This is an optimization exercise on Yosys and OpenROAD, whose aim is small area, not a production implementation.
Where RTL was checked, it was by simulation tests only, not by an equivalence proof against the original.
Not every run is shown, and edits may drop behaviour that the tests do not exercise.
Function not checked in runs 7 and 8: the RTL went through the layout flow alone.
No driver is modelled on the clock port, so clocking that relies on it looks cheaper here than on a real chip.

==> design/flow/config.mk <==
export PLATFORM = sky130hd
export DESIGN_NAME = OFDM_Symbol_Sync
export DESIGN_NICKNAME = OFDM_Symbol_Sync
export VERILOG_FILES = /design/flow/design.v
export SDC_FILE = /design/flow/constraint.sdc
export NUM_CORES = 4
export LEC_CHECK = 0
export CAP_MARGIN = 20
export CORE_MARGIN = 2
export CORE_UTILIZATION = 40
export PLACE_DENSITY = 0.6
export SLEW_MARGIN = 20
==> design/flow/constraint.sdc <==
create_clock -name core_clock -period 5.5 [get_ports {clock_clk}]
set_input_delay 1.1000 -clock core_clock [delete_from_list [all_inputs] [get_ports {clock_clk}]]
set_output_delay 1.1000 -clock core_clock [all_outputs]
set_load 0.01 [all_outputs]
==> design/flow/design.v <==
`timescale 1 ps / 1 ps
module OFDM_Symbol_Sync #(
    THRESHOLD=100,
    OFDM_SYMBOL_LENGTH=64
) (
		output  reg        sample_clock_reset,  
		input  wire        clock_clk,              
        input  wire        reset_reset,
		input  wire signed [31:0] asi_in0_data,            
		input  wire        asi_in0_valid,           
		output reg  [31:0] aso_out0_data,           
		output reg         aso_out0_valid,          
		output reg         aso_out0_endofpacket,    
		output reg         aso_out0_startofpacket,  
		output  reg        pre_sampling             
	);
    wire signed [15:0] asiReal;
    wire signed [15:0] asiImag;
    reg signed [31:0]tMA32;
    reg signed [31:0]tMA32C2;
    reg signed [31:0]tMA32Accu;
    reg signed [31:0]tMA32C2Accu;
    reg signed [5:0]tMA32Index;
    reg signed [5:0]tMA32C2Index;
    reg signed [31:0]tMA4;
    reg signed [31:0]tMA4C2;
    reg signed [31:0]tMA4Accu;
    reg signed [31:0]tMA4C2Accu;
    reg signed [5:0]tMA4Index;
    reg signed [5:0]tMA4C2Index;
    reg signed [31:0]tMADifference;
    reg signed [31:0]tMAC2Difference;
    reg [15:0]tMA32Settd;
    reg [15:0]tMA32C2Settd;
    reg [10:0]tIDLECounter;
    reg tSlackState;
    reg tSlackStateC2;
    reg tAccuFlag;
    reg tAccuFlagC2;
    reg [1:0]tInnerState;
    reg tPacketState;
    reg [15:0]tDataCounter;
    wire signed [31:0]tSyncChannelData;
    wire signed [31:0]tSyncChannelDataC2;
    assign tSyncChannelData={{16{asi_in0_data[15]}},asi_in0_data[15:0]};
    assign tSyncChannelDataC2={{16{asi_in0_data[31]}},asi_in0_data[31:16]};
    assign asiReal=asi_in0_data[31:16];
    assign asiImag=asi_in0_data[15:0];
    always @ (posedge clock_clk or posedge reset_reset)begin
        if(reset_reset) begin
            tMA32<=0;
            tMA32C2<=0;
            tMA32Accu<=0;
            tMA32C2Accu<=0;
            tMA32Index<=0;
            tMA32C2Index<=0;
            tMA4<=0;
            tMA4C2<=0;
            tMA4Accu<=0;
            tMA4C2Accu<=0;
            tMA4Index<=0;
            tMA4C2Index<=0;
            tAccuFlag<=0;
            tAccuFlagC2<=0;
            tMA32Settd<=0;
            tMA32C2Settd<=0;
            tMADifference=0;
            tMAC2Difference=0;
            pre_sampling<=1;
            tPacketState<=0;
            tDataCounter<=0;
            tInnerState<=0;
            tIDLECounter<=0;
            tSlackState<=0;
            sample_clock_reset<=0;
            aso_out0_data=0;
            aso_out0_valid<=0;
            aso_out0_endofpacket<=0;
            aso_out0_startofpacket<=0;
        end
        else begin
            case (tInnerState)
                0:begin 
                    if(asi_in0_valid)begin
                        if(tMA4Index==1)begin
                            tMA4<=(tMA4Accu>>>1);
                            tMA4Accu<=tSyncChannelData;
                            tMA4Index<=0;
                            tMADifference=(tMA32-tMA4)>0?(tMA32-tMA4):(tMA4-tMA32);
                            if(tMADifference>THRESHOLD&&tMA32Settd==1)begin
                                pre_sampling<=0;
                                tInnerState<=1;
                                aso_out0_valid<=1;
                                aso_out0_startofpacket<=1;
                            end
                        end else begin
                            tMA4Accu<=tMA4Accu+tSyncChannelData;
                            tMA4Index<=tMA4Index+1;
                        end
                        if (tMA32Index==31)begin
                            tAccuFlag<=1;
                            tMA32<=(tMA32Accu>>>5);
                            tMA32Index<=0;
                            tMA32Accu<=0;
                            tMA32Settd<=1;
                        end else begin
                            tMA32Accu<=tMA32Accu+tSyncChannelData;
                            tMA32Index<=tMA32Index+1;
                        end
                        if(tMA4C2Index==1)begin
                            tMA4C2<=(tMA4C2Accu>>>1);
                            tMA4C2Accu<=tSyncChannelDataC2;
                            tMA4C2Index<=0;
                            tMAC2Difference=(tMA32C2-tMA4C2)>0?(tMA32C2-tMA4C2):(tMA4C2-tMA32C2);
                            if(tMAC2Difference>THRESHOLD&&tMA32C2Settd==1)begin
                                pre_sampling<=0;
                                tInnerState<=1;
                                aso_out0_valid<=1;
                                aso_out0_startofpacket<=1;
                            end
                        end else begin
                            tMA4C2Accu<=tMA4C2Accu+tSyncChannelDataC2;
                            tMA4C2Index<=tMA4C2Index+1;
                        end
                        if (tMA32C2Index==31)begin
                            tAccuFlagC2<=1;
                            tMA32C2<=(tMA32C2Accu>>>5);
                            tMA32C2Index<=0;
                            tMA32C2Accu<=0;
                            tMA32C2Settd<=1;
                        end else begin
                            tMA32C2Accu<=tMA32C2Accu+tSyncChannelDataC2;
                            tMA32C2Index<=tMA32C2Index+1;
                        end
                    end
                end
                1:begin
                    if(aso_out0_valid) begin
                        aso_out0_valid<=0;
                    end
                    else begin
                        if(asi_in0_valid)
                            aso_out0_valid<=1;
                    end
                    if(aso_out0_startofpacket)
                        aso_out0_startofpacket<=0;
                    if(asi_in0_valid)begin
                        if(!tPacketState)begin
                            aso_out0_startofpacket<=1;
                            tPacketState<=1;
                        end
                        aso_out0_data={{16'b0-asiReal},{16'b0-asiImag}};
                        if(tDataCounter==OFDM_SYMBOL_LENGTH-1)begin
                            aso_out0_endofpacket<=1;
                            tDataCounter<=tDataCounter+1;
                        end
                        else if(tDataCounter==OFDM_SYMBOL_LENGTH)begin
                            aso_out0_endofpacket<=0;
                            aso_out0_valid<=0;
                            tPacketState<=0;
                            tMA32<=0;
                            tMA32C2<=0;
                            tMA32Accu<=0;
                            tMA32C2Accu<=0;
                            tMA32Index<=0;
                            tMA32C2Index<=0;
                            tMA4<=0;
                            tMA4C2<=0;
                            tMA4Accu<=0;
                            tMA4C2Accu<=0;
                            tMA4Index<=0;
                            tMA4C2Index<=0;
                            tAccuFlag<=0;
                            tAccuFlagC2<=0;
                            tMA32Settd<=0;
                            tMA32C2Settd<=0;
                            tMADifference=0;
                            tMAC2Difference=0;
                            pre_sampling<=1;
                            tPacketState<=0;
                            tDataCounter<=0;
                            tInnerState<=2;
                            tSlackState<=0;
                            tIDLECounter<=0;
                        end
                        else begin
                            tDataCounter<=tDataCounter+1;
                        end
                    end
                end
                2:begin
                    if(tIDLECounter<512)
                        tIDLECounter<=tIDLECounter+1;
                    else
                        tInnerState<=0;
                end
            endcase
        end
    end
endmodule
==> design/flow/run.sh <==
#!/bin/bash
# synth_recipe.tcl (not shown) runs the flow's synth.tcl, then flattens the netlist and writes it again
# the make line also repeats each setting of config.mk as NAME=value (left out here)
make -C /OpenROAD-flow-scripts/flow DESIGN_CONFIG=/design/flow/config.mk WORK_HOME=/design/flow/orfs CLKGATE_MAP_FILE= SYNTH_SCRIPT=/design/flow/synth_recipe.tcl finish
==> flow_summary.yaml, run 1 <==
status:
  outcome: "timing/DRC/antenna clean"
clocking:
  cts_htree_levels: 2
  cts_tree: "built"
  clk_latency_ns: 0.56
  hold_buffers: 0
  numClockSinks: 336
  cts_root_buf: "clkbuf_16"
timing:
  fin_hold_ws_ns: 0.4716
  fin_tns_setup_ns: 0
  worst_pin_slew_ns: 0.9967
  final.min_clock_period_ns: 5.212
  setup_violations: 0
  setup_slack_ns: 0.2875
  hold_viol: 0
  fmax_mhz: 191.8
  slew_viol_final: 0
  fin_skew_ns: 0.03776
  min_period_over_period_pct: 94.77
  rsz0062_at_grt: "no"
synth:
  synth_top_family_by_area: "compound AO/OA/AOI/OAI gates"
  yosysTopAreaCellShare_pct: 30.84
  synth_fa_ha_area_share_pct: 12.70
  synth_edf_count: 0
  yosys.area_share.simple_pct: 17.52
  synth_xor_area_share_pct: 6.541
  yosysMostFrequentCell: "nand2_1"
  ys_types: 94
  synth_compound_area_share_pct: 26.46
  yosysTopAreaCell: "dfrtp_1"
  synthCells: 3293
  synthArstFlopShare_pct: 100.0
  synth_area_um2: 27180
  yosys-top-cells-area: "dfrtp_1 31%, ha_1 12%, o21ai_0 5.7%, nand2_1 5.3%, a21oi_1 4.8%"
  yosysWarningCount: 1
  synth_area_per_cell_um2: 8.254
  seq_area_frac_synth_pct: 30.94
  synthMuxAreaShare_pct: 1.155
  syn-num-nets: 3599
finish:
  fin_util_pct: 45.09
  syn2layout_area_growth_pct: 11.60
  seq_cell_count: 336
  n_all_buffers: 133
  num-multi-input-gates: 2623
  fin_area_um2: 30330
  clk_share_pct: 4.405
  nets: 3631
  multi_input_area_um2: 17570
  nClkBuffers: 53
  antennaDiodeCount: 0
  regArea_um2: 8409
  n_fill_cell: 6718
  multi_input_area_share_pct: 57.92
  final_cells: 4227
  largest_class: "multi-input combinational cells"
  num-nonclk-inverters: 192
  nonClkBufAreaFrac_pct: 3.960
die:
  num_rows: 95
  taps: 873
  die_y_um: 264.7
  initial_core_util_pct: 40.40
  core_area_um2: 67280
  die-area_um2: 70050
  num_io_pins: 72
worst_setup_path:
  arrival_ns: 5.66
  cp.required_ns: 5.95
  crit_type: "flip-flop to flip-flop"
  end_kind: "flip-flop"
  critPathLaunchType: "flip-flop"
  path_max_fanout: 6
placed_design:
  hpwl_um: 56600
  port_buffers: 70
  post-place-ws_ns: 0.08274
  dpl-instance-area_um2: 28980
  post-place-cells: 4157
global_route:
  grt_pass1_wl_um: 124000
  grt_max_degree: 149
  grt_antenna_before_repair: 0
  gr-total-overflow: 0
  track_usage_pct: 21.45
  grt_pass1_vias: 22680
drt:
  wl_per_cell_um: 17.86
  dr.pass1.iters: 5
  antenna_left: 0
  drt-initial-drc-count: 1799
  drc: 0
job:
  maxCapViolCount: 0
## run 1: registers in the layout (all words and copies together) (netlist names), 2 cells and up
| register | cells |
|---|---|
| tMA4C2Index | 6 |
| tMA4C2Accu | 32 |
| tIDLECounter | 11 |
| tDataCounter | 16 |
| tMA32C2Index | 6 |
| tMA32C2 | 27 |
| tMA4 | 31 |
| tMA32C2Accu | 32 |
| tInnerState | 2 |
| tMA4Accu | 32 |
| tMA4Index | 6 |
| tMA32Accu | 32 |
| aso_out0_data | 32 |
| tMA4C2 | 31 |
| tMA32 | 27 |
| tMA32Index | 6 |
## run 1: cell usage in the layout (no fill, tap or decap), types with 92 or more instances in the layout
cell     instances
a21o_1          92
a21oi_1        258
a22o_1         123
dfrtp_1        335
ha_1           263
inv_1          190
nand2_1        383
nor2_1         209
o21ai_0        307
xnor2_1         94
xor2_1         109
## run 1: repair_timing
action,in CTS,in global routing
buffers inserted,0,0
resized for setup,0,3
setup endpoints to repair,0,5
## run 1: worst max-delay path, cell delays in order (launching register included)
cell and delay, ns:
dfrtp_1 0.46, inv_1 0.07, ha_1 0.30, nor2b_1 0.15, o31a_4 0.31, a211oi_4 0.39
a21oi_2 0.15, or3_1 0.39, a2111oi_2 0.36, nand4_1 0.13, or4_4 0.55, o21ai_2 0.21
mux4_2 0.54, a32oi_1 0.17, mux2i_1 0.10, o31a_1 0.40, o21a_4 0.19, a31o_1 0.22
## run 1: final timing paths
check	slack [ns]	start	depth (start not counted)	end
hold reg to reg	0.47	pre_sampling$_DFFE_PP1P_	2	pre_sampling$_DFFE_PP1P_
hold / removal	0.47	pre_sampling$_DFFE_PP1P_	2	pre_sampling$_DFFE_PP1P_
setup / recovery	0.29	tMA32[1]$_DFFE_PP0P_	17	tInnerState[1]$_DFFE_PP0P_
max in group asynchronous	3.30	reset_reset	3	tMA4C2[26]$_DFFE_PP0P_
min in group asynchronous	0.97	reset_reset	2	aso_out0_data[5]$_DFFE_PP0P_
setup reg to reg	0.29	tMA32[1]$_DFFE_PP0P_	17	tInnerState[1]$_DFFE_PP0P_
## run 1: layer usage
layer  GRT usage, %  vias up  wire [µm]
li1               -    12000          -
met1          31.44    11460      37680
met2          34.78      479      34030
met3          1.988       84       2730
met4          3.665        0       1049
met5              0        -          0
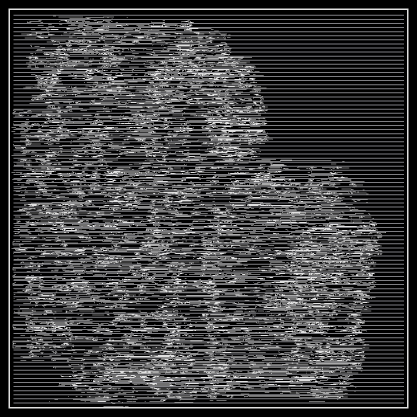
*Signal wires on met1, run 1*
(1.5 px per µm) Supply wires on this layer in grey.
nets with wire on the layer: 3411
main direction: horizontal
share of all routed wire: 50%
longest straight run: 52.4 µm
wire length on this layer: 37.7 mm

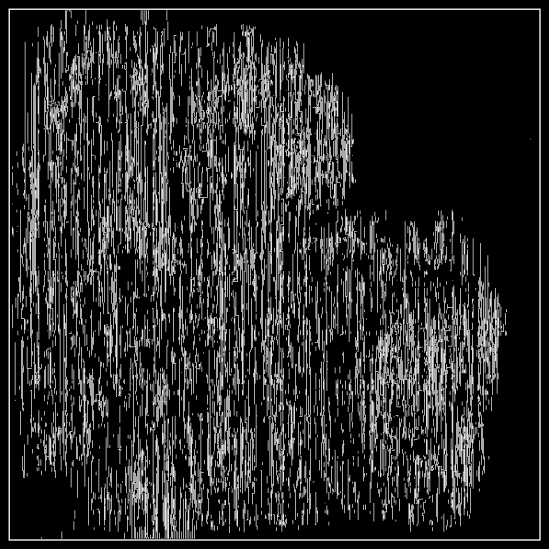
*Metal 2, run 1*
(2 px per µm)
main direction: vertical
nets with wire on the layer: 2842
share of all routed wire: 45%
longest straight run: 77.9 µm
wire length on this layer: 34.0 mm
Detailed Route WL: 75490 µm
Via Count: 24.03k
met2 GRT Util: 34.78%

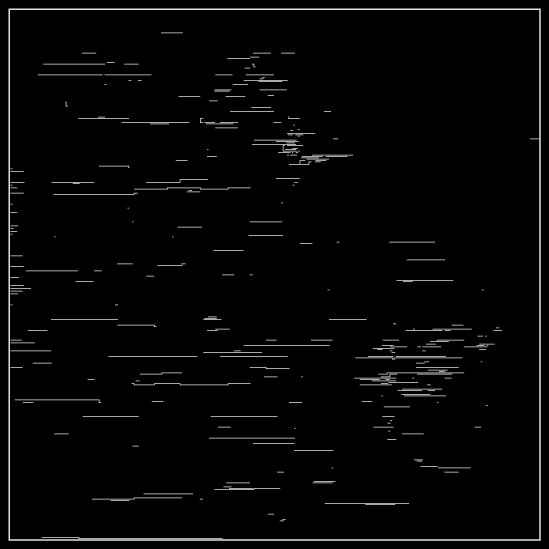
*M3 wires, run 1*
(2 px per µm)
main direction: horizontal
wire length on this layer: 2730 µm
nets with wire on the layer: 206
longest straight run: 71.8 µm
share of all routed wire: 3.6%

==> run 2: changes to the inputs <==
==> design/flow/design.v (replaced) <==
`timescale 1 ps / 1 ps
module OFDM_Symbol_Sync #(
    THRESHOLD=100,
    OFDM_SYMBOL_LENGTH=64
) (
    output wire        sample_clock_reset,
    input  wire        clock_clk,
    input  wire        reset_reset,
    input  wire signed [31:0] asi_in0_data,
    input  wire        asi_in0_valid,
    output reg  [31:0] aso_out0_data,
    output reg         aso_out0_valid,
    output wire        aso_out0_endofpacket,
    output reg         aso_out0_startofpacket,
    output wire        pre_sampling
);
    wire signed [15:0] sI = asi_in0_data[15:0];
    wire signed [15:0] sR = asi_in0_data[31:16];
    wire v = asi_in0_valid;
    reg st_pkt, st_idle;
    wire st_srch = ~st_pkt & ~st_idle;
    reg [9:0] cnt;
    wire [4:0] idx = cnt[4:0];
    wire idx31 = &idx;
    wire idx0  = ~|idx;
    wire settd = cnt[5];
    reg signed [20:0] accR, accI;    
    reg signed [15:0] m32R, m32I;    
    reg signed [15:0] p4R, p4I;      
    reg flag;                         
    wire signed [15:0] mR = idx31 ? accR[20:5] : m32R;
    wire signed [15:0] mI = idx31 ? accI[20:5] : m32I;
    wire signed [16:0] dR = mR - p4R;
    wire signed [16:0] dI = mI - p4I;
    wire bigR = (dR > 17'sd100) | (dR < -17'sd100);
    wire bigI = (dI > 17'sd100) | (dI < -17'sd100);
    wire detect = st_srch & v & idx[0] & flag & settd;
    wire signed [16:0] pairR = p4R + sR;
    wire signed [16:0] pairI = p4I + sI;
    always @(posedge clock_clk) begin
        if (v) begin
            accR <= (idx0 ? 21'sd0 : accR) + sR;
            accI <= (idx0 ? 21'sd0 : accI) + sI;
            p4R  <= idx[0] ? sR : pairR[16:1];
            p4I  <= idx[0] ? sI : pairI[16:1];
        end
        if (idx31) begin
            m32R <= accR[20:5];
            m32I <= accI[20:5];
        end
        if (v & idx[0])
            flag <= bigR | bigI;
    end
    wire pkt_end  = st_pkt & v & cnt[6];
    wire idle_end = st_idle & cnt[9];
    wire cnt_clr  = detect | pkt_end | idle_end;
    wire cnt_inc  = v | st_idle;
    wire c5 = cnt_inc & idx31;
    always @(posedge clock_clk or posedge reset_reset) begin
        if (reset_reset) begin
            st_pkt <= 1'b0;
            st_idle <= 1'b0;
            cnt <= 10'd0;
            aso_out0_data <= 32'd0;
            aso_out0_valid <= 1'b0;
            aso_out0_startofpacket <= 1'b0;
        end else begin
            if (cnt_clr)
                cnt <= 10'd0;
            else if (st_srch) begin
                cnt[4:0] <= idx + {4'd0, cnt_inc};
                cnt[5] <= cnt[5] | c5;
            end else
                cnt <= cnt + {9'd0, cnt_inc};
            if (detect) st_pkt <= 1'b1;
            else if (pkt_end) st_pkt <= 1'b0;
            if (pkt_end) st_idle <= 1'b1;
            else if (idle_end) st_idle <= 1'b0;
            if (st_pkt & v)
                aso_out0_data <= {16'd0 - asi_in0_data[31:16], 16'd0 - asi_in0_data[15:0]};
            aso_out0_valid <= detect | (st_pkt & ~aso_out0_valid & v & ~cnt[6]);
            aso_out0_startofpacket <= detect | (st_pkt & v & ~|cnt[6:0]);
        end
    end
    assign aso_out0_endofpacket = st_pkt & cnt[6];
    assign pre_sampling = ~st_pkt;
    assign sample_clock_reset = 1'b0;
endmodule
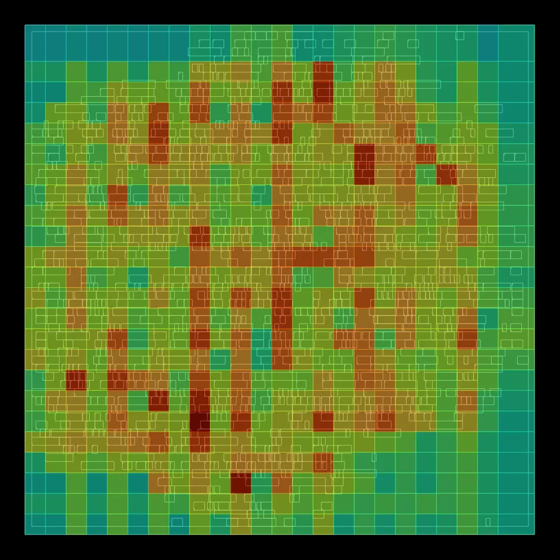
*Routing congestion map, run 2*
met2 GRT Util: 30.29%
met3 Usage GRT: 3.424%

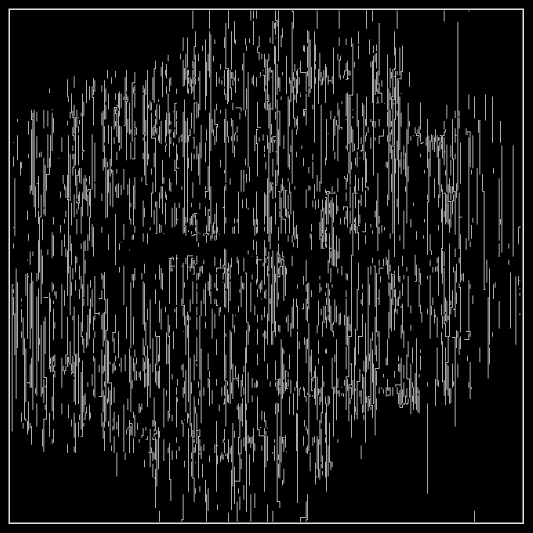
*Metal 2, run 2*
(3 px per µm)
nets with wire on the layer: 1187
wire length on this layer: 12000 µm
Detailed Route WL: 27040 µm
Via Count: 8857

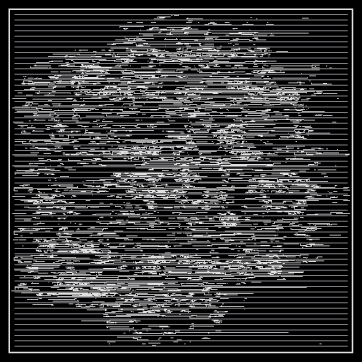
*Signal wires on met1, run 2*
(2 px per µm) Supply wires on this layer in grey.
longest straight run: 56.3 µm
share of all routed wire: 50%
main direction: horizontal
wire length on this layer: 13600 µm
nets with wire on the layer: 1345

==> flow_summary.yaml, run 2 <==
drt:
  wl_per_cell_um: 16.36
  dr.pass1.iters: 5
  viasPerCell: 5.358
  antenna_left: 0
  drt-initial-drc-count: 512
  m1WireLength_um: 13640
  drc: 0
  maxUsedRoutingLayer: "met4"
  met2_length_um: 11960
  route.met3.wl_um: 1109
clocking:
  numClockSinks: 153
  cts_htree_levels: 4
  cts_buffers: 17
  cts_setup_buffers: 0
  cts_repair_resize_count: 0
  clk_latency_ns: 0.43
  cts_root_buf: "clkbuf_16"
  hold_buffers: 0
  clockBufferDepth: 2
  cts_tree: "built"
die:
  num_rows: 61
  num_io_pins: 72
  die_y_um: 170.9
  initial_core_util_pct: 40.31
  die-area_um2: 29200
  die_width_um: 170.9
  core_area_um2: 27630
global_route:
  track_usage_pct: 19.26
  grt_pass1_vias: 8550
  grt_pass1_wl_um: 44350
  gr-total-overflow: 0
  grt_max_degree: 66
  grt_antenna_before_repair: 0
status:
  outcome: "timing/DRC/antenna clean"
synth:
  synthCells: 1192
  synth_area_um2: 11140
  yosysTopAreaCellShare_pct: 20.22
  synth_area_per_cell_um2: 9.344
  yosysMostFrequentCell: "nand2_1"
  ys_top_cells_by_count: "108 x nand2_1, 106 x ha_1, 87 x o21ai_0"
  seq_area_frac_synth_pct: 36.31
  ys.flop_type: "edfxtp_1"
  yosysTopAreaCell: "edfxtp_1"
  synthArstFlopShare_pct: 30.07
  syn-num-nets: 1339
  yosys-top-cells-area: "edfxtp_1 20%, ha_1 12%, dfrtp_1 10%, dfxtp_1 5.8%, xnor2_1 5.1%"
  ys_types: 79
  yosysWarningCount: 1
  synth_edf_count: 75
finish:
  final_cells: 1653
  nets: 1409
  layout_commonest_cell: "nand2_1"
  final_cell_mix: "107 x nand2_1, 106 x ha_1, 87 x o21ai_0, 75 x edfxtp_1, 73 x inv_1"
  syn2layout_area_growth_pct: 15.42
  antennaDiodeCount: 0
  top_register: "aso_out0_data"
  top_regs: "aso_out0_data x32, accI x21, accR x21"
  n_fill_cell: 2700
  largest_reg_flops: 32
worst_setup_path:
  crit_type: "flip-flop to flip-flop"
  arrival_ns: 4.66
  slowest_delay_ns: 0.49
  cp.required_ns: 5.66
  end_kind: "flip-flop"
  path_max_fanout: 18
  cp.buffers_inverters: 1
  cp_slowest_cell: "or4_1"
  critical_path.top_delay_family: "simple AND/OR/NAND/NOR gates"
  crit_chain: "nand3_1, or2_2, buf_4, mux2_2, ha_1, nor2b_1, o21a_1, o21ai_0, a211oi_1, or4_1, a222oi_1, nand4_1, nor4_1, o211ai_2"
  critPathLaunchType: "flip-flop"
timing:
  fin_skew_ns: 0.009782
  fin_tns_setup_ns: 0
  hold_viol: 0
  setup_violations: 0
  rsz0062_at_grt: "no"
  final.min_clock_period_ns: 4.496
  fmax_mhz: 222.4
  min_period_over_period_pct: 81.75
  worst_pin_slew_ns: 0.7322
  slew_viol_final: 0
  max_slew_margin_pct: 51.11
worst_hold_path:
  hold_path_class: "flip-flop to flip-flop"
placed_design:
  gp_congestion: 0.8781
  hpwl_um: 20360
  port_buffers: 70
  post-place-cells: 1621
job:
  maxCapViolCount: 0
run 2: changes by cell type after synthesis, moves of 144 or more:
cell / delta
o21ai_0: -220
nand2_1: -278
ha_1: -157
a21oi_1: -211
dfrtp_1: -289
nor2_1: -144
run 2: metrics by stage:
| stage | worst slack, ns | util [%] | area [µm²] | hold slack (ns) |
|---|---|---|---|---|
| 3_5_place_dp | 0.7779 | 44.41 | 12270 | 0.4563 |
| 5_1_grt | 0.6836 | 46.53 | 12860 | 0.4931 |
| 6_report | 1.004 | 46.53 | 12860 | 0.4649 |
| 3_3_place_gp | 0.7925 | 44.41 | 12270 | 0.4531 |
| 4_1_cts | 1.044 | 46.53 | 12860 | 0.4650 |
| 2_1_floorplan | 1.232 | - | 11140 | 0.4345 |
run 2: final cells by class:
type                            instances  area [µm²]  area share [%]
Multi-Input combinational cell        935        6694           52.07
Sequential cell                       153        4045           31.46
Timing Repair Buffer                   81       780.7           6.073
Clock buffer                           22       496.7           3.864
Tap cell                              378       473.0           3.679
Inverter                               74       277.8           2.161
Clock inverter                         10       88.84          0.6910
run 2: path summary, 6_finish.rpt:
path	startpoint	to	slack, ns	cells past startpoint
setup reg to reg	cnt[2]$_DFF_PP0_	flag$_DFFE_PP_	1.00	14
hold reg to reg	m32I[0]$_DFF_P_	m32I[0]$_DFF_P_	0.46	2
setup / recovery	cnt[2]$_DFF_PP0_	flag$_DFFE_PP_	1.00	14
hold / removal	m32I[0]$_DFF_P_	m32I[0]$_DFF_P_	0.46	2
min in group asynchronous	reset_reset	cnt[5]$_DFF_PP0_	1.12	2
max in group asynchronous	reset_reset	cnt[0]$_DFF_PP0_	3.57	3
run 2: metal layers:
metal	vias up	global-route usage, %
li1	4466	-
met1	4204	27.50
met2	171	30.29
met3	16	3.424
met4	0	4.716
met5	-	0
run 2: cells by family after synthesis:
group | after synthesis | synth area share (%)
buffers and inverters | 104 | 3.617
multiplexers | 40 | 3.977
adder cells (fa/ha/maj) | 112 | 12.99
other | 1 | 0.03367
AO/OA/AOI/OAI | 271 | 16.27
XOR/XNOR | 109 | 8.571
AND/OR/NAND/NOR | 402 | 18.24
flip-flops | 153 | 36.31
## Run 3: files that changed since run 2, shown whole
==> design/flow/design.v <==
`timescale 1 ps / 1 ps
module OFDM_Symbol_Sync #(
    THRESHOLD=100,
    OFDM_SYMBOL_LENGTH=64
) (
    output wire        sample_clock_reset,
    input  wire        clock_clk,
    input  wire        reset_reset,
    input  wire signed [31:0] asi_in0_data,
    input  wire        asi_in0_valid,
    output reg  [31:0] aso_out0_data,
    output reg         aso_out0_valid,
    output wire        aso_out0_endofpacket,
    output reg         aso_out0_startofpacket,
    output wire        pre_sampling
);
    wire [15:0] sI = asi_in0_data[15:0];
    wire [15:0] sR = asi_in0_data[31:16];
    wire v = asi_in0_valid;
    reg st_pkt, st_idle;
    wire st_srch = ~st_pkt & ~st_idle;
    reg [9:0] cnt;
    wire [4:0] idx = cnt[4:0];
    wire idx31 = &idx;
    wire idx0  = ~|idx;
    wire settd = cnt[5];
    reg [20:0] accR, accI;    
    reg [15:0] m32R, m32I;    
    reg [15:0] p4R, p4I;      
    reg flag;                 
    wire [20:0] aR = accR & {21{~idx0}};
    wire [20:0] aI = accI & {21{~idx0}};
    wire [20:0] bR = {{5{sR[15]}}, sR};
    wire [20:0] bI = {{5{sI[15]}}, sI};
    wire [21:0] caR, caI;
    wire [20:0] sumaR, sumaI;
    assign caR[0] = 1'b0;
    assign caI[0] = 1'b0;
    genvar k;
    generate for (k = 0; k < 21; k = k + 1) begin : g_acc
        assign sumaR[k]  = aR[k] ^ bR[k] ^ caR[k];
        assign caR[k+1]  = (aR[k] & bR[k]) | (caR[k] & (aR[k] ^ bR[k]));
        assign sumaI[k]  = aI[k] ^ bI[k] ^ caI[k];
        assign caI[k+1]  = (aI[k] & bI[k]) | (caI[k] & (aI[k] ^ bI[k]));
    end endgenerate
    wire [16:0] cpR, cpI;
    wire [16:0] sumpR, sumpI;
    assign cpR[0] = 1'b0;
    assign cpI[0] = 1'b0;
    generate for (k = 0; k < 16; k = k + 1) begin : g_pair
        assign sumpR[k]  = p4R[k] ^ sR[k] ^ cpR[k];
        assign cpR[k+1]  = (p4R[k] & sR[k]) | (cpR[k] & (p4R[k] ^ sR[k]));
        assign sumpI[k]  = p4I[k] ^ sI[k] ^ cpI[k];
        assign cpI[k+1]  = (p4I[k] & sI[k]) | (cpI[k] & (p4I[k] ^ sI[k]));
    end endgenerate
    assign sumpR[16] = p4R[15] ^ sR[15] ^ cpR[16];
    assign sumpI[16] = p4I[15] ^ sI[15] ^ cpI[16];
    wire [15:0] mR = idx31 ? accR[20:5] : m32R;
    wire [15:0] mI = idx31 ? accI[20:5] : m32I;
    wire [15:0] npR = ~p4R;
    wire [15:0] npI = ~p4I;
    wire [16:0] cdR, cdI;
    wire [16:0] dR, dI;
    assign cdR[0] = 1'b1;
    assign cdI[0] = 1'b1;
    generate for (k = 0; k < 16; k = k + 1) begin : g_diff
        assign dR[k]     = mR[k] ^ npR[k] ^ cdR[k];
        assign cdR[k+1]  = (mR[k] & npR[k]) | (cdR[k] & (mR[k] ^ npR[k]));
        assign dI[k]     = mI[k] ^ npI[k] ^ cdI[k];
        assign cdI[k+1]  = (mI[k] & npI[k]) | (cdI[k] & (mI[k] ^ npI[k]));
    end endgenerate
    assign dR[16] = mR[15] ^ npR[15] ^ cdR[16];
    assign dI[16] = mI[15] ^ npI[15] ^ cdI[16];
    wire [15:0] eR = dR[15:0] ^ {16{dR[16]}};
    wire [15:0] eI = dI[15:0] ^ {16{dI[16]}};
    wire bigR = (|eR[15:7]) | (eR[6] & eR[5] & (eR[4] | eR[3] | (eR[2] & (dR[16] | eR[1] | eR[0]))));
    wire bigI = (|eI[15:7]) | (eI[6] & eI[5] & (eI[4] | eI[3] | (eI[2] & (dI[16] | eI[1] | eI[0]))));
    wire detect = st_srch & v & idx[0] & flag & settd;
    always @(posedge clock_clk) begin
        if (v) begin
            accR <= sumaR;
            accI <= sumaI;
            p4R  <= idx[0] ? sR : sumpR[16:1];
            p4I  <= idx[0] ? sI : sumpI[16:1];
        end
        if (idx31) begin
            m32R <= accR[20:5];
            m32I <= accI[20:5];
        end
        if (v & idx[0])
            flag <= bigR | bigI;
    end
    wire pkt_end  = st_pkt & v & cnt[6];
    wire idle_end = st_idle & cnt[9];
    wire cnt_clr  = detect | pkt_end | idle_end;
    wire cnt_inc  = v | st_idle;
    wire [10:0] cc;
    assign cc[0] = cnt_inc;
    generate for (k = 0; k < 10; k = k + 1) begin : g_cnt
        assign cc[k+1] = cc[k] & cnt[k];
    end endgenerate
    wire [9:0] cnt_up = cnt ^ cc[9:0];
    wire [15:0] orR, orI;
    assign orR[0] = 1'b0;
    assign orI[0] = 1'b0;
    generate for (k = 1; k < 16; k = k + 1) begin : g_neg
        assign orR[k] = orR[k-1] | sR[k-1];
        assign orI[k] = orI[k-1] | sI[k-1];
    end endgenerate
    always @(posedge clock_clk or posedge reset_reset) begin
        if (reset_reset) begin
            st_pkt <= 1'b0;
            st_idle <= 1'b0;
            cnt <= 10'd0;
            aso_out0_data <= 32'd0;
            aso_out0_valid <= 1'b0;
            aso_out0_startofpacket <= 1'b0;
        end else begin
            if (cnt_clr)
                cnt <= 10'd0;
            else if (st_srch) begin
                cnt[4:0] <= cnt_up[4:0];
                cnt[5] <= cnt[5] | cc[5];
            end else
                cnt <= cnt_up;
            if (detect) st_pkt <= 1'b1;
            else if (pkt_end) st_pkt <= 1'b0;
            if (pkt_end) st_idle <= 1'b1;
            else if (idle_end) st_idle <= 1'b0;
            if (st_pkt & v)
                aso_out0_data <= {sR ^ orR, sI ^ orI};
            aso_out0_valid <= detect | (st_pkt & ~aso_out0_valid & v & ~cnt[6]);
            aso_out0_startofpacket <= detect | (st_pkt & v & ~|cnt[6:0]);
        end
    end
    assign aso_out0_endofpacket = st_pkt & cnt[6];
    assign pre_sampling = ~st_pkt;
    assign sample_clock_reset = 1'b0;
endmodule
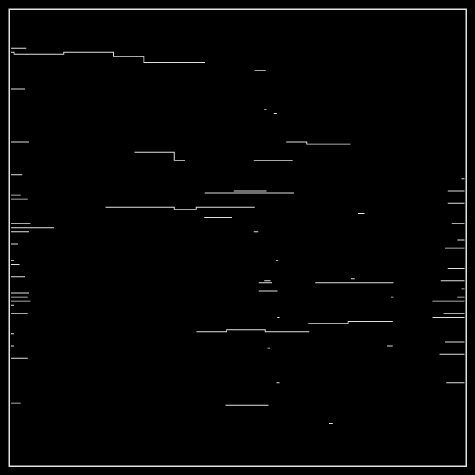
*M3 wires, run 3*
(3 px per µm)
longest straight run: 29.4 µm
wire length on this layer: 536 µm
Via Count: 4921
met3 Usage GRT: 3.683%
Detailed Route WL: 17640 µm

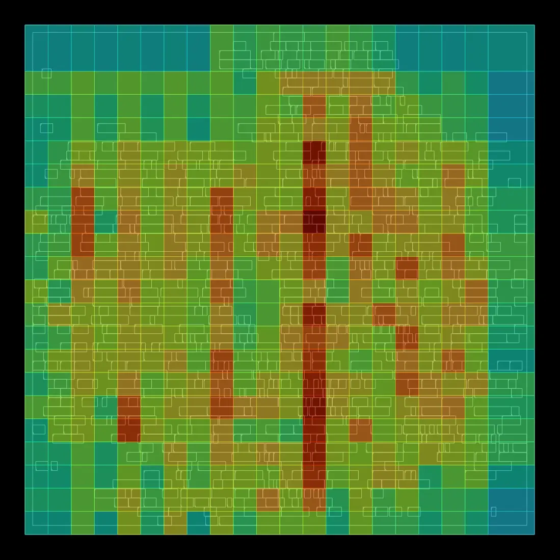
*Routing congestion map, run 3*
Final Util: 51.39%
total track usage: 17.11%
met1 usage: 21.90%
most used routing layer: met2
met2 GRT Util: 29.46%

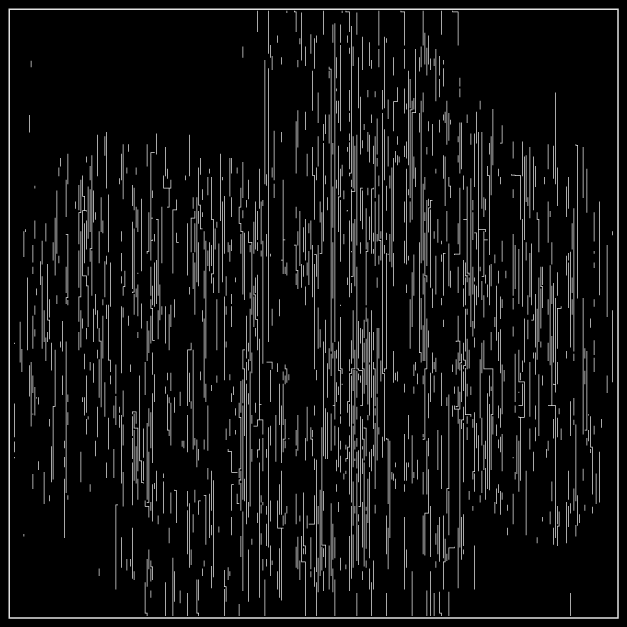
*Metal 2, run 3*
(4 px per µm)
share of all routed wire: 51%
wire length on this layer: 9040 µm

==> flow_summary.yaml, run 3 <==
status:
  outcome: "failed layout checks"
  so.violations: "negative setup slack"
die:
  die_width_um: 151.8
  die_y_um: 151.8
  num_rows: 54
  die-area_um2: 23040
timing:
  rsz0062_at_grt: "yes"
  max_slew_margin_pct: 37.66
  setup_violations: 27
  setup_slack_ns: -2.656
  final.min_clock_period_ns: 8.156
  worst_pin_slew_ns: 0.9329
  fin_tns_setup_ns: -33.91
  fin_hold_ws_ns: 0.4717
  fmax_mhz: 122.6
worst_setup_path:
  crit_type: "flip-flop to flip-flop"
  slowest_delay_ns: 0.44
  r2r_slack_ns: -2.66
  critical_path.top_delay_family: "adder cells"
  rr_worst_depth: 27
  cp.required_ns: 5.67
  r2r-start: "cnt[0]$_DFF_PP0_"
  crit_path_end: "accR[20]$_DFFE_PP_"
  crit_cells: 27
finish:
  top_regs: "aso_out0_data x32, accI x21, accR x21"
  antennaDiodeCount: 0
  final_cells: 1033
  fin_area_um2: 11110
  layout_commonest_cell: "fa_2"
  top_register: "aso_out0_data"
  largest_reg_flops: 32
global_route:
  grt_antenna_before_repair: 0
  grt_pass1_vias: 5734
  grt_pass1_wl_um: 29550
  gr-total-overflow: 0
drt:
  wl_per_cell_um: 17.08
  viasPerCell: 4.764
  dr.pass1.iters: 4
  drc: 0
placed_design:
  post-place-cells: 989
  gp_congestion: 0.7491
  hpwl_um: 12810
  port_buffers: 70
clocking:
  cts_tree: "built"
  cts_htree_levels: 4
  clockBufferDepth: 2
  cts_root_buf: "clkbuf_16"
  numClockSinks: 153
  cts_repair_resize_count: 36
  clk_latency_ns: 0.43
  cts_setup_buffers: 5
synth:
  synth_edf_count: 75
  yosysWarningCount: 1
  ys_types: 39
  ys_top_cells_by_count: "100 x fa_1, 91 x inv_1, 76 x mux2_2"
  synthCells: 616
  yosysMostFrequentCell: "fa_1"
  yosysTopAreaCellShare_pct: 25.78
  ys.flop_type: "edfxtp_1"
job:
  maxCapViolCount: 0
run 3: cell types whose count changed in the layout (fill, tap and decap cells not counted), sizes merged, moves of 38 or more:
cell and delta:
buf +42, mux2 +42, nand2 -91, o21ai -82, xor2 -39, ha -64
fa +94, nor2 -60, a21oi -48, nor3 -38, xnor2 -63
run 3: cell type report:
type / instances / area [µm²] / area share, %
timing repair buffer: 121 / 1161 / 10.45
sequential: 153 / 4045 / 36.41
clock buffer: 26 / 530.5 / 4.775
tap: 280 / 350.3 / 3.153
inverter: 91 / 350.3 / 3.153
clock inverter: 6 / 60.06 / 0.5405
multi-input combinational: 356 / 4613 / 41.52
run 3: kinds of logic (layout without fill, tap and decap cells):
group / count (synthesis) / after routing / share of synthesized area, %
flip-flops: 153 / 153 / 46.28
adder cells (fa/ha/maj): 142 / 142 / 28.93
buffers and inverters: 107 / 244 / 4.697
AND/OR/NAND/NOR: 94 / 94 / 6.229
multiplexers: 92 / 92 / 11.63
AO/OA/AOI/OAI: 20 / 20 / 1.490
XOR/XNOR: 7 / 7 / 0.7017
other: 1 / 1 / 0.04292
run 3: layer usage:
layer / GRT usage, % / wire, µm / vias up
li1: - / - / 2289
met1: 21.90 / 7814 / 2532
met2: 29.46 / 9044 / 82
met3: 3.683 / 535 / 18
met4: 4.722 / 246 / 0
met5: 0 / 0 / -
run 3: stage by stage:
stage | worst slack (ns)
2_1_floorplan | -2.659
3_3_place_gp | -3.369
3_5_place_dp | -3.444
4_1_cts | -2.699
5_1_grt | -2.871
6_report | -2.656
run 3: how the worst min path moves through the flow:
stage / end / from / depth (start not counted)
after floorplan: m32I[0]$_DFF_P_ / m32I[0]$_DFF_P_ / 2
after global placement: m32I[0]$_DFF_P_ / m32I[0]$_DFF_P_ / 2
after detailed placement: aso_out0_valid$_DFF_PP0_ / aso_out0_valid$_DFF_PP0_ / 1
after CTS: aso_out0_valid$_DFF_PP0_ / aso_out0_valid$_DFF_PP0_ / 1
after global routing: m32I[2]$_DFF_P_ / m32I[2]$_DFF_P_ / 1
final: aso_out0_valid$_DFF_PP0_ / aso_out0_valid$_DFF_PP0_ / 1
--- run 4 (changed files replaced; the others as in run 3) ---
==> design/flow/design.v <==
`timescale 1 ps / 1 ps
module ofdm_ss_rca #(parameter W = 8) (
    input  wire [W-1:0] a,
    input  wire [W-1:0] b,
    input  wire         ci,
    output wire [W-1:0] s,
    output wire         co
);
    wire [W:0] c;
    assign c[0] = ci;
    genvar k;
    generate for (k = 0; k < W; k = k + 1) begin : g
        assign s[k]   = a[k] ^ b[k] ^ c[k];
        assign c[k+1] = (a[k] & b[k]) | (c[k] & (a[k] ^ b[k]));
    end endgenerate
    assign co = c[W];
endmodule
module ofdm_ss_chan (
    input  wire        clk,
    input  wire        v,           
    input  wire [15:0] s,           
    input  wire        first,       
    input  wire        last,        
    input  wire        odd,         
    output wire        big          
);
    reg  [4:0] accL;
    reg  [7:0] accM, accH;
    reg        c5, c13;
    wire [4:0] nL;
    wire [7:0] nM, nH;
    wire       n5, n13, nc_unused;
    wire       keep = ~first;
    ofdm_ss_rca #(5) uL (.a(accL & {5{keep}}), .b(s[4:0]),  .ci(1'b0),      .s(nL), .co(n5));
    ofdm_ss_rca #(8) uM (.a(accM & {8{keep}}), .b(s[12:5]), .ci(c5 & keep), .s(nM), .co(n13));
    ofdm_ss_rca #(8) uH (.a(accH & {8{keep}}), .b({{5{s[15]}}, s[15:13]}), .ci(c13 & keep),
                         .s(nH), .co(nc_unused));
    reg [15:0] m32;
    reg        cm0, cm8;
    reg  [16:0] p4;
    reg         pc;
    wire [16:0] pa = p4 & {17{~odd}};
    wire [16:0] pb = {s[15], s};
    wire [16:0] nP;
    wire        n9, np_unused;
    ofdm_ss_rca #(9) uP0 (.a(pa[8:0]),  .b(pb[8:0]),  .ci(1'b0), .s(nP[8:0]),  .co(n9));
    ofdm_ss_rca #(8) uP1 (.a(pa[16:9]), .b(pb[16:9]), .ci(1'b0), .s(nP[16:9]), .co(np_unused));
    always @(posedge clk) begin
        if (v) begin
            accL <= nL;
            accM <= nM;
            accH <= nH;
            c5   <= n5;
            c13  <= n13;
            p4   <= nP;
            pc   <= n9 & ~odd;
        end
        if (v & last) begin
            m32 <= {nH, nM};
            cm0 <= n5;
            cm8 <= n13;
        end
    end
    wire [15:0] X = m32;
    wire [15:0] Y = p4[16:1];
    wire [7:0]  lo;
    wire        cl;
    ofdm_ss_rca #(8) uD0 (.a(X[7:0]), .b(~Y[7:0]), .ci(cm0), .s(lo), .co(cl));
    wire [8:0]  dh;
    ofdm_ss_rca #(9) uD1 (.a({X[15], X[15:8]}), .b(~{Y[15], Y[15:8]}), .ci(cm8), .s(dh), .co());
    wire a1 = &dh[8:1];
    wire z1 = ~|dh[8:1];
    wire dm2 = a1 & ~dh[0];
    wire dm1 = a1 &  dh[0];
    wire d0  = z1 & ~dh[0];
    wire dp1 = z1 &  dh[0];
    wire hz  = (pc == cl) ? d0  : (pc ? dp1 : dm1);
    wire hm1 = (pc == cl) ? dm1 : (pc ? d0  : dm2);
    wire le99  = ~lo[7] & ~(lo[6] & lo[5] & (lo[4] | lo[3] | lo[2]));
    wire ge155 = lo[7] & (lo[6] | lo[5] | (lo[4] & lo[3] & (lo[2] | (lo[1] & lo[0]))));
    assign big = ~((hz & le99) | (hm1 & ge155));
endmodule
module OFDM_Symbol_Sync #(
    THRESHOLD=100,
    OFDM_SYMBOL_LENGTH=64
) (
    output wire        sample_clock_reset,
    input  wire        clock_clk,
    input  wire        reset_reset,
    input  wire signed [31:0] asi_in0_data,
    input  wire        asi_in0_valid,
    output reg  [31:0] aso_out0_data,
    output reg         aso_out0_valid,
    output wire        aso_out0_endofpacket,
    output reg         aso_out0_startofpacket,
    output wire        pre_sampling
);
    wire [15:0] sI = asi_in0_data[15:0];
    wire [15:0] sR = asi_in0_data[31:16];
    wire v = asi_in0_valid;
    reg st_pkt, st_idle;
    wire st_srch = ~st_pkt & ~st_idle;
    reg [9:0] cnt;
    wire [4:0] idx = cnt[4:0];
    wire settd = cnt[5];
    wire bigR, bigI;
    ofdm_ss_chan chR (.clk(clock_clk), .v(v), .s(sR), .first(idx == 5'd0),
                      .last(idx == 5'd30), .odd(idx[0]), .big(bigR));
    ofdm_ss_chan chI (.clk(clock_clk), .v(v), .s(sI), .first(idx == 5'd0),
                      .last(idx == 5'd30), .odd(idx[0]), .big(bigI));
    reg flag;
    always @(posedge clock_clk)
        if (v & idx[0])
            flag <= bigR | bigI;
    wire detect = st_srch & v & idx[0] & flag & settd;
    wire pkt_end  = st_pkt & v & cnt[6];
    wire idle_end = st_idle & cnt[9];
    wire cnt_clr  = detect | pkt_end | idle_end;
    wire cnt_inc  = v | st_idle;
    wire [10:0] cc;
    assign cc[0] = cnt_inc;
    genvar k;
    generate for (k = 0; k < 10; k = k + 1) begin : g_cnt
        assign cc[k+1] = cc[k] & cnt[k];
    end endgenerate
    wire [9:0] cnt_up = cnt ^ cc[9:0];
    wire [15:0] orR, orI;
    assign orR[0] = 1'b0;
    assign orI[0] = 1'b0;
    generate for (k = 1; k < 16; k = k + 1) begin : g_neg
        assign orR[k] = orR[k-1] | sR[k-1];
        assign orI[k] = orI[k-1] | sI[k-1];
    end endgenerate
    always @(posedge clock_clk or posedge reset_reset) begin
        if (reset_reset) begin
            st_pkt <= 1'b0;
            st_idle <= 1'b0;
            cnt <= 10'd0;
            aso_out0_data <= 32'd0;
            aso_out0_valid <= 1'b0;
            aso_out0_startofpacket <= 1'b0;
        end else begin
            if (cnt_clr)
                cnt <= 10'd0;
            else if (st_srch) begin
                cnt[4:0] <= cnt_up[4:0];
                cnt[5] <= cnt[5] | cc[5];
            end else
                cnt <= cnt_up;
            if (detect) st_pkt <= 1'b1;
            else if (pkt_end) st_pkt <= 1'b0;
            if (pkt_end) st_idle <= 1'b1;
            else if (idle_end) st_idle <= 1'b0;
            if (st_pkt & v)
                aso_out0_data <= {sR ^ orR, sI ^ orI};
            aso_out0_valid <= detect | (st_pkt & ~aso_out0_valid & v & ~cnt[6]);
            aso_out0_startofpacket <= detect | (st_pkt & v & ~|cnt[6:0]);
        end
    end
    assign aso_out0_endofpacket = st_pkt & cnt[6];
    assign pre_sampling = ~st_pkt;
    assign sample_clock_reset = 1'b0;
endmodule
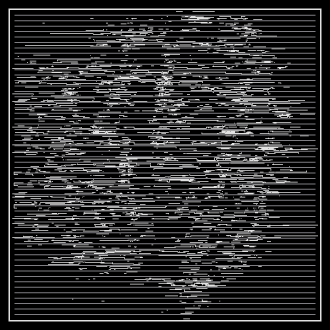
*Signal wires on met1, run 4*
(2 px per µm) Supply wires on this layer in grey.
longest straight run: 35.0 µm
share of all routed wire: 45%
wire length on this layer: 7550 µm
main direction: horizontal
nets with wire on the layer: 853

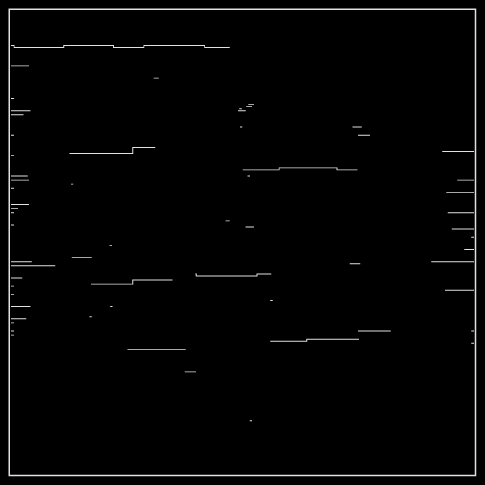
*M3 wires, run 4*
(3 px per µm)
share of all routed wire: 2.6%
main direction: horizontal
met3 Usage GRT: 3.649%
Via Count: 4914

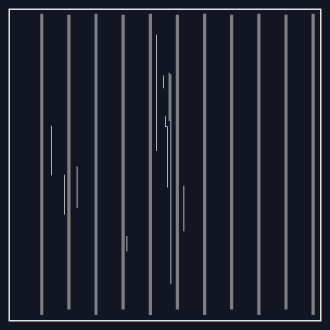
*Signal wires on met4, run 4*
(2 px per µm) Supply wires on this layer in grey.
share of all routed wire: 1.9%
main direction: vertical

==> flow_summary.yaml, run 4 <==
die:
  core_area_um2: 22500
  die-area_um2: 24010
  initial_core_util_pct: 40.51
  die_width_um: 155.0
  die_y_um: 155.0
  num_rows: 55
worst_setup_path:
  path_max_fanout: 2
  rr_worst_depth: 16
  startpoint: "chI.m32[8]$_DFFE_PP_"
  arrival_ns: 5.20
  r2r-start: "chI.m32[8]$_DFFE_PP_"
  cp.required_ns: 5.66
  critPathLaunchType: "flip-flop"
  crit_type: "flip-flop to flip-flop"
synth:
  yosysTopAreaCell: "edfxtp_1"
  ys_top_cells_by_count: "119 x edfxtp_1, 119 x inv_1, 98 x fa_1"
  yosys-top-cells-area: "edfxtp_1 39%, fa_1 22%, dfrtp_1 13%, ha_1 6.0%, inv_1 4.9%"
  synthArstFlopShare_pct: 27.88
  ys_types: 47
  ys.flop_type: "edfxtp_1"
  yosysWarningCount: 2
  synth_edf_count: 119
  ys_ff_latch: 165
  synthCells: 652
  yosysTopAreaCellShare_pct: 39.20
timing:
  fin_tns_setup_ns: 0
  rsz0062_at_grt: "no"
  min_period_over_period_pct: 91.54
  slew_viol_final: 0
  max_slew_margin_pct: 42.95
  final.min_clock_period_ns: 5.035
  worst_pin_slew_ns: 0.8519
  fmax_mhz: 198.6
  setup_violations: 0
finish:
  final_cell_mix: "119 x edfxtp_1, 118 x inv_1, 98 x fa_1, 69 x clkdlybuf4s50_1, 46 x dfrtp_1"
  syn2layout_area_growth_pct: 18.48
  top_register: "aso_out0_data"
  layout_commonest_cell: "edfxtp_1"
  fin_area_um2: 10800
  antennaDiodeCount: 0
  largest_reg_flops: 32
  top_regs: "aso_out0_data x32, chI.p4 x17, chR.p4 x17"
  layout-drive-gt1-share_pct: 7.210
global_route:
  grt_pass1_vias: 5562
  grt_max_degree: 48
  grt_antenna_before_repair: 0
  gr-total-overflow: 0
  track_usage_pct: 15.52
  grt_pass1_wl_um: 28430
worst_hold_path:
  hold_path_class: "flip-flop to flip-flop"
  hold_path_depth: 1
  hold_start: "aso_out0_valid$_DFF_PP0_"
clocking:
  cts_htree_levels: 4
  clk_latency_ns: 0.43
  cts.clk_slew.worst_paths_ns: 0.06
  cts_tree: "built"
  cts_root_buf: "clkbuf_16"
  cts_buffers: 17
  numClockSinks: 165
  cts_repair_resize_count: 0
  clockBufferDepth: 2
  hold_buffers: 0
  cts_setup_buffers: 0
drt:
  drc: 0
  antenna_left: 0
  wl_um: 16800
  dr.pass1.iters: 4
  viasPerCell: 4.752
  wl_per_cell_um: 16.25
placed_design:
  gp_congestion: 0.7561
  hpwl_um: 12380
  port_buffers: 70
status:
  outcome: "timing/DRC/antenna clean"
job:
  maxCapViolCount: 0
==> run 4: layer usage <==
metal,vias to the layer above,global-route usage (%),share of wire (%)
li1,2286,-,-
met3,23,3.649,2.6
met5,-,0,0
met2,71,25.84,50
met1,2534,20.01,45
met4,0,5.556,1.9
==> run 4: final cells by class <==
type                    instances  area [µm²]
flip-flops and latches        165        4725
clock inverters                11       150.1
repair buffers                 78       783.3
multi-input cells             355        3876
well taps                     285       356.6
inverters                     119       447.9
clock buffers                  21       460.4
fillers                      1951       11700
==> run 4: logic make-up after synthesis <==
| logic type | share of synthesized area [%] |
|---|---|
| compound gates | 1.812 |
| buf+inv | 5.697 |
| xor+xnor | 1.249 |
| mux | 3.569 |
| fa+ha+maj | 27.56 |
| flops | 51.83 |
| other cells | 0.04114 |
| simple gates | 8.236 |
==> run 4: metrics by stage <==
stage | hold WS, ns | setup slack [ns] | util [%] | instances
floorplan | 0.4763 | 0.7898 | - | 652
global placement | 0.4679 | 0.3885 | 45.27 | 1002
detailed placement | 0.4737 | 0.3358 | 45.27 | 1002
CTS | 0.4879 | 0.4498 | 47.98 | 1034
global route | 0.4925 | 0.2319 | 47.99 | 1034
finish | 0.4832 | 0.4652 | 47.99 | 1034
==> run 4: path summary, 6_finish.rpt <==
path / slack (ns) / to
max in group asynchronous: 3.86 / aso_out0_data[25]$_DFFE_PP0P_
max reg2reg: 0.47 / flag$_DFFE_PP_
min: 0.48 / aso_out0_valid$_DFF_PP0_
max: 0.47 / flag$_DFFE_PP_
min in group asynchronous: 1.13 / aso_out0_data[2]$_DFFE_PP0P_
min reg2reg: 0.48 / aso_out0_valid$_DFF_PP0_
==> run 4: critical path, cell delays in order (launching register included) <==
cell and delay (ns):
edfxtp_1 0.37, inv_1 0.08, fa_1 0.17, inv_1 0.05, fa_1 0.44, fa_1 0.46, fa_1 0.48, fa_1 0.46
fa_1 0.47, fa_1 0.43, inv_1 0.09, fa_1 0.41, nand4b_1 0.19, nor2_1 0.19, nand2_1 0.08, a22oi_1 0.27
o22ai_1 0.13
==> run 5: changes to the inputs <==
--- a/design/flow/design.v
+++ b/design/flow/design.v
@@ -31,30 +31,30 @@
     wire [7:0] nM, nH;
     wire       n5, n13, nc_unused;
     wire       keep = ~first;
-    ofdm_ss_rca #(5) uL (.a(accL & {5{keep}}), .b(s[4:0]),  .ci(1'b0),      .s(nL), .co(n5));
-    ofdm_ss_rca #(8) uM (.a(accM & {8{keep}}), .b(s[12:5]), .ci(c5 & keep), .s(nM), .co(n13));
-    ofdm_ss_rca #(8) uH (.a(accH & {8{keep}}), .b({{5{s[15]}}, s[15:13]}), .ci(c13 & keep),
+    wire [15:0] sv = s & {16{v}};
+    ofdm_ss_rca #(5) uL (.a(accL & {5{keep}}), .b(sv[4:0]),  .ci(1'b0),      .s(nL), .co(n5));
+    ofdm_ss_rca #(8) uM (.a(accM & {8{keep}}), .b(sv[12:5]), .ci(c5 & keep), .s(nM), .co(n13));
+    ofdm_ss_rca #(8) uH (.a(accH & {8{keep}}), .b({{5{sv[15]}}, sv[15:13]}), .ci(c13 & keep),
                          .s(nH), .co(nc_unused));
     reg [15:0] m32;
     reg        cm0, cm8;
     reg  [16:0] p4;
     reg         pc;
-    wire [16:0] pa = p4 & {17{~odd}};
-    wire [16:0] pb = {s[15], s};
+    wire [16:0] pa = p4 & {17{~(odd & v)}};
+    wire [16:0] pb = {sv[15], sv};
     wire [16:0] nP;
     wire        n9, np_unused;
     ofdm_ss_rca #(9) uP0 (.a(pa[8:0]),  .b(pb[8:0]),  .ci(1'b0), .s(nP[8:0]),  .co(n9));
     ofdm_ss_rca #(8) uP1 (.a(pa[16:9]), .b(pb[16:9]), .ci(1'b0), .s(nP[16:9]), .co(np_unused));
     always @(posedge clk) begin
-        if (v) begin
-            accL <= nL;
-            accM <= nM;
-            accH <= nH;
-            c5   <= n5;
-            c13  <= n13;
-            p4   <= nP;
-            pc   <= n9 & ~odd;
-        end
+        accL <= nL;
+        accM <= nM;
+        accH <= nH;
+        c5   <= n5;
+        c13  <= n13;
+        p4   <= nP;
+        if (v)
+            pc <= n9 & ~odd;
         if (v & last) begin
             m32 <= {nH, nM};
             cm0 <= n5;
==> design/flow/flow/run.sh (new file) <==
#!/bin/bash
set -euo pipefail
export BUFFER_PORTS_ARGS="-buffer_cell sky130_fd_sc_hd__buf_1"
bash standard.sh > standard_flow.log 2>&1
==> design/flow/standard.sh (new file) <==
#!/bin/bash
# synth_recipe.tcl (not shown) runs the flow's synth.tcl, then flattens the netlist and writes it again
# the make line also repeats each setting of config.mk as NAME=value (left out here)
make -C /OpenROAD-flow-scripts/flow DESIGN_CONFIG=/design/flow/config.mk WORK_HOME=/design/flow/orfs CLKGATE_MAP_FILE= SYNTH_SCRIPT=/design/flow/synth_recipe.tcl "${@:-finish}"
--- a/design/flow/config.mk
+++ b/design/flow/config.mk
@@ -8,5 +8,6 @@
 export CAP_MARGIN = 20
 export CORE_MARGIN = 2
 export CORE_UTILIZATION = 40
+export CTS_BUF_LIST = sky130_fd_sc_hd__clkbuf_8
 export PLACE_DENSITY = 0.6
 export SLEW_MARGIN = 20
removed: design/flow/run.sh
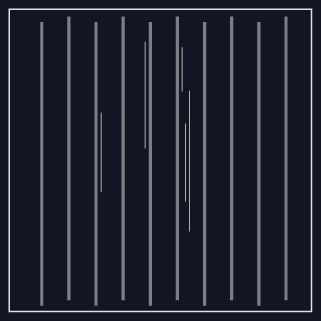
*Signal wires on met4, run 5*
(2 px per µm) Supply wires on this layer in grey.
wire length on this layer: 223 µm
nets with wire on the layer: 3
longest straight run: 70.0 µm

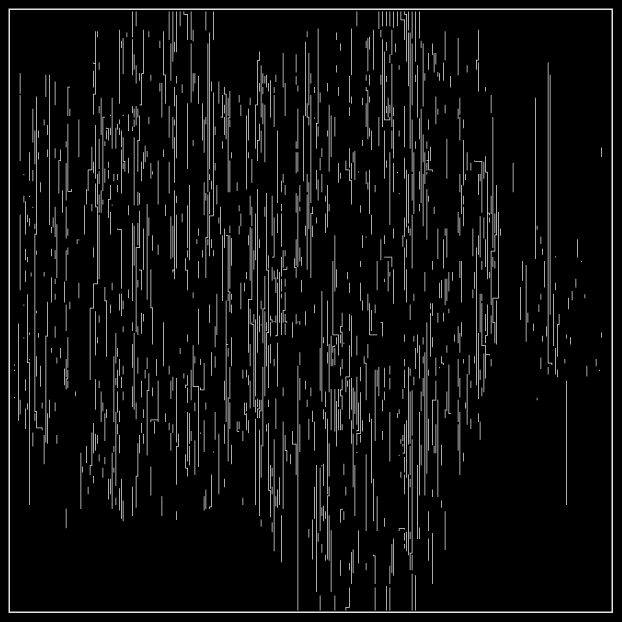
*Metal 2, run 5*
(4 px per µm)
longest straight run: 75.1 µm
wire length on this layer: 6870 µm

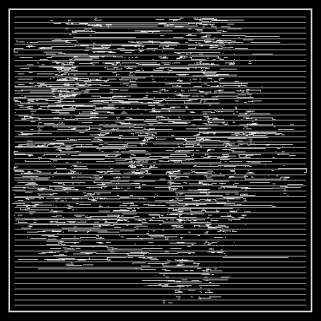
*Signal wires on met1, run 5*
(2 px per µm) Supply wires on this layer in grey.
nets with wire on the layer: 879
longest straight run: 51.5 µm

==> flow_summary.yaml, run 5 <==
worst_setup_path:
  end_kind: "flip-flop"
  cp_slowest_cell: "fa_1"
  crit_top_cell: "fa_1"
  crit_chain: "inv_1, fa_1, inv_1, fa_1, fa_1, fa_1, fa_1, fa_1, fa_1, inv_1, fa_1, nand4b_1, nor2_1, o2111ai_1, a21oi_1, o22ai_1"
  critPathLaunchType: "flip-flop"
  path_max_fanout: 2
  critical_path.top_delay_family: "adder cells"
  r2r_slack_ns: 0.61
  arrival_ns: 5.09
  rr_worst_depth: 16
  rr_endpoint: "flag$_DFFE_PP_"
  cp.buffers_inverters: 3
  crit_type: "flip-flop to flip-flop"
  cp.required_ns: 5.70
  r2r-start: "chI.m32[8]$_DFFE_PP_"
  slowest_delay_ns: 0.47
synth:
  yosysMostFrequentCell: "inv_1"
  yosysTopAreaCellShare_pct: 22.89
  ys_top_cells_by_count: "138 x inv_1, 98 x fa_1, 80 x dfxtp_1"
  yosysTopAreaCell: "fa_1"
  yosys-top-cells-area: "fa_1 23%, dfxtp_1 19%, edfxtp_1 14%, dfrtp_1 13%, ha_1 6.4%"
  syn-num-nets: 884
  ys.flop_type: "dfxtp_1"
  synthCells: 707
  synth_edf_count: 39
  synthArstFlopShare_pct: 27.88
  ys_types: 49
  synth_area_per_cell_um2: 12.12
  synth_area_um2: 8571
  yosysWarningCount: 2
  ys_ff_latch: 165
  seq_area_frac_synth_pct: 45.78
placed_design:
  port_buffers: 70
  dpl-instance-area_um2: 9146
  hpwl_um: 11070
  post-place-ws_ns: 0.4019
  post-place-cells: 1041
  gp_congestion: 0.7321
worst_hold_path:
  hold_path_class: "flip-flop to flip-flop"
  hold_start: "aso_out0_valid$_DFF_PP0_"
  holdPathEnd: "aso_out0_valid$_DFF_PP0_"
  hold_path_depth: 1
drt:
  dr.pass1.iters: 4
  antenna_left: 0
  wl_um: 14680
  drt-initial-drc-count: 137
  vias: 4764
  viasPerCell: 4.436
  drc: 0
  wl_per_cell_um: 13.67
die:
  num_io_pins: 72
  initial_core_util_pct: 40.77
  core_area_um2: 21020
  die-area_um2: 22610
  die_y_um: 150.4
  num_rows: 53
  die_width_um: 150.4
finish:
  layout-drive-gt1-share_pct: 10.01
  largest_reg_flops: 32
  n_fill_cell: 1927
  top_register: "aso_out0_data"
  nets: 963
  antennaDiodeCount: 0
  fin_util_pct: 45.71
  layout_commonest_cell: "inv_1"
  fin_area_um2: 9609
  final_cell_mix: "137 x inv_1, 98 x fa_1, 80 x dfxtp_1, 69 x buf_1"
  top_regs: "aso_out0_data x32, chI.p4 x17, chR.p4 x17"
  final_cells: 1074
  syn2layout_area_growth_pct: 12.12
timing:
  fmax_mhz: 204.7
  rsz0062_at_grt: "no"
  final.min_clock_period_ns: 4.886
  fin_skew_ns: 0.01660
  fin_tns_setup_ns: 0
  min_period_over_period_pct: 88.83
  setup_slack_ns: 0.6145
  fin_hold_ws_ns: 0.4744
  max_slew_margin_pct: 37.61
  worst_pin_slew_ns: 0.9325
  hold_viol: 0
  slew_viol_final: 0
  setup_violations: 0
clocking:
  cts_buffers: 17
  hold_buffers: 0
  numClockSinks: 165
  cts_setup_buffers: 0
  cts_repair_resize_count: 0
  cts_root_buf: "clkbuf_8"
  clk_latency_ns: 0.46
  clockBufferDepth: 2
  cts.clk_slew.worst_paths_ns: 0.09
  cts_htree_levels: 4
  cts_tree: "built"
global_route:
  grt_util_met1_pct: 20.12
  grt_pass1_vias: 5091
  grt_antenna_before_repair: 0
  grt_max_degree: 48
  grt_use_met3_pct: 3.303
  grt_pass1_wl_um: 25120
  busiest_layer: "met2"
  track_usage_pct: 14.69
  gr-total-overflow: 0
  met2_usage_pct: 23.05
job:
  maxCapViolCount: 0
status:
  outcome: "timing/DRC/antenna clean"
run 5: layout make-up:
class                      instances  area, µm²  area share [%]
clock buffer                      17      234.0           2.435
clock inverter                    15      201.4           2.096
inverter                         139      521.8           5.430
multi-input combinational        385       4040           42.04
sequential                       165       3924           40.83
tap                              275      344.1           3.581
timing repair buffer              78      344.1           3.581
run 5: kinds of logic after synthesis:
family                   count (synthesis)  synth area share, %
buffers and inverters                  157                7.197
other                                    1              0.04375
AND/OR/NAND/NOR                        172                10.26
XOR/XNOR                                13                1.328
AO/OA/AOI/OAI                           28                2.278
adder cells (fa/ha/maj)                142                29.31
multiplexers                            29                3.796
flip-flops                             165                45.78
run 5: worst register-to-register path: stages, from the launching register on:
cell       delay [ns]
edfxtp_1         0.37
inv_1            0.08
fa_1             0.17
inv_1            0.06
fa_1             0.45
fa_1             0.46
fa_1             0.46
fa_1             0.46
fa_1             0.47
fa_1             0.43
inv_1            0.09
fa_1             0.39
nand4b_1         0.18
nor2_1           0.18
o2111ai_1        0.12
a21oi_1          0.17
o22ai_1          0.09
run 5: how the worst max path moves through the flow:
stage	from	depth (start not counted)	slack (ns)	to
floorplan	asi_in0_valid	17	0.62	chR.p4[8]$_DFF_P_
global placement	asi_in0_valid	16	0.52	chI.p4[8]$_DFF_P_
detailed placement	asi_in0_valid	16	0.40	chR.p4[8]$_DFF_P_
CTS	chI.m32[8]$_DFFE_PP_	16	0.57	flag$_DFFE_PP_
global route	chR.m32[8]$_DFFE_PP_	16	0.24	flag$_DFFE_PP_
finish	chI.m32[8]$_DFFE_PP_	16	0.61	flag$_DFFE_PP_
run 5: routing by layer:
metal / vias to the layer above / wire length (µm) / share of wire, %
met2: 81 / 6873 / 47
met1: 2335 / 7058 / 48
li1: 2333 / - / -
met3: 15 / 529 / 3.6
met4: 0 / 223 / 1.5
met5: - / 0 / 0
==> run 6: changes to the inputs <==
==> design/flow/run.sh (new file) <==
#!/bin/bash
# synth_recipe.tcl (not shown) runs the flow's synth.tcl, then flattens the netlist and writes it again
# the make line also repeats each setting of config.mk as NAME=value (left out here)
make -C /OpenROAD-flow-scripts/flow DESIGN_CONFIG=/design/flow/config.mk WORK_HOME=/design/flow/orfs CLKGATE_MAP_FILE= SYNTH_SCRIPT=/design/flow/synth_recipe.tcl finish
removed: design/flow/flow/run.sh
removed: design/flow/standard.sh
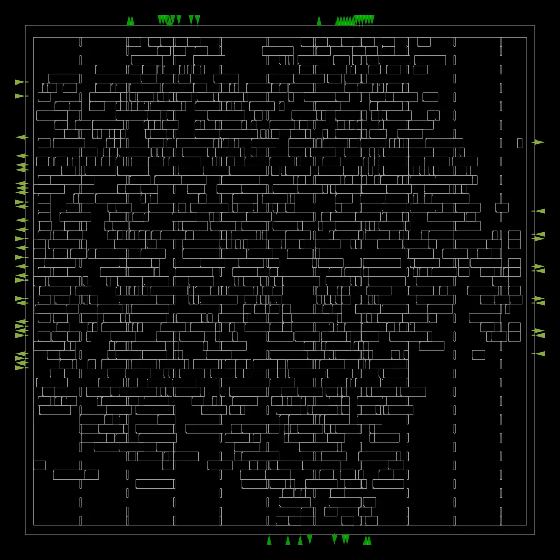
*Cell placement, run 6*
number of sequential cells: 165
area of the core: 21020 µm²
Seq/total area: 39.35%
Final Util: 47.44%

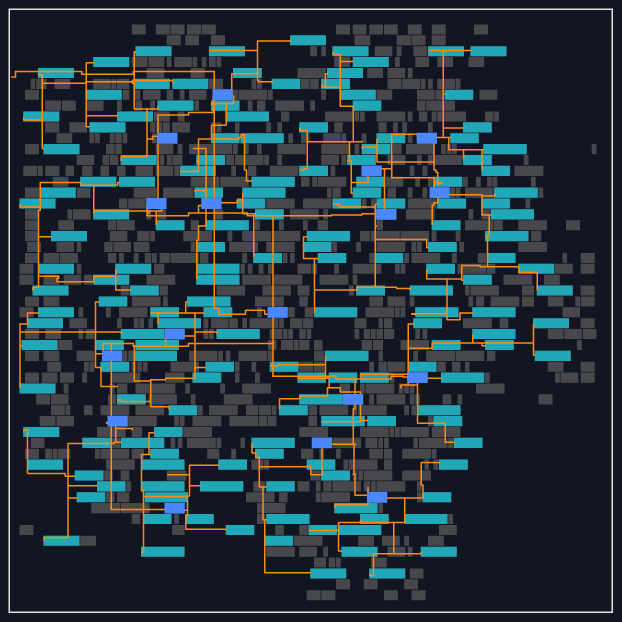
*Clock distribution, run 6*
(4 px per µm)
[blue] clock-net drivers | count: 17
[orange] clock wires | length: 2090 µm
[cyan] flip-flops | count: 165
routed clock nets: 18
flops lie: spread over the die

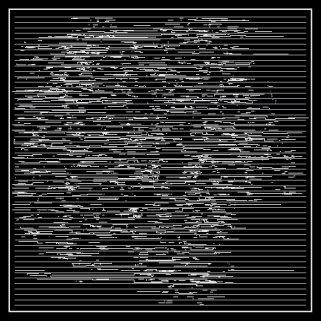
*Signal wires on met1, run 6*
(2 px per µm) Supply wires on this layer in grey.
nets with wire on the layer: 894
main direction: horizontal
wire length on this layer: 7440 µm
share of all routed wire: 49%
longest straight run: 49.7 µm

==> flow_summary.yaml, run 6 <==
status:
  outcome: "timing/DRC/antenna clean"
drt:
  antenna_left: 0
  vias: 4775
  wl_per_cell_um: 14.20
  drc: 0
  viasPerCell: 4.442
  dr.pass1.iters: 4
  drt-initial-drc-count: 178
  wl_um: 15260
finish:
  nets: 964
  largest_reg_flops: 32
  regArea_um2: 3924
  n_fill_cell: 1927
  final_cell_mix: "140 x inv_1, 98 x fa_1, 80 x dfxtp_1, 70 x clkdlybuf4s50_1"
  multi_input_area_um2: 4040
  antennaDiodeCount: 0
  layout-drive-gt1-share_pct: 9.250
  layout_commonest_cell: "inv_1"
  top_register: "aso_out0_data"
  top_regs: "aso_out0_data x32, chI.p4 x17, chR.p4 x17"
  syn2layout_area_growth_pct: 16.35
synth:
  yosysWarningCount: 2
  seq_area_frac_synth_pct: 45.78
  ys_ff_latch: 165
  synthArstFlopShare_pct: 27.88
  ys_types: 49
  yosysMostFrequentCell: "inv_1"
  yosysTopAreaCellShare_pct: 22.89
  ys_top_cells_by_count: "138 x inv_1, 98 x fa_1, 80 x dfxtp_1"
  synth_area_um2: 8571
  yosysTopAreaCell: "fa_1"
  syn-num-nets: 884
  synth_edf_count: 39
  synth_area_per_cell_um2: 12.12
  yosys-top-cells-area: "fa_1 23%, dfxtp_1 19%, edfxtp_1 14%, dfrtp_1 13%, ha_1 6.4%"
  synthCells: 707
  ys.flop_type: "dfxtp_1"
worst_setup_path:
  path_max_fanout: 2
  crit_path_end: "flag$_DFFE_PP_"
  rr_endpoint: "flag$_DFFE_PP_"
  crit_type: "flip-flop to flip-flop"
  startpoint: "chR.m32[8]$_DFFE_PP_"
  critPathLaunchType: "flip-flop"
  r2r_slack_ns: 0.50
  arrival_ns: 5.21
  rr_worst_depth: 16
  r2r-start: "chR.m32[8]$_DFFE_PP_"
  cp.required_ns: 5.71
  end_kind: "flip-flop"
global_route:
  gr-total-overflow: 0
  track_usage_pct: 15.38
  grt_pass1_wl_um: 26240
  grt_antenna_before_repair: 0
  grt_max_degree: 48
  grt_pass1_vias: 5196
timing:
  fmax_mhz: 199.9
  worst_pin_slew_ns: 0.9329
  final.min_clock_period_ns: 5.002
  max_slew_margin_pct: 37.58
  fin_tns_setup_ns: 0
  fin_hold_ws_ns: 0.4791
  rsz0062_at_grt: "no"
  hold_viol: 0
  setup_violations: 0
  min_period_over_period_pct: 90.95
  slew_viol_final: 0
  fin_skew_ns: 0.01343
  setup_slack_ns: 0.4979
placed_design:
  hpwl_um: 11550
  post-place-ws_ns: 0.1365
  port_buffers: 70
  gp_congestion: 0.7591
die:
  die_width_um: 150.4
  initial_core_util_pct: 40.77
  num_rows: 53
  die_y_um: 150.4
  num_io_pins: 72
  die-area_um2: 22610
clocking:
  clk_latency_ns: 0.46
  cts.clk_slew.worst_paths_ns: 0.09
  cts_repair_resize_count: 0
  cts_root_buf: "clkbuf_8"
  cts_setup_buffers: 0
  hold_buffers: 0
  cts_htree_levels: 4
  cts_buffers: 17
  cts_tree: "built"
  clockBufferDepth: 2
  numClockSinks: 165
job:
  maxCapViolCount: 0
worst_hold_path:
  hold_path_class: "flip-flop to flip-flop"
[run 6: metrics by stage]
step / instances / util (%) / cell area [µm²]
2_1_floorplan: 707 / - / 8571
3_3_place_gp: 1042 / 45.62 / 9590
3_5_place_dp: 1042 / 45.62 / 9590
4_1_cts: 1074 / 47.31 / 9945
5_1_grt: 1075 / 47.44 / 9972
6_report: 1075 / 47.44 / 9972
[run 6: worst min-delay path by stage]
| stage | startpoint | endpoint | slack, ns | cells after the start |
|---|---|---|---|---|
| after global placement | aso_out0_valid$_DFF_PP0_ | aso_out0_valid$_DFF_PP0_ | 0.45 | 1 |
| after floorplan | chI.p4[16]$_DFF_P_ | chI.p4[16]$_DFF_P_ | 0.46 | 2 |
| after CTS | aso_out0_valid$_DFF_PP0_ | aso_out0_valid$_DFF_PP0_ | 0.47 | 1 |
| after global routing | aso_out0_valid$_DFF_PP0_ | aso_out0_valid$_DFF_PP0_ | 0.48 | 1 |
| after detailed placement | aso_out0_valid$_DFF_PP0_ | aso_out0_valid$_DFF_PP0_ | 0.45 | 1 |
| final | aso_out0_valid$_DFF_PP0_ | aso_out0_valid$_DFF_PP0_ | 0.48 | 1 |
[run 6: critical path, cell delays in order (launching register included)]
cell and delay, ns:
edfxtp_1 0.36, inv_1 0.09, fa_1 0.17, inv_1 0.05, fa_1 0.44, fa_1 0.48
fa_1 0.47, fa_1 0.46, fa_1 0.46, fa_1 0.42, inv_1 0.09, fa_1 0.39
nand4b_1 0.18, nor2_1 0.18, o21ai_0 0.15, a211oi_2 0.27, o22ai_1 0.10
[run 6: cells by family (layout without fill, tap and decap cells)]
group                    after synthesis  after routing  synth area share [%]
buffers and inverters                157            250                 7.197
flip-flops                           165            165                 45.78
adder cells (fa/ha/maj)              142            142                 29.31
AO/OA/AOI/OAI                         28             28                 2.278
XOR/XNOR                              13             13                 1.328
other                                  1              1               0.04375
AND/OR/NAND/NOR                      172            172                 10.26
multiplexers                          29             29                 3.796
[run 6: area by class of cell]
cell class                 count  area share (%)
sequential                   165           39.35
tap                          275           3.450
multi-input combinational    385           40.51
timing repair buffer          79           7.905
clock buffer                  19           2.622
inverter                     139           5.232
clock inverter                13          0.9285
[run 6: routing by layer]
metal  GRT usage, %  part of all wire [%]  up-vias
met1          21.86                    49     2349
met2          23.34                    47       72
met4          4.670                  0.97        0
met3          3.848                   3.2       11
met5              0                     0        -
li1               -                     -     2343
==> run 7: changes to the inputs <==
--- a/design/flow/design.v
+++ b/design/flow/design.v
@@ -45,7 +45,8 @@
     wire [16:0] nP;
     wire        n9, np_unused;
     ofdm_ss_rca #(9) uP0 (.a(pa[8:0]),  .b(pb[8:0]),  .ci(1'b0), .s(nP[8:0]),  .co(n9));
-    ofdm_ss_rca #(8) uP1 (.a(pa[16:9]), .b(pb[16:9]), .ci(1'b0), .s(nP[16:9]), .co(np_unused));
+    ofdm_ss_rca #(8) uP1 (.a(pa[16:9]), .b(pb[16:9]), .ci(pc & ~(odd & v)), .s(nP[16:9]),
+                          .co(np_unused));
     always @(posedge clk) begin
         accL <= nL;
         accM <= nM;
@@ -53,8 +54,7 @@
         c5   <= n5;
         c13  <= n13;
         p4   <= nP;
-        if (v)
-            pc <= n9 & ~odd;
+        pc   <= n9;
         if (v & last) begin
             m32 <= {nH, nM};
             cm0 <= n5;
@@ -127,9 +127,11 @@
     wire [15:0] orR, orI;
     assign orR[0] = 1'b0;
     assign orI[0] = 1'b0;
-    generate for (k = 1; k < 16; k = k + 1) begin : g_neg
-        assign orR[k] = orR[k-1] | sR[k-1];
-        assign orI[k] = orI[k-1] | sI[k-1];
+    assign orR[1] = sR[0];
+    assign orI[1] = sI[0];
+    generate for (k = 2; k < 16; k = k + 1) begin : g_neg
+        assign orR[k] = orR[k-2] | sR[k-2] | sR[k-1];
+        assign orI[k] = orI[k-2] | sI[k-2] | sI[k-1];
     end endgenerate
     always @(posedge clock_clk or posedge reset_reset) begin
         if (reset_reset) begin
==> design/flow/flow/run.sh (new file) <==
#!/bin/bash
set -euo pipefail
export SYNTH_ARGS="-noabc"
export BUFFER_PORTS_ARGS="-buffer_cell sky130_fd_sc_hd__buf_1"
bash standard.sh > standard_flow.log 2>&1
==> design/flow/standard.sh (new file) <==
#!/bin/bash
# synth_recipe.tcl (not shown) runs the flow's synth.tcl, then flattens the netlist and writes it again
# the make line also repeats each setting of config.mk as NAME=value (left out here)
make -C /OpenROAD-flow-scripts/flow DESIGN_CONFIG=/design/flow/config.mk WORK_HOME=/design/flow/orfs CLKGATE_MAP_FILE= SYNTH_SCRIPT=/design/flow/synth_recipe.tcl "${@:-finish}"
removed: design/flow/run.sh
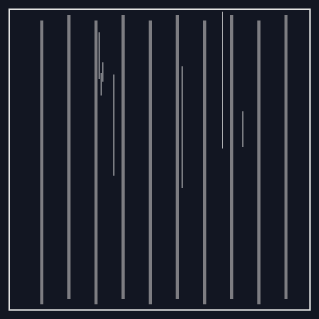
*Signal wires on met4, run 7*
(2 px per µm) Supply wires on this layer in grey.
share of all routed wire: 1.6%
longest straight run: 68.0 µm
main direction: vertical
nets with wire on the layer: 6

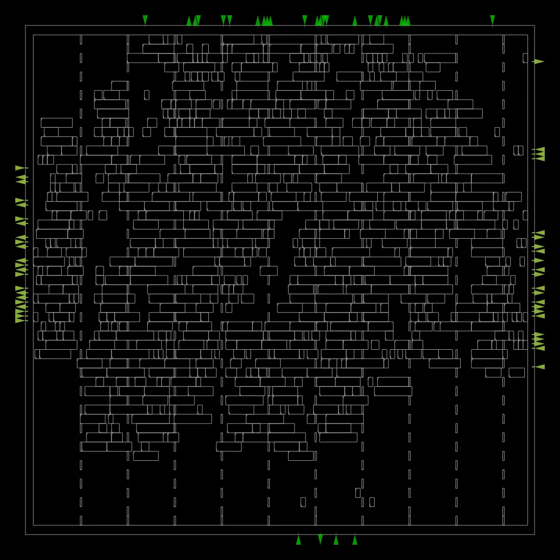
*Cell placement, run 7*
Final Util: 45.44%
Core Rows: 53
Seq/total area: 41.00%
n_taps: 275
fin cells: 1018

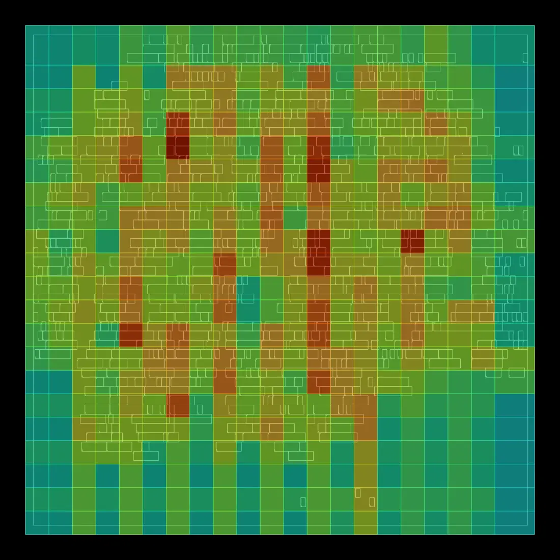
*Routing congestion map, run 7*
total track usage: 14.52%
met2 GRT Util: 23.39%
met3 Usage GRT: 3.323%
met1 usage: 19.43%
WL/cell: 14.48 µm

==> flow_summary.yaml, run 7 <==
status:
  outcome: "timing/DRC/antenna clean"
finish:
  regArea_um2: 3904
  top_register: "aso_out0_data"
  multi_input_area_um2: 4227
  n_fill_cell: 1909
  layout_commonest_cell: "and2_1"
  antennaDiodeCount: 0
  top_regs: "aso_out0_data x32, chI.p4 x17, chR.p4 x17"
  largest_reg_flops: 32
  nets: 907
synth:
  yosys-top-cells-area: "fa_1 24%, dfxtp_1 19%, dfrtp_1 14%, edfxtp_1 13%, and2_1 8.6%"
  yosysTopAreaCellShare_pct: 23.59
  ys_types: 44
  yosysWarningCount: 2
  seq_area_frac_synth_pct: 46.00
  yosysTopAreaCell: "fa_1"
  ys.flop_type: "dfxtp_1"
  syn-num-nets: 827
  ys_ff_latch: 165
  synth_area_um2: 8487
  synthCells: 650
  synth_edf_count: 37
  ys_top_cells_by_count: "116 x and2_1, 100 x fa_1, 82 x dfxtp_1"
die:
  die-area_um2: 22400
  die_y_um: 149.7
  die_width_um: 149.7
  initial_core_util_pct: 40.50
timing:
  slew_viol_final: 0
  fin_skew_ns: 0.02153
  worst_pin_slew_ns: 0.8619
  min_period_over_period_pct: 94.27
  setup_slack_ns: 0.3150
  final.min_clock_period_ns: 5.185
  setup_violations: 0
  hold_viol: 0
  fin_tns_setup_ns: 0
worst_setup_path:
  cp.required_ns: 5.70
  crit_chain: "inv_1, fa_1, fa_1, fa_1, fa_1, fa_1, fa_1, fa_1, inv_1, fa_1, nand4b_1, nor2_1, nand4_1, a211oi_1, o22ai_1"
  critPathLaunchType: "flip-flop"
  slowest_delay_ns: 0.47
  path_max_fanout: 2
  cp_slowest_cell: "fa_1"
  end_kind: "flip-flop"
global_route:
  grt_pass1_vias: 5244
  grt_max_degree: 47
  grt_pass1_wl_um: 25210
  gr-total-overflow: 0
  grt_antenna_before_repair: 0
drt:
  antenna_left: 0
  dr.pass1.iters: 4
  drt-initial-drc-count: 229
  drc: 0
  viasPerCell: 4.587
  vias: 4670
  wl_um: 14740
clocking:
  cts.clk_slew.worst_paths_ns: 0.10
  cts_buffers: 17
  numClockSinks: 165
  clockBufferDepth: 2
  clk_latency_ns: 0.46
  cts_root_buf: "clkbuf_8"
placed_design:
  hpwl_um: 11400
  dpl-instance-area_um2: 9092
  port_buffers: 70
job:
  maxCapViolCount: 0
[run 7: final cells by class]
class	instances	area share [%]
repair buffers	80	3.548
multi-input cells	390	44.39
clock inverters	14	1.840
flip-flops and latches	165	41.00
inverters	76	3.009
clock buffers	18	2.602
well taps	275	3.614
[run 7: cells by family after synthesis]
| family | after synthesis | synth area share (%) |
|---|---|---|
| buffers and inverters | 95 | 4.408 |
| and+or+nand+nor | 178 | 12.55 |
| DFF | 165 | 46.00 |
| muxes | 30 | 3.951 |
| xor gates and xnor gates | 13 | 1.342 |
| adders and majority gates | 142 | 29.78 |
| other | 1 | 0.04419 |
| AOI/OAI and AO/OA | 26 | 1.931 |
[run 7: worst paths after layout]
kind / start / endpoint / slack (ns) / cells past startpoint
setup / recovery: chI.m32[8]$_DFFE_PP_ / flag$_DFFE_PP_ / 0.31 / 15
hold / removal: aso_out0_valid$_DFF_PP0_ / aso_out0_valid$_DFF_PP0_ / 0.47 / 1
setup reg to reg: chI.m32[8]$_DFFE_PP_ / flag$_DFFE_PP_ / 0.31 / 15
hold reg to reg: aso_out0_valid$_DFF_PP0_ / aso_out0_valid$_DFF_PP0_ / 0.47 / 1
max in group asynchronous: reset_reset / aso_out0_data[24]$_DFFE_PP0P_ / 4.23 / 2
min in group asynchronous: reset_reset / aso_out0_data[6]$_DFFE_PP0P_ / 0.76 / 2
[run 7: layer usage]
layer	wire length [µm]	global-route usage (%)	share of wire, %
met3	510	3.323	3.5
met1	6879	19.43	47
met4	240	5.047	1.6
met5	0	0	0
met2	7110	23.39	48
[run 7: repair_timing]
| item | CTS | global route |
|---|---|---|
| setup endpoints to repair | 0 | 1 |
| resized for setup | 0 | 1 |
| hold buffers | 0 | 0 |
==> run 8: changes to the inputs <==
==> design/flow/flow/run.sh (replaced) <==
#!/bin/bash
set -euo pipefail
export SYNTH_ARGS="-noabc"
export BUFFER_PORTS_ARGS="-buffer_cell sky130_fd_sc_hd__buf_1"
export CTS_ARGS="-sink_clustering_enable -repair_clock_nets -dont_use_dummy_load -buf_list sky130_fd_sc_hd__clkbuf_8"
bash standard.sh > standard_flow.log 2>&1
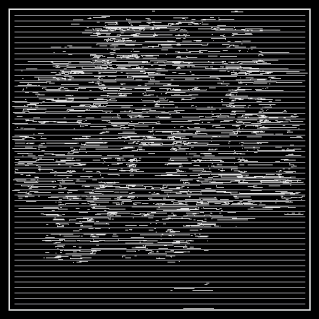
*Signal wires on met1, run 8*
(2 px per µm) Supply wires on this layer in grey.
nets with wire on the layer: 813
share of all routed wire: 47%

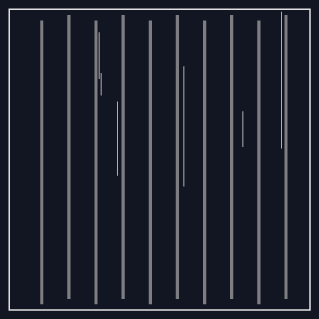
*Signal wires on met4, run 8*
(2 px per µm) Supply wires on this layer in grey.
nets with wire on the layer: 5
wire length on this layer: 216 µm
longest straight run: 68.0 µm
main direction: vertical
Via Count: 4643
Detailed Route WL: 14710 µm

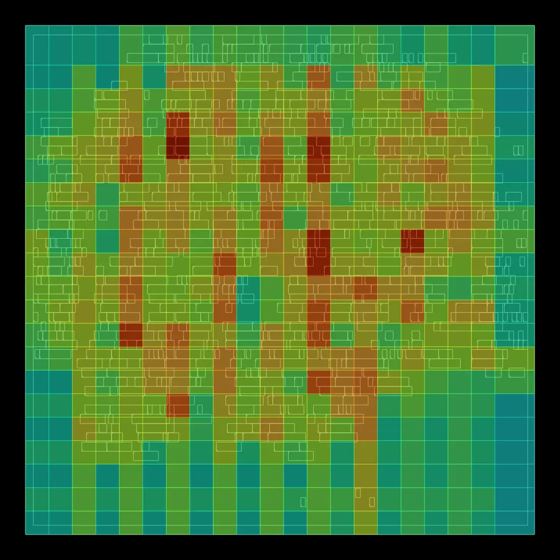
*Routing congestion map, run 8*
met3 Usage GRT: 3.415%
Final Util: 44.54%

==> flow_summary.yaml, run 8 <==
worst_setup_path:
  crit_chain: "inv_1, fa_1, fa_1, fa_1, fa_1, fa_1, fa_1, fa_1, inv_1, fa_1, nand4b_1, nor2_1, nand4_1, a211oi_2, o22ai_1"
  arrival_ns: 5.40
  end_kind: "flip-flop"
  r2r-start: "chR.m32[8]$_DFFE_PP_"
  crit_cells: 15
  crit_path_end: "flag$_DFFE_PP_"
  path_max_fanout: 2
  r2r_slack_ns: 0.30
  rr_endpoint: "flag$_DFFE_PP_"
  slowest_delay_ns: 0.47
  crit_top_cell: "fa_1"
  startpoint: "chR.m32[8]$_DFFE_PP_"
  cp.required_ns: 5.70
  critical_path.top_delay_family: "adder cells"
  crit_type: "flip-flop to flip-flop"
  critPathLaunchType: "flip-flop"
  cp_slowest_cell: "fa_1"
  cp.buffers_inverters: 2
  rr_worst_depth: 15
clocking:
  numClockSinks: 165
  cts_buffers: 17
  cts_htree_levels: 4
  clockBufferDepth: 2
  cts_tree: "built"
  cts.clk_slew.worst_paths_ns: 0.10
  cts_setup_buffers: 0
  cts_root_buf: "clkbuf_8"
  clk_latency_ns: 0.46
drt:
  wl_per_cell_um: 14.67
  drt-initial-drc-count: 223
  antenna_left: 0
  viasPerCell: 4.629
  drc: 0
  dr.pass1.iters: 4
finish:
  antennaDiodeCount: 0
  final_cell_mix: "116 x and2_1, 98 x fa_1, 82 x dfxtp_1, 74 x inv_1, 70 x buf_1"
  regArea_um2: 3904
  layout-drive-gt1-share_pct: 8.104
  multi_input_area_um2: 4227
  largest_reg_flops: 32
  nets: 907
  layout_commonest_cell: "and2_1"
  top_regs: "aso_out0_data x32, chI.p4 x17, chR.p4 x17"
  syn2layout_area_growth_pct: 9.966
  top_register: "aso_out0_data"
  n_fill_cell: 1930
  fin_area_um2: 9333
synth:
  synth_fa_ha_area_share_pct: 29.78
  synth_area_um2: 8487
  synth_compound_area_share_pct: 1.931
  synth_top_family_by_area: "adder cells"
  synthCells: 650
  ys.flop_type: "dfxtp_1"
  ys_ff_latch: 165
  yosys.area_share.simple_pct: 12.55
  ys_types: 44
  yosysWarningCount: 2
  yosys-top-cells-area: "fa_1 24%, dfxtp_1 19%, dfrtp_1 14%, edfxtp_1 13%, and2_1 8.6%"
  ys_top_cells_by_count: "116 x and2_1, 100 x fa_1, 82 x dfxtp_1"
  synth_xor_area_share_pct: 1.342
  synth_edf_count: 37
  synthArstFlopShare_pct: 27.88
  yosysTopAreaCellShare_pct: 23.59
  synthMuxAreaShare_pct: 3.951
  seq_area_frac_synth_pct: 46.00
  syn-num-nets: 827
  synth_area_per_cell_um2: 13.06
  yosysTopAreaCell: "fa_1"
  yosysMostFrequentCell: "and2_1"
job:
  maxCapViolCount: 0
placed_design:
  gp_congestion: 0.7604
  post-place-ws_ns: -0.1305
  dpl-instance-area_um2: 9092
  port_buffers: 70
  hpwl_um: 11400
timing:
  fmax_mhz: 192.3
  max_slew_margin_pct: 41.72
  final.min_clock_period_ns: 5.199
  setup_slack_ns: 0.3010
  worst_pin_slew_ns: 0.8710
  min_period_over_period_pct: 94.53
  slew_viol_final: 0
  fin_skew_ns: 0.03375
  fin_tns_setup_ns: 0
  rsz0062_at_grt: "no"
  hold_viol: 0
  setup_violations: 0
global_route:
  gr-total-overflow: 0
  grt_pass1_vias: 5216
  grt_antenna_before_repair: 0
  track_usage_pct: 14.45
  grt_pass1_wl_um: 25070
  grt_max_degree: 47
die:
  die_y_um: 149.7
  die-area_um2: 22400
  num_io_pins: 72
  initial_core_util_pct: 40.50
  core_area_um2: 20960
  num_rows: 53
  die_width_um: 149.7
worst_hold_path:
  hold_path_class: "flip-flop to flip-flop"
status:
  outcome: "timing/DRC/antenna clean"
## run 8: worst min path at each step
stage / end / from / slack [ns] / cells after the start
finish: aso_out0_valid$_DFF_PP0_ / aso_out0_valid$_DFF_PP0_ / 0.47 / 1
floorplan: chI.accH[7]$_DFF_P_ / chI.accH[7]$_DFF_P_ / 0.46 / 2
global route: aso_out0_valid$_DFF_PP0_ / aso_out0_valid$_DFF_PP0_ / 0.49 / 1
CTS: aso_out0_valid$_DFF_PP0_ / aso_out0_valid$_DFF_PP0_ / 0.47 / 1
global placement: aso_out0_valid$_DFF_PP0_ / aso_out0_valid$_DFF_PP0_ / 0.45 / 1
detailed placement: aso_out0_valid$_DFF_PP0_ / aso_out0_valid$_DFF_PP0_ / 0.46 / 1
## run 8: cell type report
class	count	area share (%)
clock buffer	17	2.507
multi-input combinational	390	45.29
inverter	76	3.070
tap	275	3.687
timing repair buffer	80	3.620
sequential	165	41.83
## run 8: logic make-up after synthesis
| kind of cell | Yosys count |
|---|---|
| adder cells (fa/ha/maj) | 142 |
| other | 1 |
| XOR/XNOR | 13 |
| buffers and inverters | 95 |
| AO/OA/AOI/OAI | 26 |
| flip-flops | 165 |
| AND/OR/NAND/NOR | 178 |
| multiplexers | 30 |
## run 8: routing by layer
layer	part of all wire (%)	wire length [µm]	vias up	GRT usage, %
met1	47	6909	2347	19.46
met2	48	7068	69	23.14
met5	0	0	-	0
li1	-	-	2210	-
met3	3.5	518	17	3.415
met4	1.5	216	0	4.906
## run 8: timing repair
action,CTS,global route
hold buffers,0,0
setup endpoints to repair,0,1
gates resized for setup,0,1
## run 8: stage by stage
stage / hold WS, ns / std cells
global route: 0.4929 / 1003
CTS: 0.4650 / 1003
detailed placement: 0.4554 / 986
global placement: 0.4514 / 986
floorplan: 0.4602 / 650
finish: 0.4680 / 1003
==> run 9: changes to the inputs <==
--- a/design/flow/design.v
+++ b/design/flow/design.v
@@ -22,6 +22,8 @@
     input  wire        first,       
     input  wire        last,        
     input  wire        odd,         
+    input  wire        count,       
+    output wire        c512,        
     output wire        big          
 );
     reg  [4:0] accL;
@@ -30,12 +32,13 @@
     wire [4:0] nL;
     wire [7:0] nM, nH;
     wire       n5, n13, nc_unused;
-    wire       keep = ~first;
+    wire       keep = ~first | count;
     wire [15:0] sv = s & {16{v}};
-    ofdm_ss_rca #(5) uL (.a(accL & {5{keep}}), .b(sv[4:0]),  .ci(1'b0),      .s(nL), .co(n5));
+    ofdm_ss_rca #(5) uL (.a(accL & {5{keep}}), .b(sv[4:0]),  .ci(count),     .s(nL), .co(n5));
     ofdm_ss_rca #(8) uM (.a(accM & {8{keep}}), .b(sv[12:5]), .ci(c5 & keep), .s(nM), .co(n13));
     ofdm_ss_rca #(8) uH (.a(accH & {8{keep}}), .b({{5{sv[15]}}, sv[15:13]}), .ci(c13 & keep),
                          .s(nH), .co(nc_unused));
+    assign c512 = (&accM[3:0]) & c5;
     reg [15:0] m32;
     reg        cm0, cm8;
     reg  [16:0] p4;
@@ -100,30 +103,32 @@
     wire v = asi_in0_valid;
     reg st_pkt, st_idle;
     wire st_srch = ~st_pkt & ~st_idle;
-    reg [9:0] cnt;
+    reg [6:0] cnt;
     wire [4:0] idx = cnt[4:0];
     wire settd = cnt[5];
-    wire bigR, bigI;
-    ofdm_ss_chan chR (.clk(clock_clk), .v(v), .s(sR), .first(idx == 5'd0),
-                      .last(idx == 5'd30), .odd(idx[0]), .big(bigR));
-    ofdm_ss_chan chI (.clk(clock_clk), .v(v), .s(sI), .first(idx == 5'd0),
-                      .last(idx == 5'd30), .odd(idx[0]), .big(bigI));
+    wire bigR, bigI, c512;
+    wire vs = v & st_srch;
+    ofdm_ss_chan chR (.clk(clock_clk), .v(vs), .s(sR), .first(idx == 5'd0),
+                      .last(idx == 5'd30), .odd(idx[0]), .count(st_idle), .c512(c512),
+                      .big(bigR));
+    ofdm_ss_chan chI (.clk(clock_clk), .v(vs), .s(sI), .first(idx == 5'd0),
+                      .last(idx == 5'd30), .odd(idx[0]), .count(1'b0), .c512(),
+                      .big(bigI));
     reg flag;
     always @(posedge clock_clk)
         if (v & idx[0])
             flag <= bigR | bigI;
     wire detect = st_srch & v & idx[0] & flag & settd;
     wire pkt_end  = st_pkt & v & cnt[6];
-    wire idle_end = st_idle & cnt[9];
+    wire idle_end = st_idle & c512;
     wire cnt_clr  = detect | pkt_end | idle_end;
-    wire cnt_inc  = v | st_idle;
-    wire [10:0] cc;
-    assign cc[0] = cnt_inc;
+    wire [7:0] cc;
+    assign cc[0] = v;
     genvar k;
-    generate for (k = 0; k < 10; k = k + 1) begin : g_cnt
+    generate for (k = 0; k < 7; k = k + 1) begin : g_cnt
         assign cc[k+1] = cc[k] & cnt[k];
     end endgenerate
-    wire [9:0] cnt_up = cnt ^ cc[9:0];
+    wire [6:0] cnt_up = cnt ^ cc[6:0];
     wire [15:0] orR, orI;
     assign orR[0] = 1'b0;
     assign orI[0] = 1'b0;
@@ -137,13 +142,13 @@
         if (reset_reset) begin
             st_pkt <= 1'b0;
             st_idle <= 1'b0;
-            cnt <= 10'd0;
+            cnt <= 7'd0;
             aso_out0_data <= 32'd0;
             aso_out0_valid <= 1'b0;
             aso_out0_startofpacket <= 1'b0;
         end else begin
             if (cnt_clr)
-                cnt <= 10'd0;
+                cnt <= 7'd0;
             else if (st_srch) begin
                 cnt[4:0] <= cnt_up[4:0];
                 cnt[5] <= cnt[5] | cc[5];
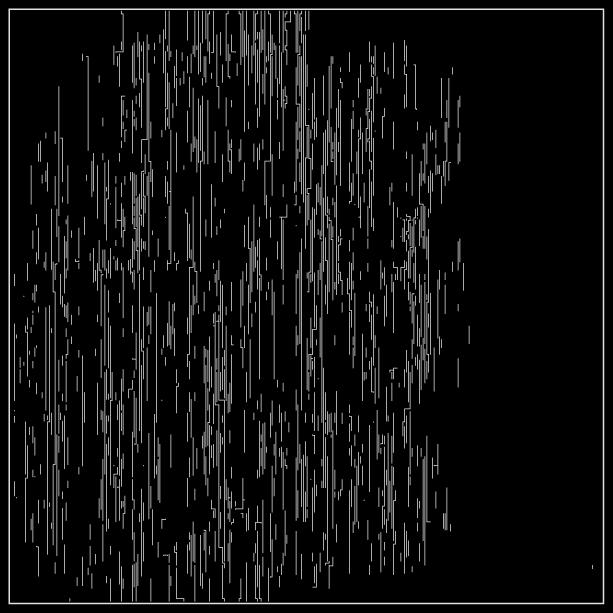
*Metal 2, run 9*
(4 px per µm)
share of all routed wire: 49%
longest straight run: 45.2 µm
nets with wire on the layer: 774
wire length on this layer: 7570 µm

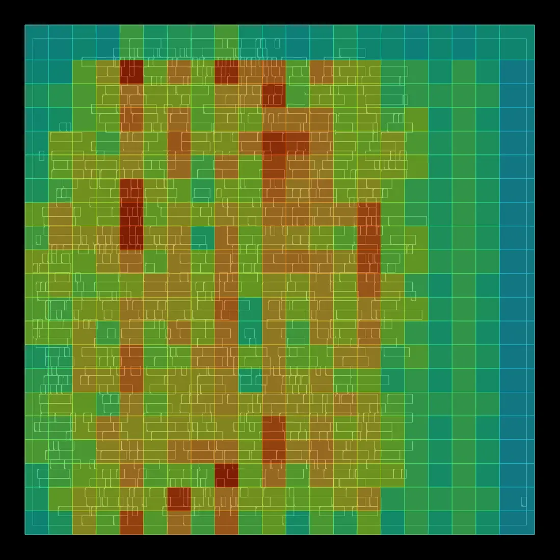
*Routing congestion map, run 9*
Final Util: 45.56%
met1 usage: 21.14%
WL/cell: 15.73 µm
met3 Usage GRT: 2.730%

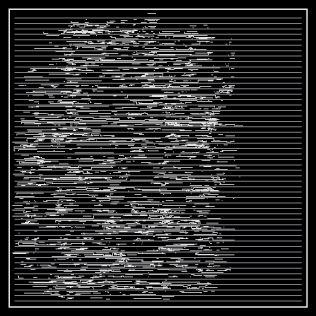
*Signal wires on met1, run 9*
(2 px per µm) Supply wires on this layer in grey.
share of all routed wire: 47%
longest straight run: 51.1 µm
wire length on this layer: 7360 µm
main direction: horizontal

==> flow_summary.yaml, run 9 <==
status:
  outcome: "timing/DRC/antenna clean"
finish:
  fin_area_um2: 9248
  regArea_um2: 3829
  antennaDiodeCount: 0
  final_cells: 988
  nets: 894
  largest_reg_flops: 32
  syn2layout_area_growth_pct: 11.23
  layout-drive-gt1-share_pct: 11.14
  top_regs: "aso_out0_data x32, chI.p4 x17, chR.p4 x17"
  final_cell_mix: "94 x and2_1, 89 x fa_1, 82 x dfxtp_1, 73 x inv_1, 70 x buf_1"
  layout_commonest_cell: "and2_1"
  top_register: "aso_out0_data"
  n_fill_cell: 1873
synth:
  ys_ff_latch: 162
  synthCells: 630
  yosysMostFrequentCell: "fa_1"
  yosysTopAreaCell: "fa_1"
  yosysTopAreaCellShare_pct: 24.32
  synth_area_um2: 8314
  seq_area_frac_synth_pct: 46.05
  ys_types: 44
  synthArstFlopShare_pct: 26.54
  ys_top_cells_by_count: "101 x fa_1, 94 x and2_1, 82 x dfxtp_1"
  yosysWarningCount: 2
  ys.flop_type: "dfxtp_1"
  synth_edf_count: 37
  syn-num-nets: 804
global_route:
  track_usage_pct: 15.72
  gr-total-overflow: 0
  grt_antenna_before_repair: 0
  grt_pass1_vias: 5305
  grt_pass1_wl_um: 26690
worst_setup_path:
  critical_path.top_delay_family: "adder cells"
  crit_top_cell: "fa_1"
  cp.required_ns: 5.66
  cp_slowest_cell: "fa_1"
  end_kind: "flip-flop"
  crit_type: "flip-flop to flip-flop"
  rr_worst_depth: 13
  cp.buffers_inverters: 0
  crit_chain: "fa_1, fa_1, fa_1, fa_1, fa_1, fa_1, fa_1, fa_1, xnor2_1, nor2_1, o211ai_1, a211oi_1, o2bb2ai_1"
  critPathLaunchType: "flip-flop"
  slowest_delay_ns: 0.53
  crit_cells: 13
timing:
  hold_viol: 0
  setup_violations: 0
  worst_pin_slew_ns: 0.9131
  max_slew_margin_pct: 39.04
  slew_viol_final: 0
  min_period_over_period_pct: 96.07
  final.min_clock_period_ns: 5.284
  fin_hold_ws_ns: 0.4854
drt:
  drc: 0
  wl_um: 15550
  dr.pass1.iters: 4
  antenna_left: 0
  vias: 4583
placed_design:
  hpwl_um: 12370
  dpl-instance-area_um2: 9014
  gp_congestion: 0.7819
clocking:
  clockBufferDepth: 2
  cts_root_buf: "clkbuf_8"
  cts_htree_levels: 4
  cts_repair_resize_count: 0
  clk_latency_ns: 0.46
  numClockSinks: 162
die:
  num_rows: 52
  initial_core_util_pct: 40.96
  core_area_um2: 20300
job:
  maxCapViolCount: 0
worst_hold_path:
  hold_path_depth: 1
[run 9: cell count changes after synthesis, moves of 3 or more]
cell,change
nor2b_1,+22
nand2_1,-8
dfrtp_1,-3
ha_1,-4
and2_1,-22
o21ai_1,-3
mux2_2,+10
mux2_1,-10
[run 9: cells by family (layout without fill, tap and decap cells)]
kind of cell               count (synthesis)  in the layout  synth area share, %
muxes                                     29             29                3.913
AOI/OAI and AO/OA                         26             26                2.047
and+or+nand+nor                          170            170                12.34
other                                      1              1              0.04510
buffers and inverters                     90            178                4.199
DFF                                      162            162                46.05
adders and majority gates                139            139                30.04
xor gates and xnor gates                  13             13                1.369
[run 9: path summary, 6_finish.rpt]
kind                                          start                            to
setup / recovery                  chI.p4[1]$_DFF_P_                flag$_DFFE_PP_
setup reg to reg                  chI.p4[1]$_DFF_P_                flag$_DFFE_PP_
hold / removal             aso_out0_valid$_DFF_PP0_      aso_out0_valid$_DFF_PP0_
hold reg to reg            aso_out0_valid$_DFF_PP0_      aso_out0_valid$_DFF_PP0_
max in group asynchronous               reset_reset              cnt[5]$_DFF_PP0_
min in group asynchronous               reset_reset  aso_out0_data[1]$_DFFE_PP0P_
[run 9: routing by layer]
layer / wire [µm] / GRT usage (%) / vias to the layer above
met3: 341 / 2.730 / 20
li1: - / - / 2178
met5: 0 / 0 / -
met4: 275 / 5.714 / 0
met1: 7358 / 21.14 / 2326
met2: 7570 / 25.81 / 59
[run 9: through the flow]
stage	util [%]	setup slack (ns)	TNS [ns]
after floorplan	-	0.009184	0
after global placement	44.40	-0.05183	-0.09523
after detailed placement	44.40	-0.1100	-0.4728
after CTS	45.56	0.2084	0
after global routing	45.56	0.01062	0
final	45.56	0.2161	0
[run 9: final cells by class]
| type | count | area share (%) |
|---|---|---|
| Inverter | 74 | 3.004 |
| Tap cell | 270 | 3.653 |
| Timing Repair Buffer | 87 | 4.357 |
| Multi-Input combinational cell | 378 | 45.05 |
| Sequential cell | 162 | 41.40 |
| Clock buffer | 17 | 2.530 |
==> run 10: changes to the inputs <==
==> design/flow/flow/run.sh (replaced) <==
#!/bin/bash
set -euo pipefail
export SYNTH_ARGS="-noabc"
export BUFFER_PORTS_ARGS="-buffer_cell sky130_fd_sc_hd__buf_1"
export CTS_ARGS="-sink_clustering_enable -repair_clock_nets -dont_use_dummy_load -buf_list {sky130_fd_sc_hd__clkbuf_4 sky130_fd_sc_hd__clkbuf_8} -root_buf sky130_fd_sc_hd__clkbuf_8"
bash standard.sh > standard_flow.log 2>&1
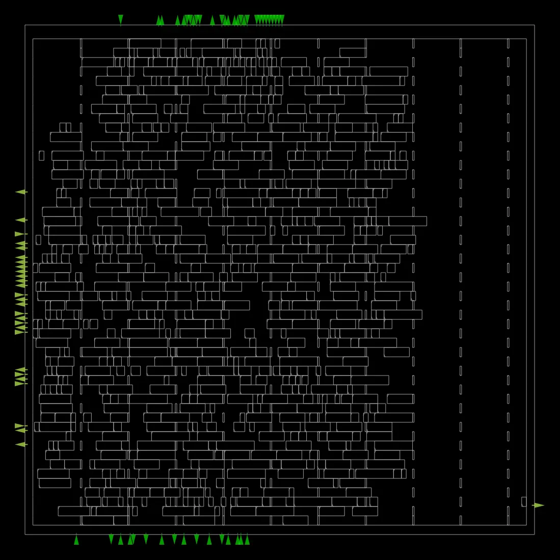
*Cell placement, run 10*
fillcell total: 1873
number of sequential cells: 162
fin cells: 988

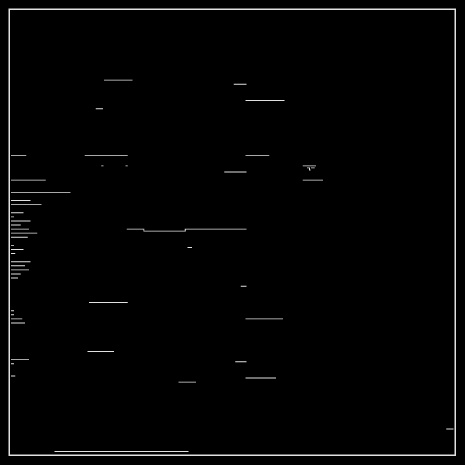
*M3 wires, run 10*
(3 px per µm)
main direction: horizontal
nets with wire on the layer: 36
longest straight run: 44.4 µm
share of all routed wire: 2.2%
Via Count: 4583
Detailed Route WL: 15550 µm

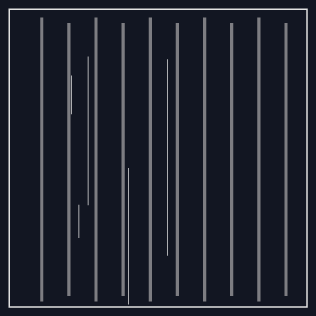
*Signal wires on met4, run 10*
(2 px per µm) Supply wires on this layer in grey.
nets with wire on the layer: 3
share of all routed wire: 1.8%

==> flow_summary.yaml, run 10 <==
status:
  outcome: "timing/DRC/antenna clean"
synth:
  ys_ff_latch: 162
  yosysTopAreaCell: "fa_1"
  yosysMostFrequentCell: "fa_1"
  ys_top_cells_by_count: "101 x fa_1, 94 x and2_1, 82 x dfxtp_1"
  ys_types: 44
  synthCells: 630
  yosysWarningCount: 2
  yosys-top-cells-area: "fa_1 24%, dfxtp_1 20%, edfxtp_1 13%, dfrtp_1 13%, and2_1 7.1%"
  synthArstFlopShare_pct: 26.54
  synth_area_um2: 8314
  ys.flop_type: "dfxtp_1"
  yosysTopAreaCellShare_pct: 24.32
  synth_edf_count: 37
  syn-num-nets: 804
  synth_area_per_cell_um2: 13.20
  seq_area_frac_synth_pct: 46.05
global_route:
  grt_max_degree: 44
  gr-total-overflow: 0
  grt_pass1_wl_um: 26690
  grt_antenna_before_repair: 0
  track_usage_pct: 15.72
  grt_pass1_vias: 5305
worst_setup_path:
  slowest_delay_ns: 0.53
  cp.required_ns: 5.66
  cp.buffers_inverters: 0
  critPathLaunchType: "flip-flop"
  path_max_fanout: 5
  crit_type: "flip-flop to flip-flop"
  cp_slowest_cell: "fa_1"
  crit_chain: "fa_1, fa_1, fa_1, fa_1, fa_1, fa_1, fa_1, fa_1, xnor2_1, nor2_1, o211ai_1, a211oi_1, o2bb2ai_1"
  r2r-start: "chI.p4[1]$_DFF_P_"
  arrival_ns: 5.45
  end_kind: "flip-flop"
  critical_path.top_delay_family: "adder cells"
  crit_top_cell: "fa_1"
  startpoint: "chI.p4[1]$_DFF_P_"
clocking:
  cts_setup_buffers: 0
  cts_repair_resize_count: 0
  hold_buffers: 0
  cts_root_buf: "clkbuf_8"
  clk_latency_ns: 0.46
  cts_buffers: 17
  cts.clk_slew.worst_paths_ns: 0.09
  cts_htree_levels: 4
  cts_tree: "built"
  numClockSinks: 162
  clockBufferDepth: 2
die:
  core_area_um2: 20300
  die_width_um: 148.2
  num_io_pins: 72
  initial_core_util_pct: 40.96
  die-area_um2: 21950
  die_y_um: 148.2
  num_rows: 52
finish:
  antennaDiodeCount: 0
  fin_area_um2: 9248
  largest_reg_flops: 32
  layout-drive-gt1-share_pct: 11.14
  top_register: "aso_out0_data"
  nets: 894
  top_regs: "aso_out0_data x32, chI.p4 x17, chR.p4 x17"
  syn2layout_area_growth_pct: 11.23
  final_cell_mix: "94 x and2_1, 89 x fa_1, 82 x dfxtp_1, 73 x inv_1, 70 x buf_1"
  fin_util_pct: 45.56
  layout_commonest_cell: "and2_1"
placed_design:
  port_buffers: 70
  post-place-cells: 971
  dpl-instance-area_um2: 9014
  hpwl_um: 12370
  post-place-ws_ns: -0.1100
  gp_congestion: 0.7819
timing:
  rsz0062_at_grt: "no"
  fin_skew_ns: 0.02627
  setup_slack_ns: 0.2161
  fmax_mhz: 189.3
  slew_viol_final: 0
  final.min_clock_period_ns: 5.284
  setup_violations: 0
  hold_viol: 0
  max_slew_margin_pct: 39.04
  min_period_over_period_pct: 96.07
  worst_pin_slew_ns: 0.9131
drt:
  dr.pass1.iters: 4
  drc: 0
  drt-initial-drc-count: 177
  antenna_left: 0
  viasPerCell: 4.639
  wl_per_cell_um: 15.73
job:
  maxCapViolCount: 0
worst_hold_path:
  hold_start: "aso_out0_valid$_DFF_PP0_"
  hold_path_class: "flip-flop to flip-flop"
==> run 10: cell counts after synthesis <==
No cell type changed its count.
==> run 10: final timing paths <==
check / slack, ns / endpoint / cells after the start
setup / recovery: 0.22 / flag$_DFFE_PP_ / 13
hold / removal: 0.49 / aso_out0_valid$_DFF_PP0_ / 1
setup reg to reg: 0.22 / flag$_DFFE_PP_ / 13
hold reg to reg: 0.49 / aso_out0_valid$_DFF_PP0_ / 1
max in group asynchronous: 4.08 / cnt[5]$_DFF_PP0_ / 2
min in group asynchronous: 0.82 / aso_out0_data[1]$_DFFE_PP0P_ / 2
==> run 10: cells by family after synthesis <==
logic type	Yosys count	share of synthesized area [%]
compound gates	26	2.047
xor+xnor	13	1.369
fa+ha+maj	139	30.04
buf+inv	90	4.199
flops	162	46.05
mux	29	3.913
other cells	1	0.04510
simple gates	170	12.34
==> run 10: metal layers <==
metal  up-vias  track usage [%]  wire, µm
li1       2178                -         -
met1      2326            21.14      7358
met2        59            25.81      7570
met3        20            2.730       341
met4         0            5.714       275
met5         -                0         0
==> run 10: per-stage QoR <==
step                setup TNS (ns)  hold slack (ns)
floorplan                        0           0.4602
finish                           0           0.4854
global route                     0           0.5101
detailed placement         -0.4728           0.4531
CTS                              0           0.4764
global placement          -0.09523           0.4580
==> run 10: area by class of cell <==
| cell class | count | area (µm²) | area share [%] |
|---|---|---|---|
| Tap cell | 270 | 337.8 | 3.653 |
| Clock buffer | 17 | 234.0 | 2.530 |
| Sequential cell | 162 | 3829 | 41.40 |
| Inverter | 74 | 277.8 | 3.004 |
| Timing Repair Buffer | 87 | 402.9 | 4.357 |
| Multi-Input combinational cell | 378 | 4167 | 45.05 |
==> run 11: changes to the inputs <==
==> design/flow/flow/run.sh (replaced) <==
#!/bin/bash
set -euo pipefail
export SYNTH_ARGS="-noabc"
export BUFFER_PORTS_ARGS="-buffer_cell sky130_fd_sc_hd__buf_1"
export CTS_ARGS="-sink_clustering_enable -repair_clock_nets -dont_use_dummy_load -buf_list sky130_fd_sc_hd__clkbuf_4 -root_buf sky130_fd_sc_hd__clkbuf_8"
export POST_CTS_TCL="$(pwd)/flow/post_cts.tcl"
bash standard.sh > standard_flow.log 2>&1
==> design/flow/flow/post_cts.tcl (new file) <==
# After clock tree synthesis: a clkbuf_4 leaf buffer that drives many
# flip-flops gives them too slow a clock edge, so upsize those to clkbuf_8.
set upsized 0
foreach inst [get_cells -filter "ref_name == sky130_fd_sc_hd__clkbuf_4"] {
  set out [get_pins -of_objects $inst -filter "direction == output"]
  set net [get_nets -of_objects $out]
  set loads [llength [get_pins -of_objects $net -filter "direction == input"]]
  if { $loads >= 12 } {
    replace_cell $inst sky130_fd_sc_hd__clkbuf_8
    incr upsized
  }
}
puts "post_cts: upsized $upsized clock buffers"
if { $upsized > 0 } {
  detailed_placement
  estimate_parasitics -placement
}
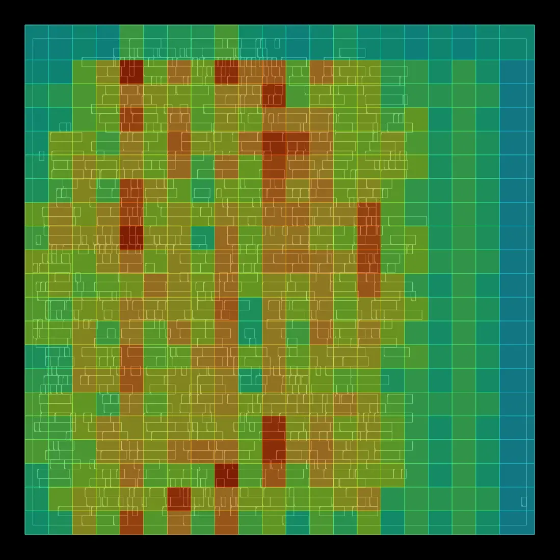
*Routing congestion map, run 11*
met2 GRT Util: 25.69%
met1 usage: 21.14%
WL/cell: 15.63 µm
Final Util: 45.22%

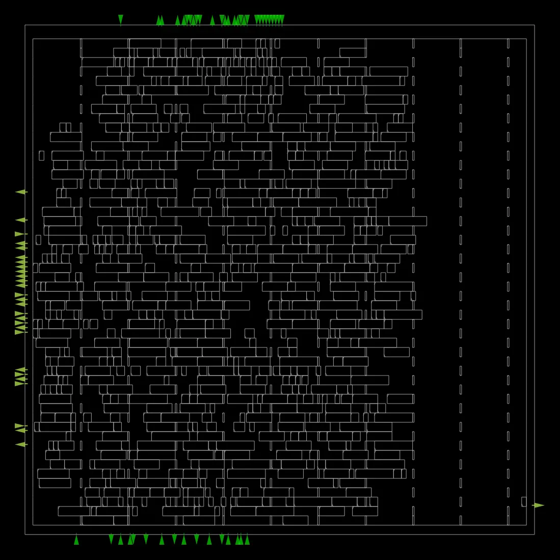
*Cell placement, run 11*
fillcell total: 1880
Seq/total area: 41.71%
Core Rows: 52

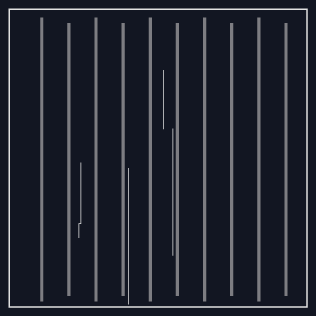
*Signal wires on met4, run 11*
(2 px per µm) Supply wires on this layer in grey.
longest straight run: 68.0 µm
main direction: vertical
share of all routed wire: 1.3%
nets with wire on the layer: 2

==> flow_summary.yaml, run 11 <==
status:
  outcome: "timing/DRC/antenna clean"
worst_setup_path:
  crit_chain: "fa_1, fa_1, fa_1, fa_1, fa_1, fa_1, fa_1, fa_1, xnor2_1, nor2_1, o211ai_1, a211oi_1, o2bb2ai_1"
  critical_path.top_delay_family: "adder cells"
  crit_top_cell: "fa_1"
  r2r-start: "chI.p4[1]$_DFF_P_"
  slowest_delay_ns: 0.52
  cp_slowest_cell: "fa_1"
  cp.buffers_inverters: 0
  cp.required_ns: 5.66
  critPathLaunchType: "flip-flop"
  rr_worst_depth: 13
  crit_type: "flip-flop to flip-flop"
  end_kind: "flip-flop"
  arrival_ns: 5.43
  rr_endpoint: "flag$_DFFE_PP_"
  r2r_slack_ns: 0.24
  path_max_fanout: 5
drt:
  viasPerCell: 4.624
  vias: 4569
  drt-initial-drc-count: 186
  wl_um: 15440
  dr.pass1.iters: 4
  drc: 0
  antenna_left: 0
clocking:
  cts_tree: "built"
  clk_latency_ns: 0.44
  numClockSinks: 162
  cts.clk_slew.worst_paths_ns: 0.10
finish:
  nets: 894
  top_register: "aso_out0_data"
  top_regs: "aso_out0_data x32, chI.p4 x17, chR.p4 x17"
  final_cell_mix: "94 x and2_1, 89 x fa_1, 82 x dfxtp_1, 73 x inv_1, 70 x buf_1"
  largest_reg_flops: 32
  antennaDiodeCount: 0
  layout-drive-gt1-share_pct: 11.14
  final_cells: 988
  layout_commonest_cell: "and2_1"
  syn2layout_area_growth_pct: 10.40
synth:
  synth_edf_count: 37
  syn-num-nets: 804
  synth_area_per_cell_um2: 13.20
  synthCells: 630
  synth_area_um2: 8314
  yosysTopAreaCellShare_pct: 24.32
  yosysMostFrequentCell: "fa_1"
  yosys-top-cells-area: "fa_1 24%, dfxtp_1 20%, edfxtp_1 13%, dfrtp_1 13%, and2_1 7.1%"
  ys_top_cells_by_count: "101 x fa_1, 94 x and2_1, 82 x dfxtp_1"
  yosysWarningCount: 2
  yosysTopAreaCell: "fa_1"
  ys_ff_latch: 162
  ys.flop_type: "dfxtp_1"
  ys_types: 44
  seq_area_frac_synth_pct: 46.05
  synthArstFlopShare_pct: 26.54
worst_hold_path:
  holdPathEnd: "aso_out0_valid$_DFF_PP0_"
  hold_path_class: "flip-flop to flip-flop"
  hold_path_depth: 1
  hold_start: "aso_out0_valid$_DFF_PP0_"
timing:
  setup_violations: 0
  fin_hold_ws_ns: 0.4811
  worst_pin_slew_ns: 0.9160
  slew_viol_final: 0
  max_slew_margin_pct: 38.85
  hold_viol: 0
  rsz0062_at_grt: "no"
  final.min_clock_period_ns: 5.264
  fmax_mhz: 190.0
  min_period_over_period_pct: 95.71
  fin_skew_ns: 0.03844
placed_design:
  port_buffers: 70
  gp_congestion: 0.7819
  post-place-cells: 971
  hpwl_um: 12370
die:
  die-area_um2: 21950
  initial_core_util_pct: 40.96
  die_width_um: 148.2
  die_y_um: 148.2
  num_io_pins: 72
  core_area_um2: 20300
global_route:
  grt_max_degree: 44
  grt_pass1_vias: 5285
  grt_antenna_before_repair: 0
  gr-total-overflow: 0
  grt_pass1_wl_um: 26620
  track_usage_pct: 15.63
job:
  maxCapViolCount: 0
[run 11: metrics by stage]
step	setup TNS (ns)	cell area, µm²	setup slack, ns	util [%]
after floorplan	0	8364	0.009184	-
after global placement	-0.09523	9014	-0.05183	44.40
after detailed placement	-0.4728	9014	-0.1100	44.40
after global routing	0	9179	0.005679	45.22
final	0	9179	0.2361	45.22
[run 11: layer usage]
metal	vias up	GRT usage (%)	wire, µm
li1	2182	-	-
met1	2307	21.14	7301
met2	66	25.69	7589
met3	14	2.638	348
met4	0	5.429	198
met5	-	0	0
[run 11: worst max-delay path by stage]
stage,startpoint,endpoint,cells after the start
2_1_floorplan,asi_in0_valid,chI.p4[8]$_DFF_P_,13
3_3_place_gp,asi_in0_valid,chI.p4[8]$_DFF_P_,14
3_5_place_dp,asi_in0_valid,chR.p4[8]$_DFF_P_,14
5_1_grt,cnt[0]$_DFF_PP0_,chR.m32[15]$_DFFE_PP_,14
6_report,chI.p4[1]$_DFF_P_,flag$_DFFE_PP_,13
[run 11: layout make-up]
cell class / count / area, µm² / area share, %
sequential: 162 / 3829 / 41.71
clock buffer: 17 / 165.2 / 1.799
timing repair buffer: 87 / 402.9 / 4.389
tap: 270 / 337.8 / 3.680
multi-input combinational: 378 / 4167 / 45.39
inverter: 74 / 277.8 / 3.026
[run 11: cell families after synthesis]
| family | after synthesis | synth area share [%] |
|---|---|---|
| and+or+nand+nor | 170 | 12.34 |
| DFF | 162 | 46.05 |
| adders and majority gates | 139 | 30.04 |
| buffers and inverters | 90 | 4.199 |
| muxes | 29 | 3.913 |
| AOI/OAI and AO/OA | 26 | 2.047 |
| xor gates and xnor gates | 13 | 1.369 |
| other | 1 | 0.04510 |

## Gallery

Cell placement.
shot_01.png
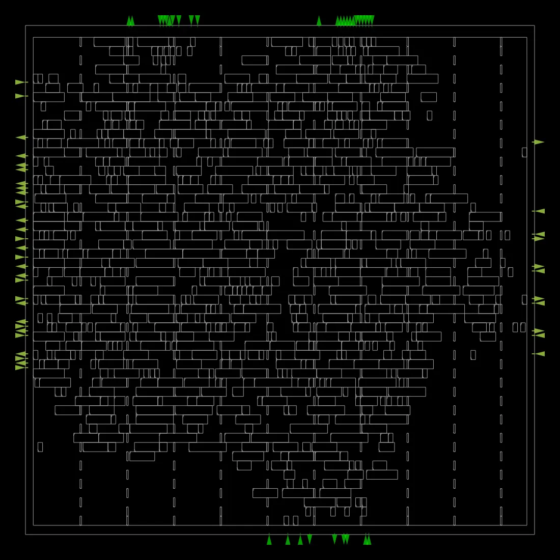
shot_02.png
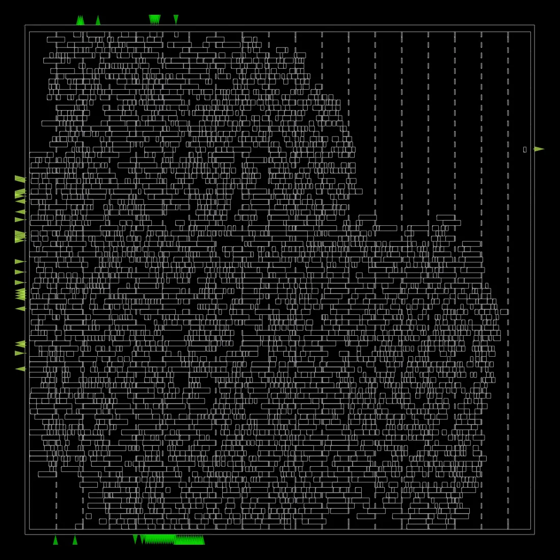
shot_03.png
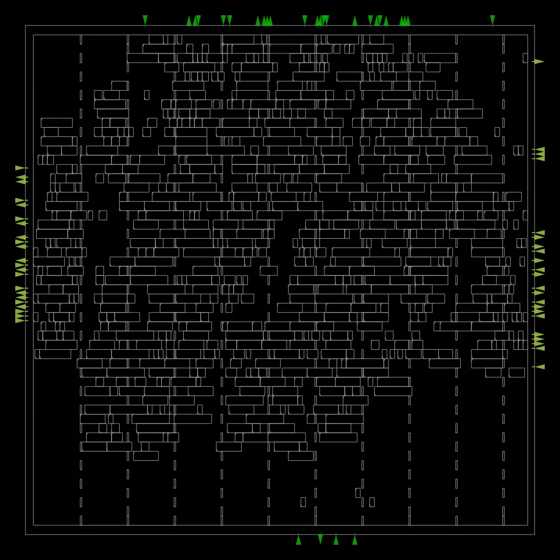
shot_04.png
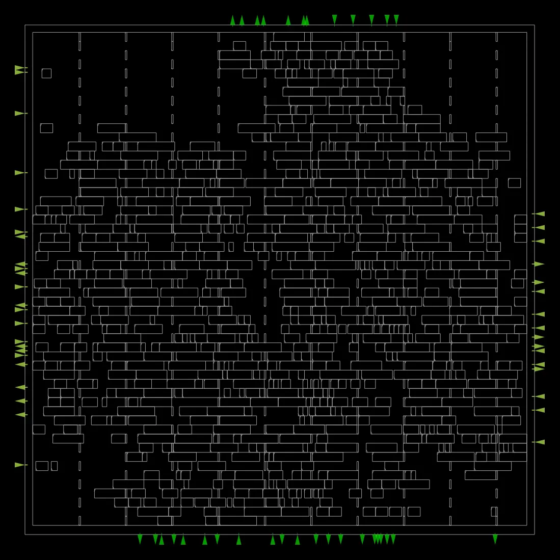
shot_05.png
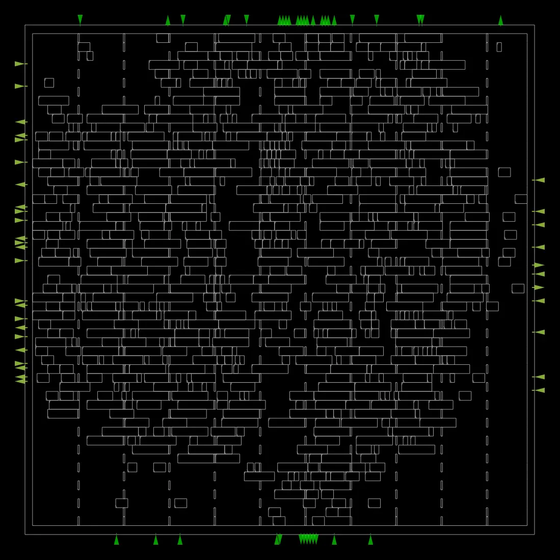
shot_06.png
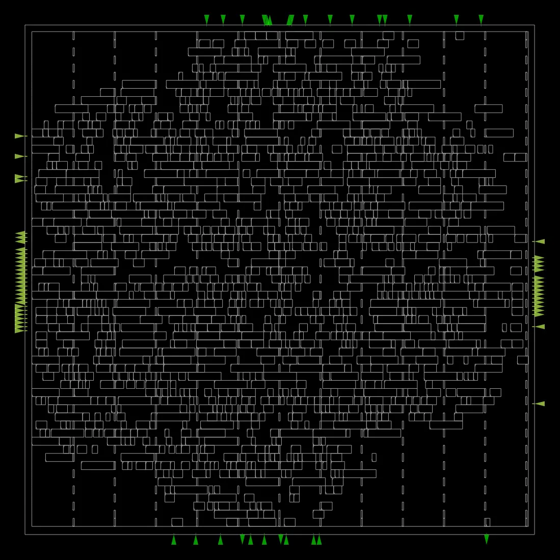
- most sequential cells: shot_02.png
- most cells: shot_02.png
shot_06.png: run 2
shot_01.png: run 5
shot_03.png: run 8
shot_02.png: run 1
shot_05.png: run 4
shot_04.png: run 3


==> gallery <==
Signal wires on met4.
Plate I
(1.5 px per µm) Supply wires on this layer in grey.
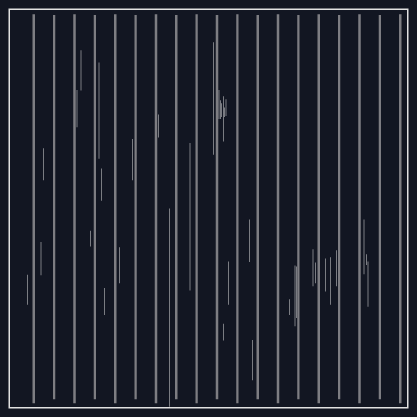
Plate II
(2 px per µm) Supply wires on this layer in grey.
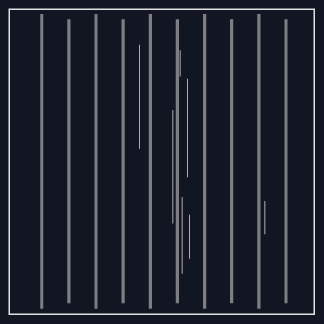
Plate III
(2 px per µm) Supply wires on this layer in grey.
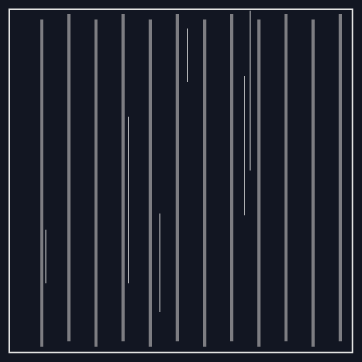
- Plate II = run 3
- Plate III = run 2
- Plate I = run 1

==> what the ideal ports hide <==
The flow's constraints put no driver on any port. The routed layouts listed below were extracted and timed again, unchanged, in two steps. Step 1 (the two cells are an assumption about what drives the block):
set clk [get_ports {clock_clk}]
set_driving_cell -lib_cell sky130_fd_sc_hd__clkbuf_16 $clk
set_driving_cell -lib_cell sky130_fd_sc_hd__buf_2 [delete_from_list [all_inputs] $clk]
Step 2 also shifts input and output timing later by t, the mid clock arrival at the registers, as if the neighbouring blocks saw the same clock. Three values: no drivers, after step 1, after step 2; two values: the first two.
run	shift t [ns]	slack for setup (ns)	slew at the worst register clock pin (ns)	pins driven straight from the clock port
run 1	0.599	0.288 / 0.288 / 0.059	0.07 / 0.07	1
run 2	0.471	1.004 / 1.004 / 0.732	0.07 / 0.07	1
run 3	0.463	-2.656 / -2.656 / -3.088	0.07 / 0.07	1
run 4	0.472	0.465 / 0.465 / 0.336	0.07 / 0.07	1
run 5	0.487	0.614 / 0.614 / 0.380	0.09 / 0.09	1
run 6	0.490	0.498 / 0.498 / 0.128	0.09 / 0.09	1
run 7	0.487	0.315 / 0.315 / -0.145	0.10 / 0.10	1
run 8	0.479	0.301 / 0.301 / -0.123	0.10 / 0.10	1
run 9	0.478	0.216 / 0.216 / -0.090	0.09 / 0.09	1
run 10	0.478	0.216 / 0.216 / -0.090	0.09 / 0.09	1
run 11	0.460	0.236 / 0.236 / -0.089	0.12 / 0.12	1
With both steps, setup timing fails in 5 of these runs, where it was met with ideal ports. The setup slack of run 7, which loses most, moves by 0.000 ns with the drivers and by -0.460 ns with both steps.
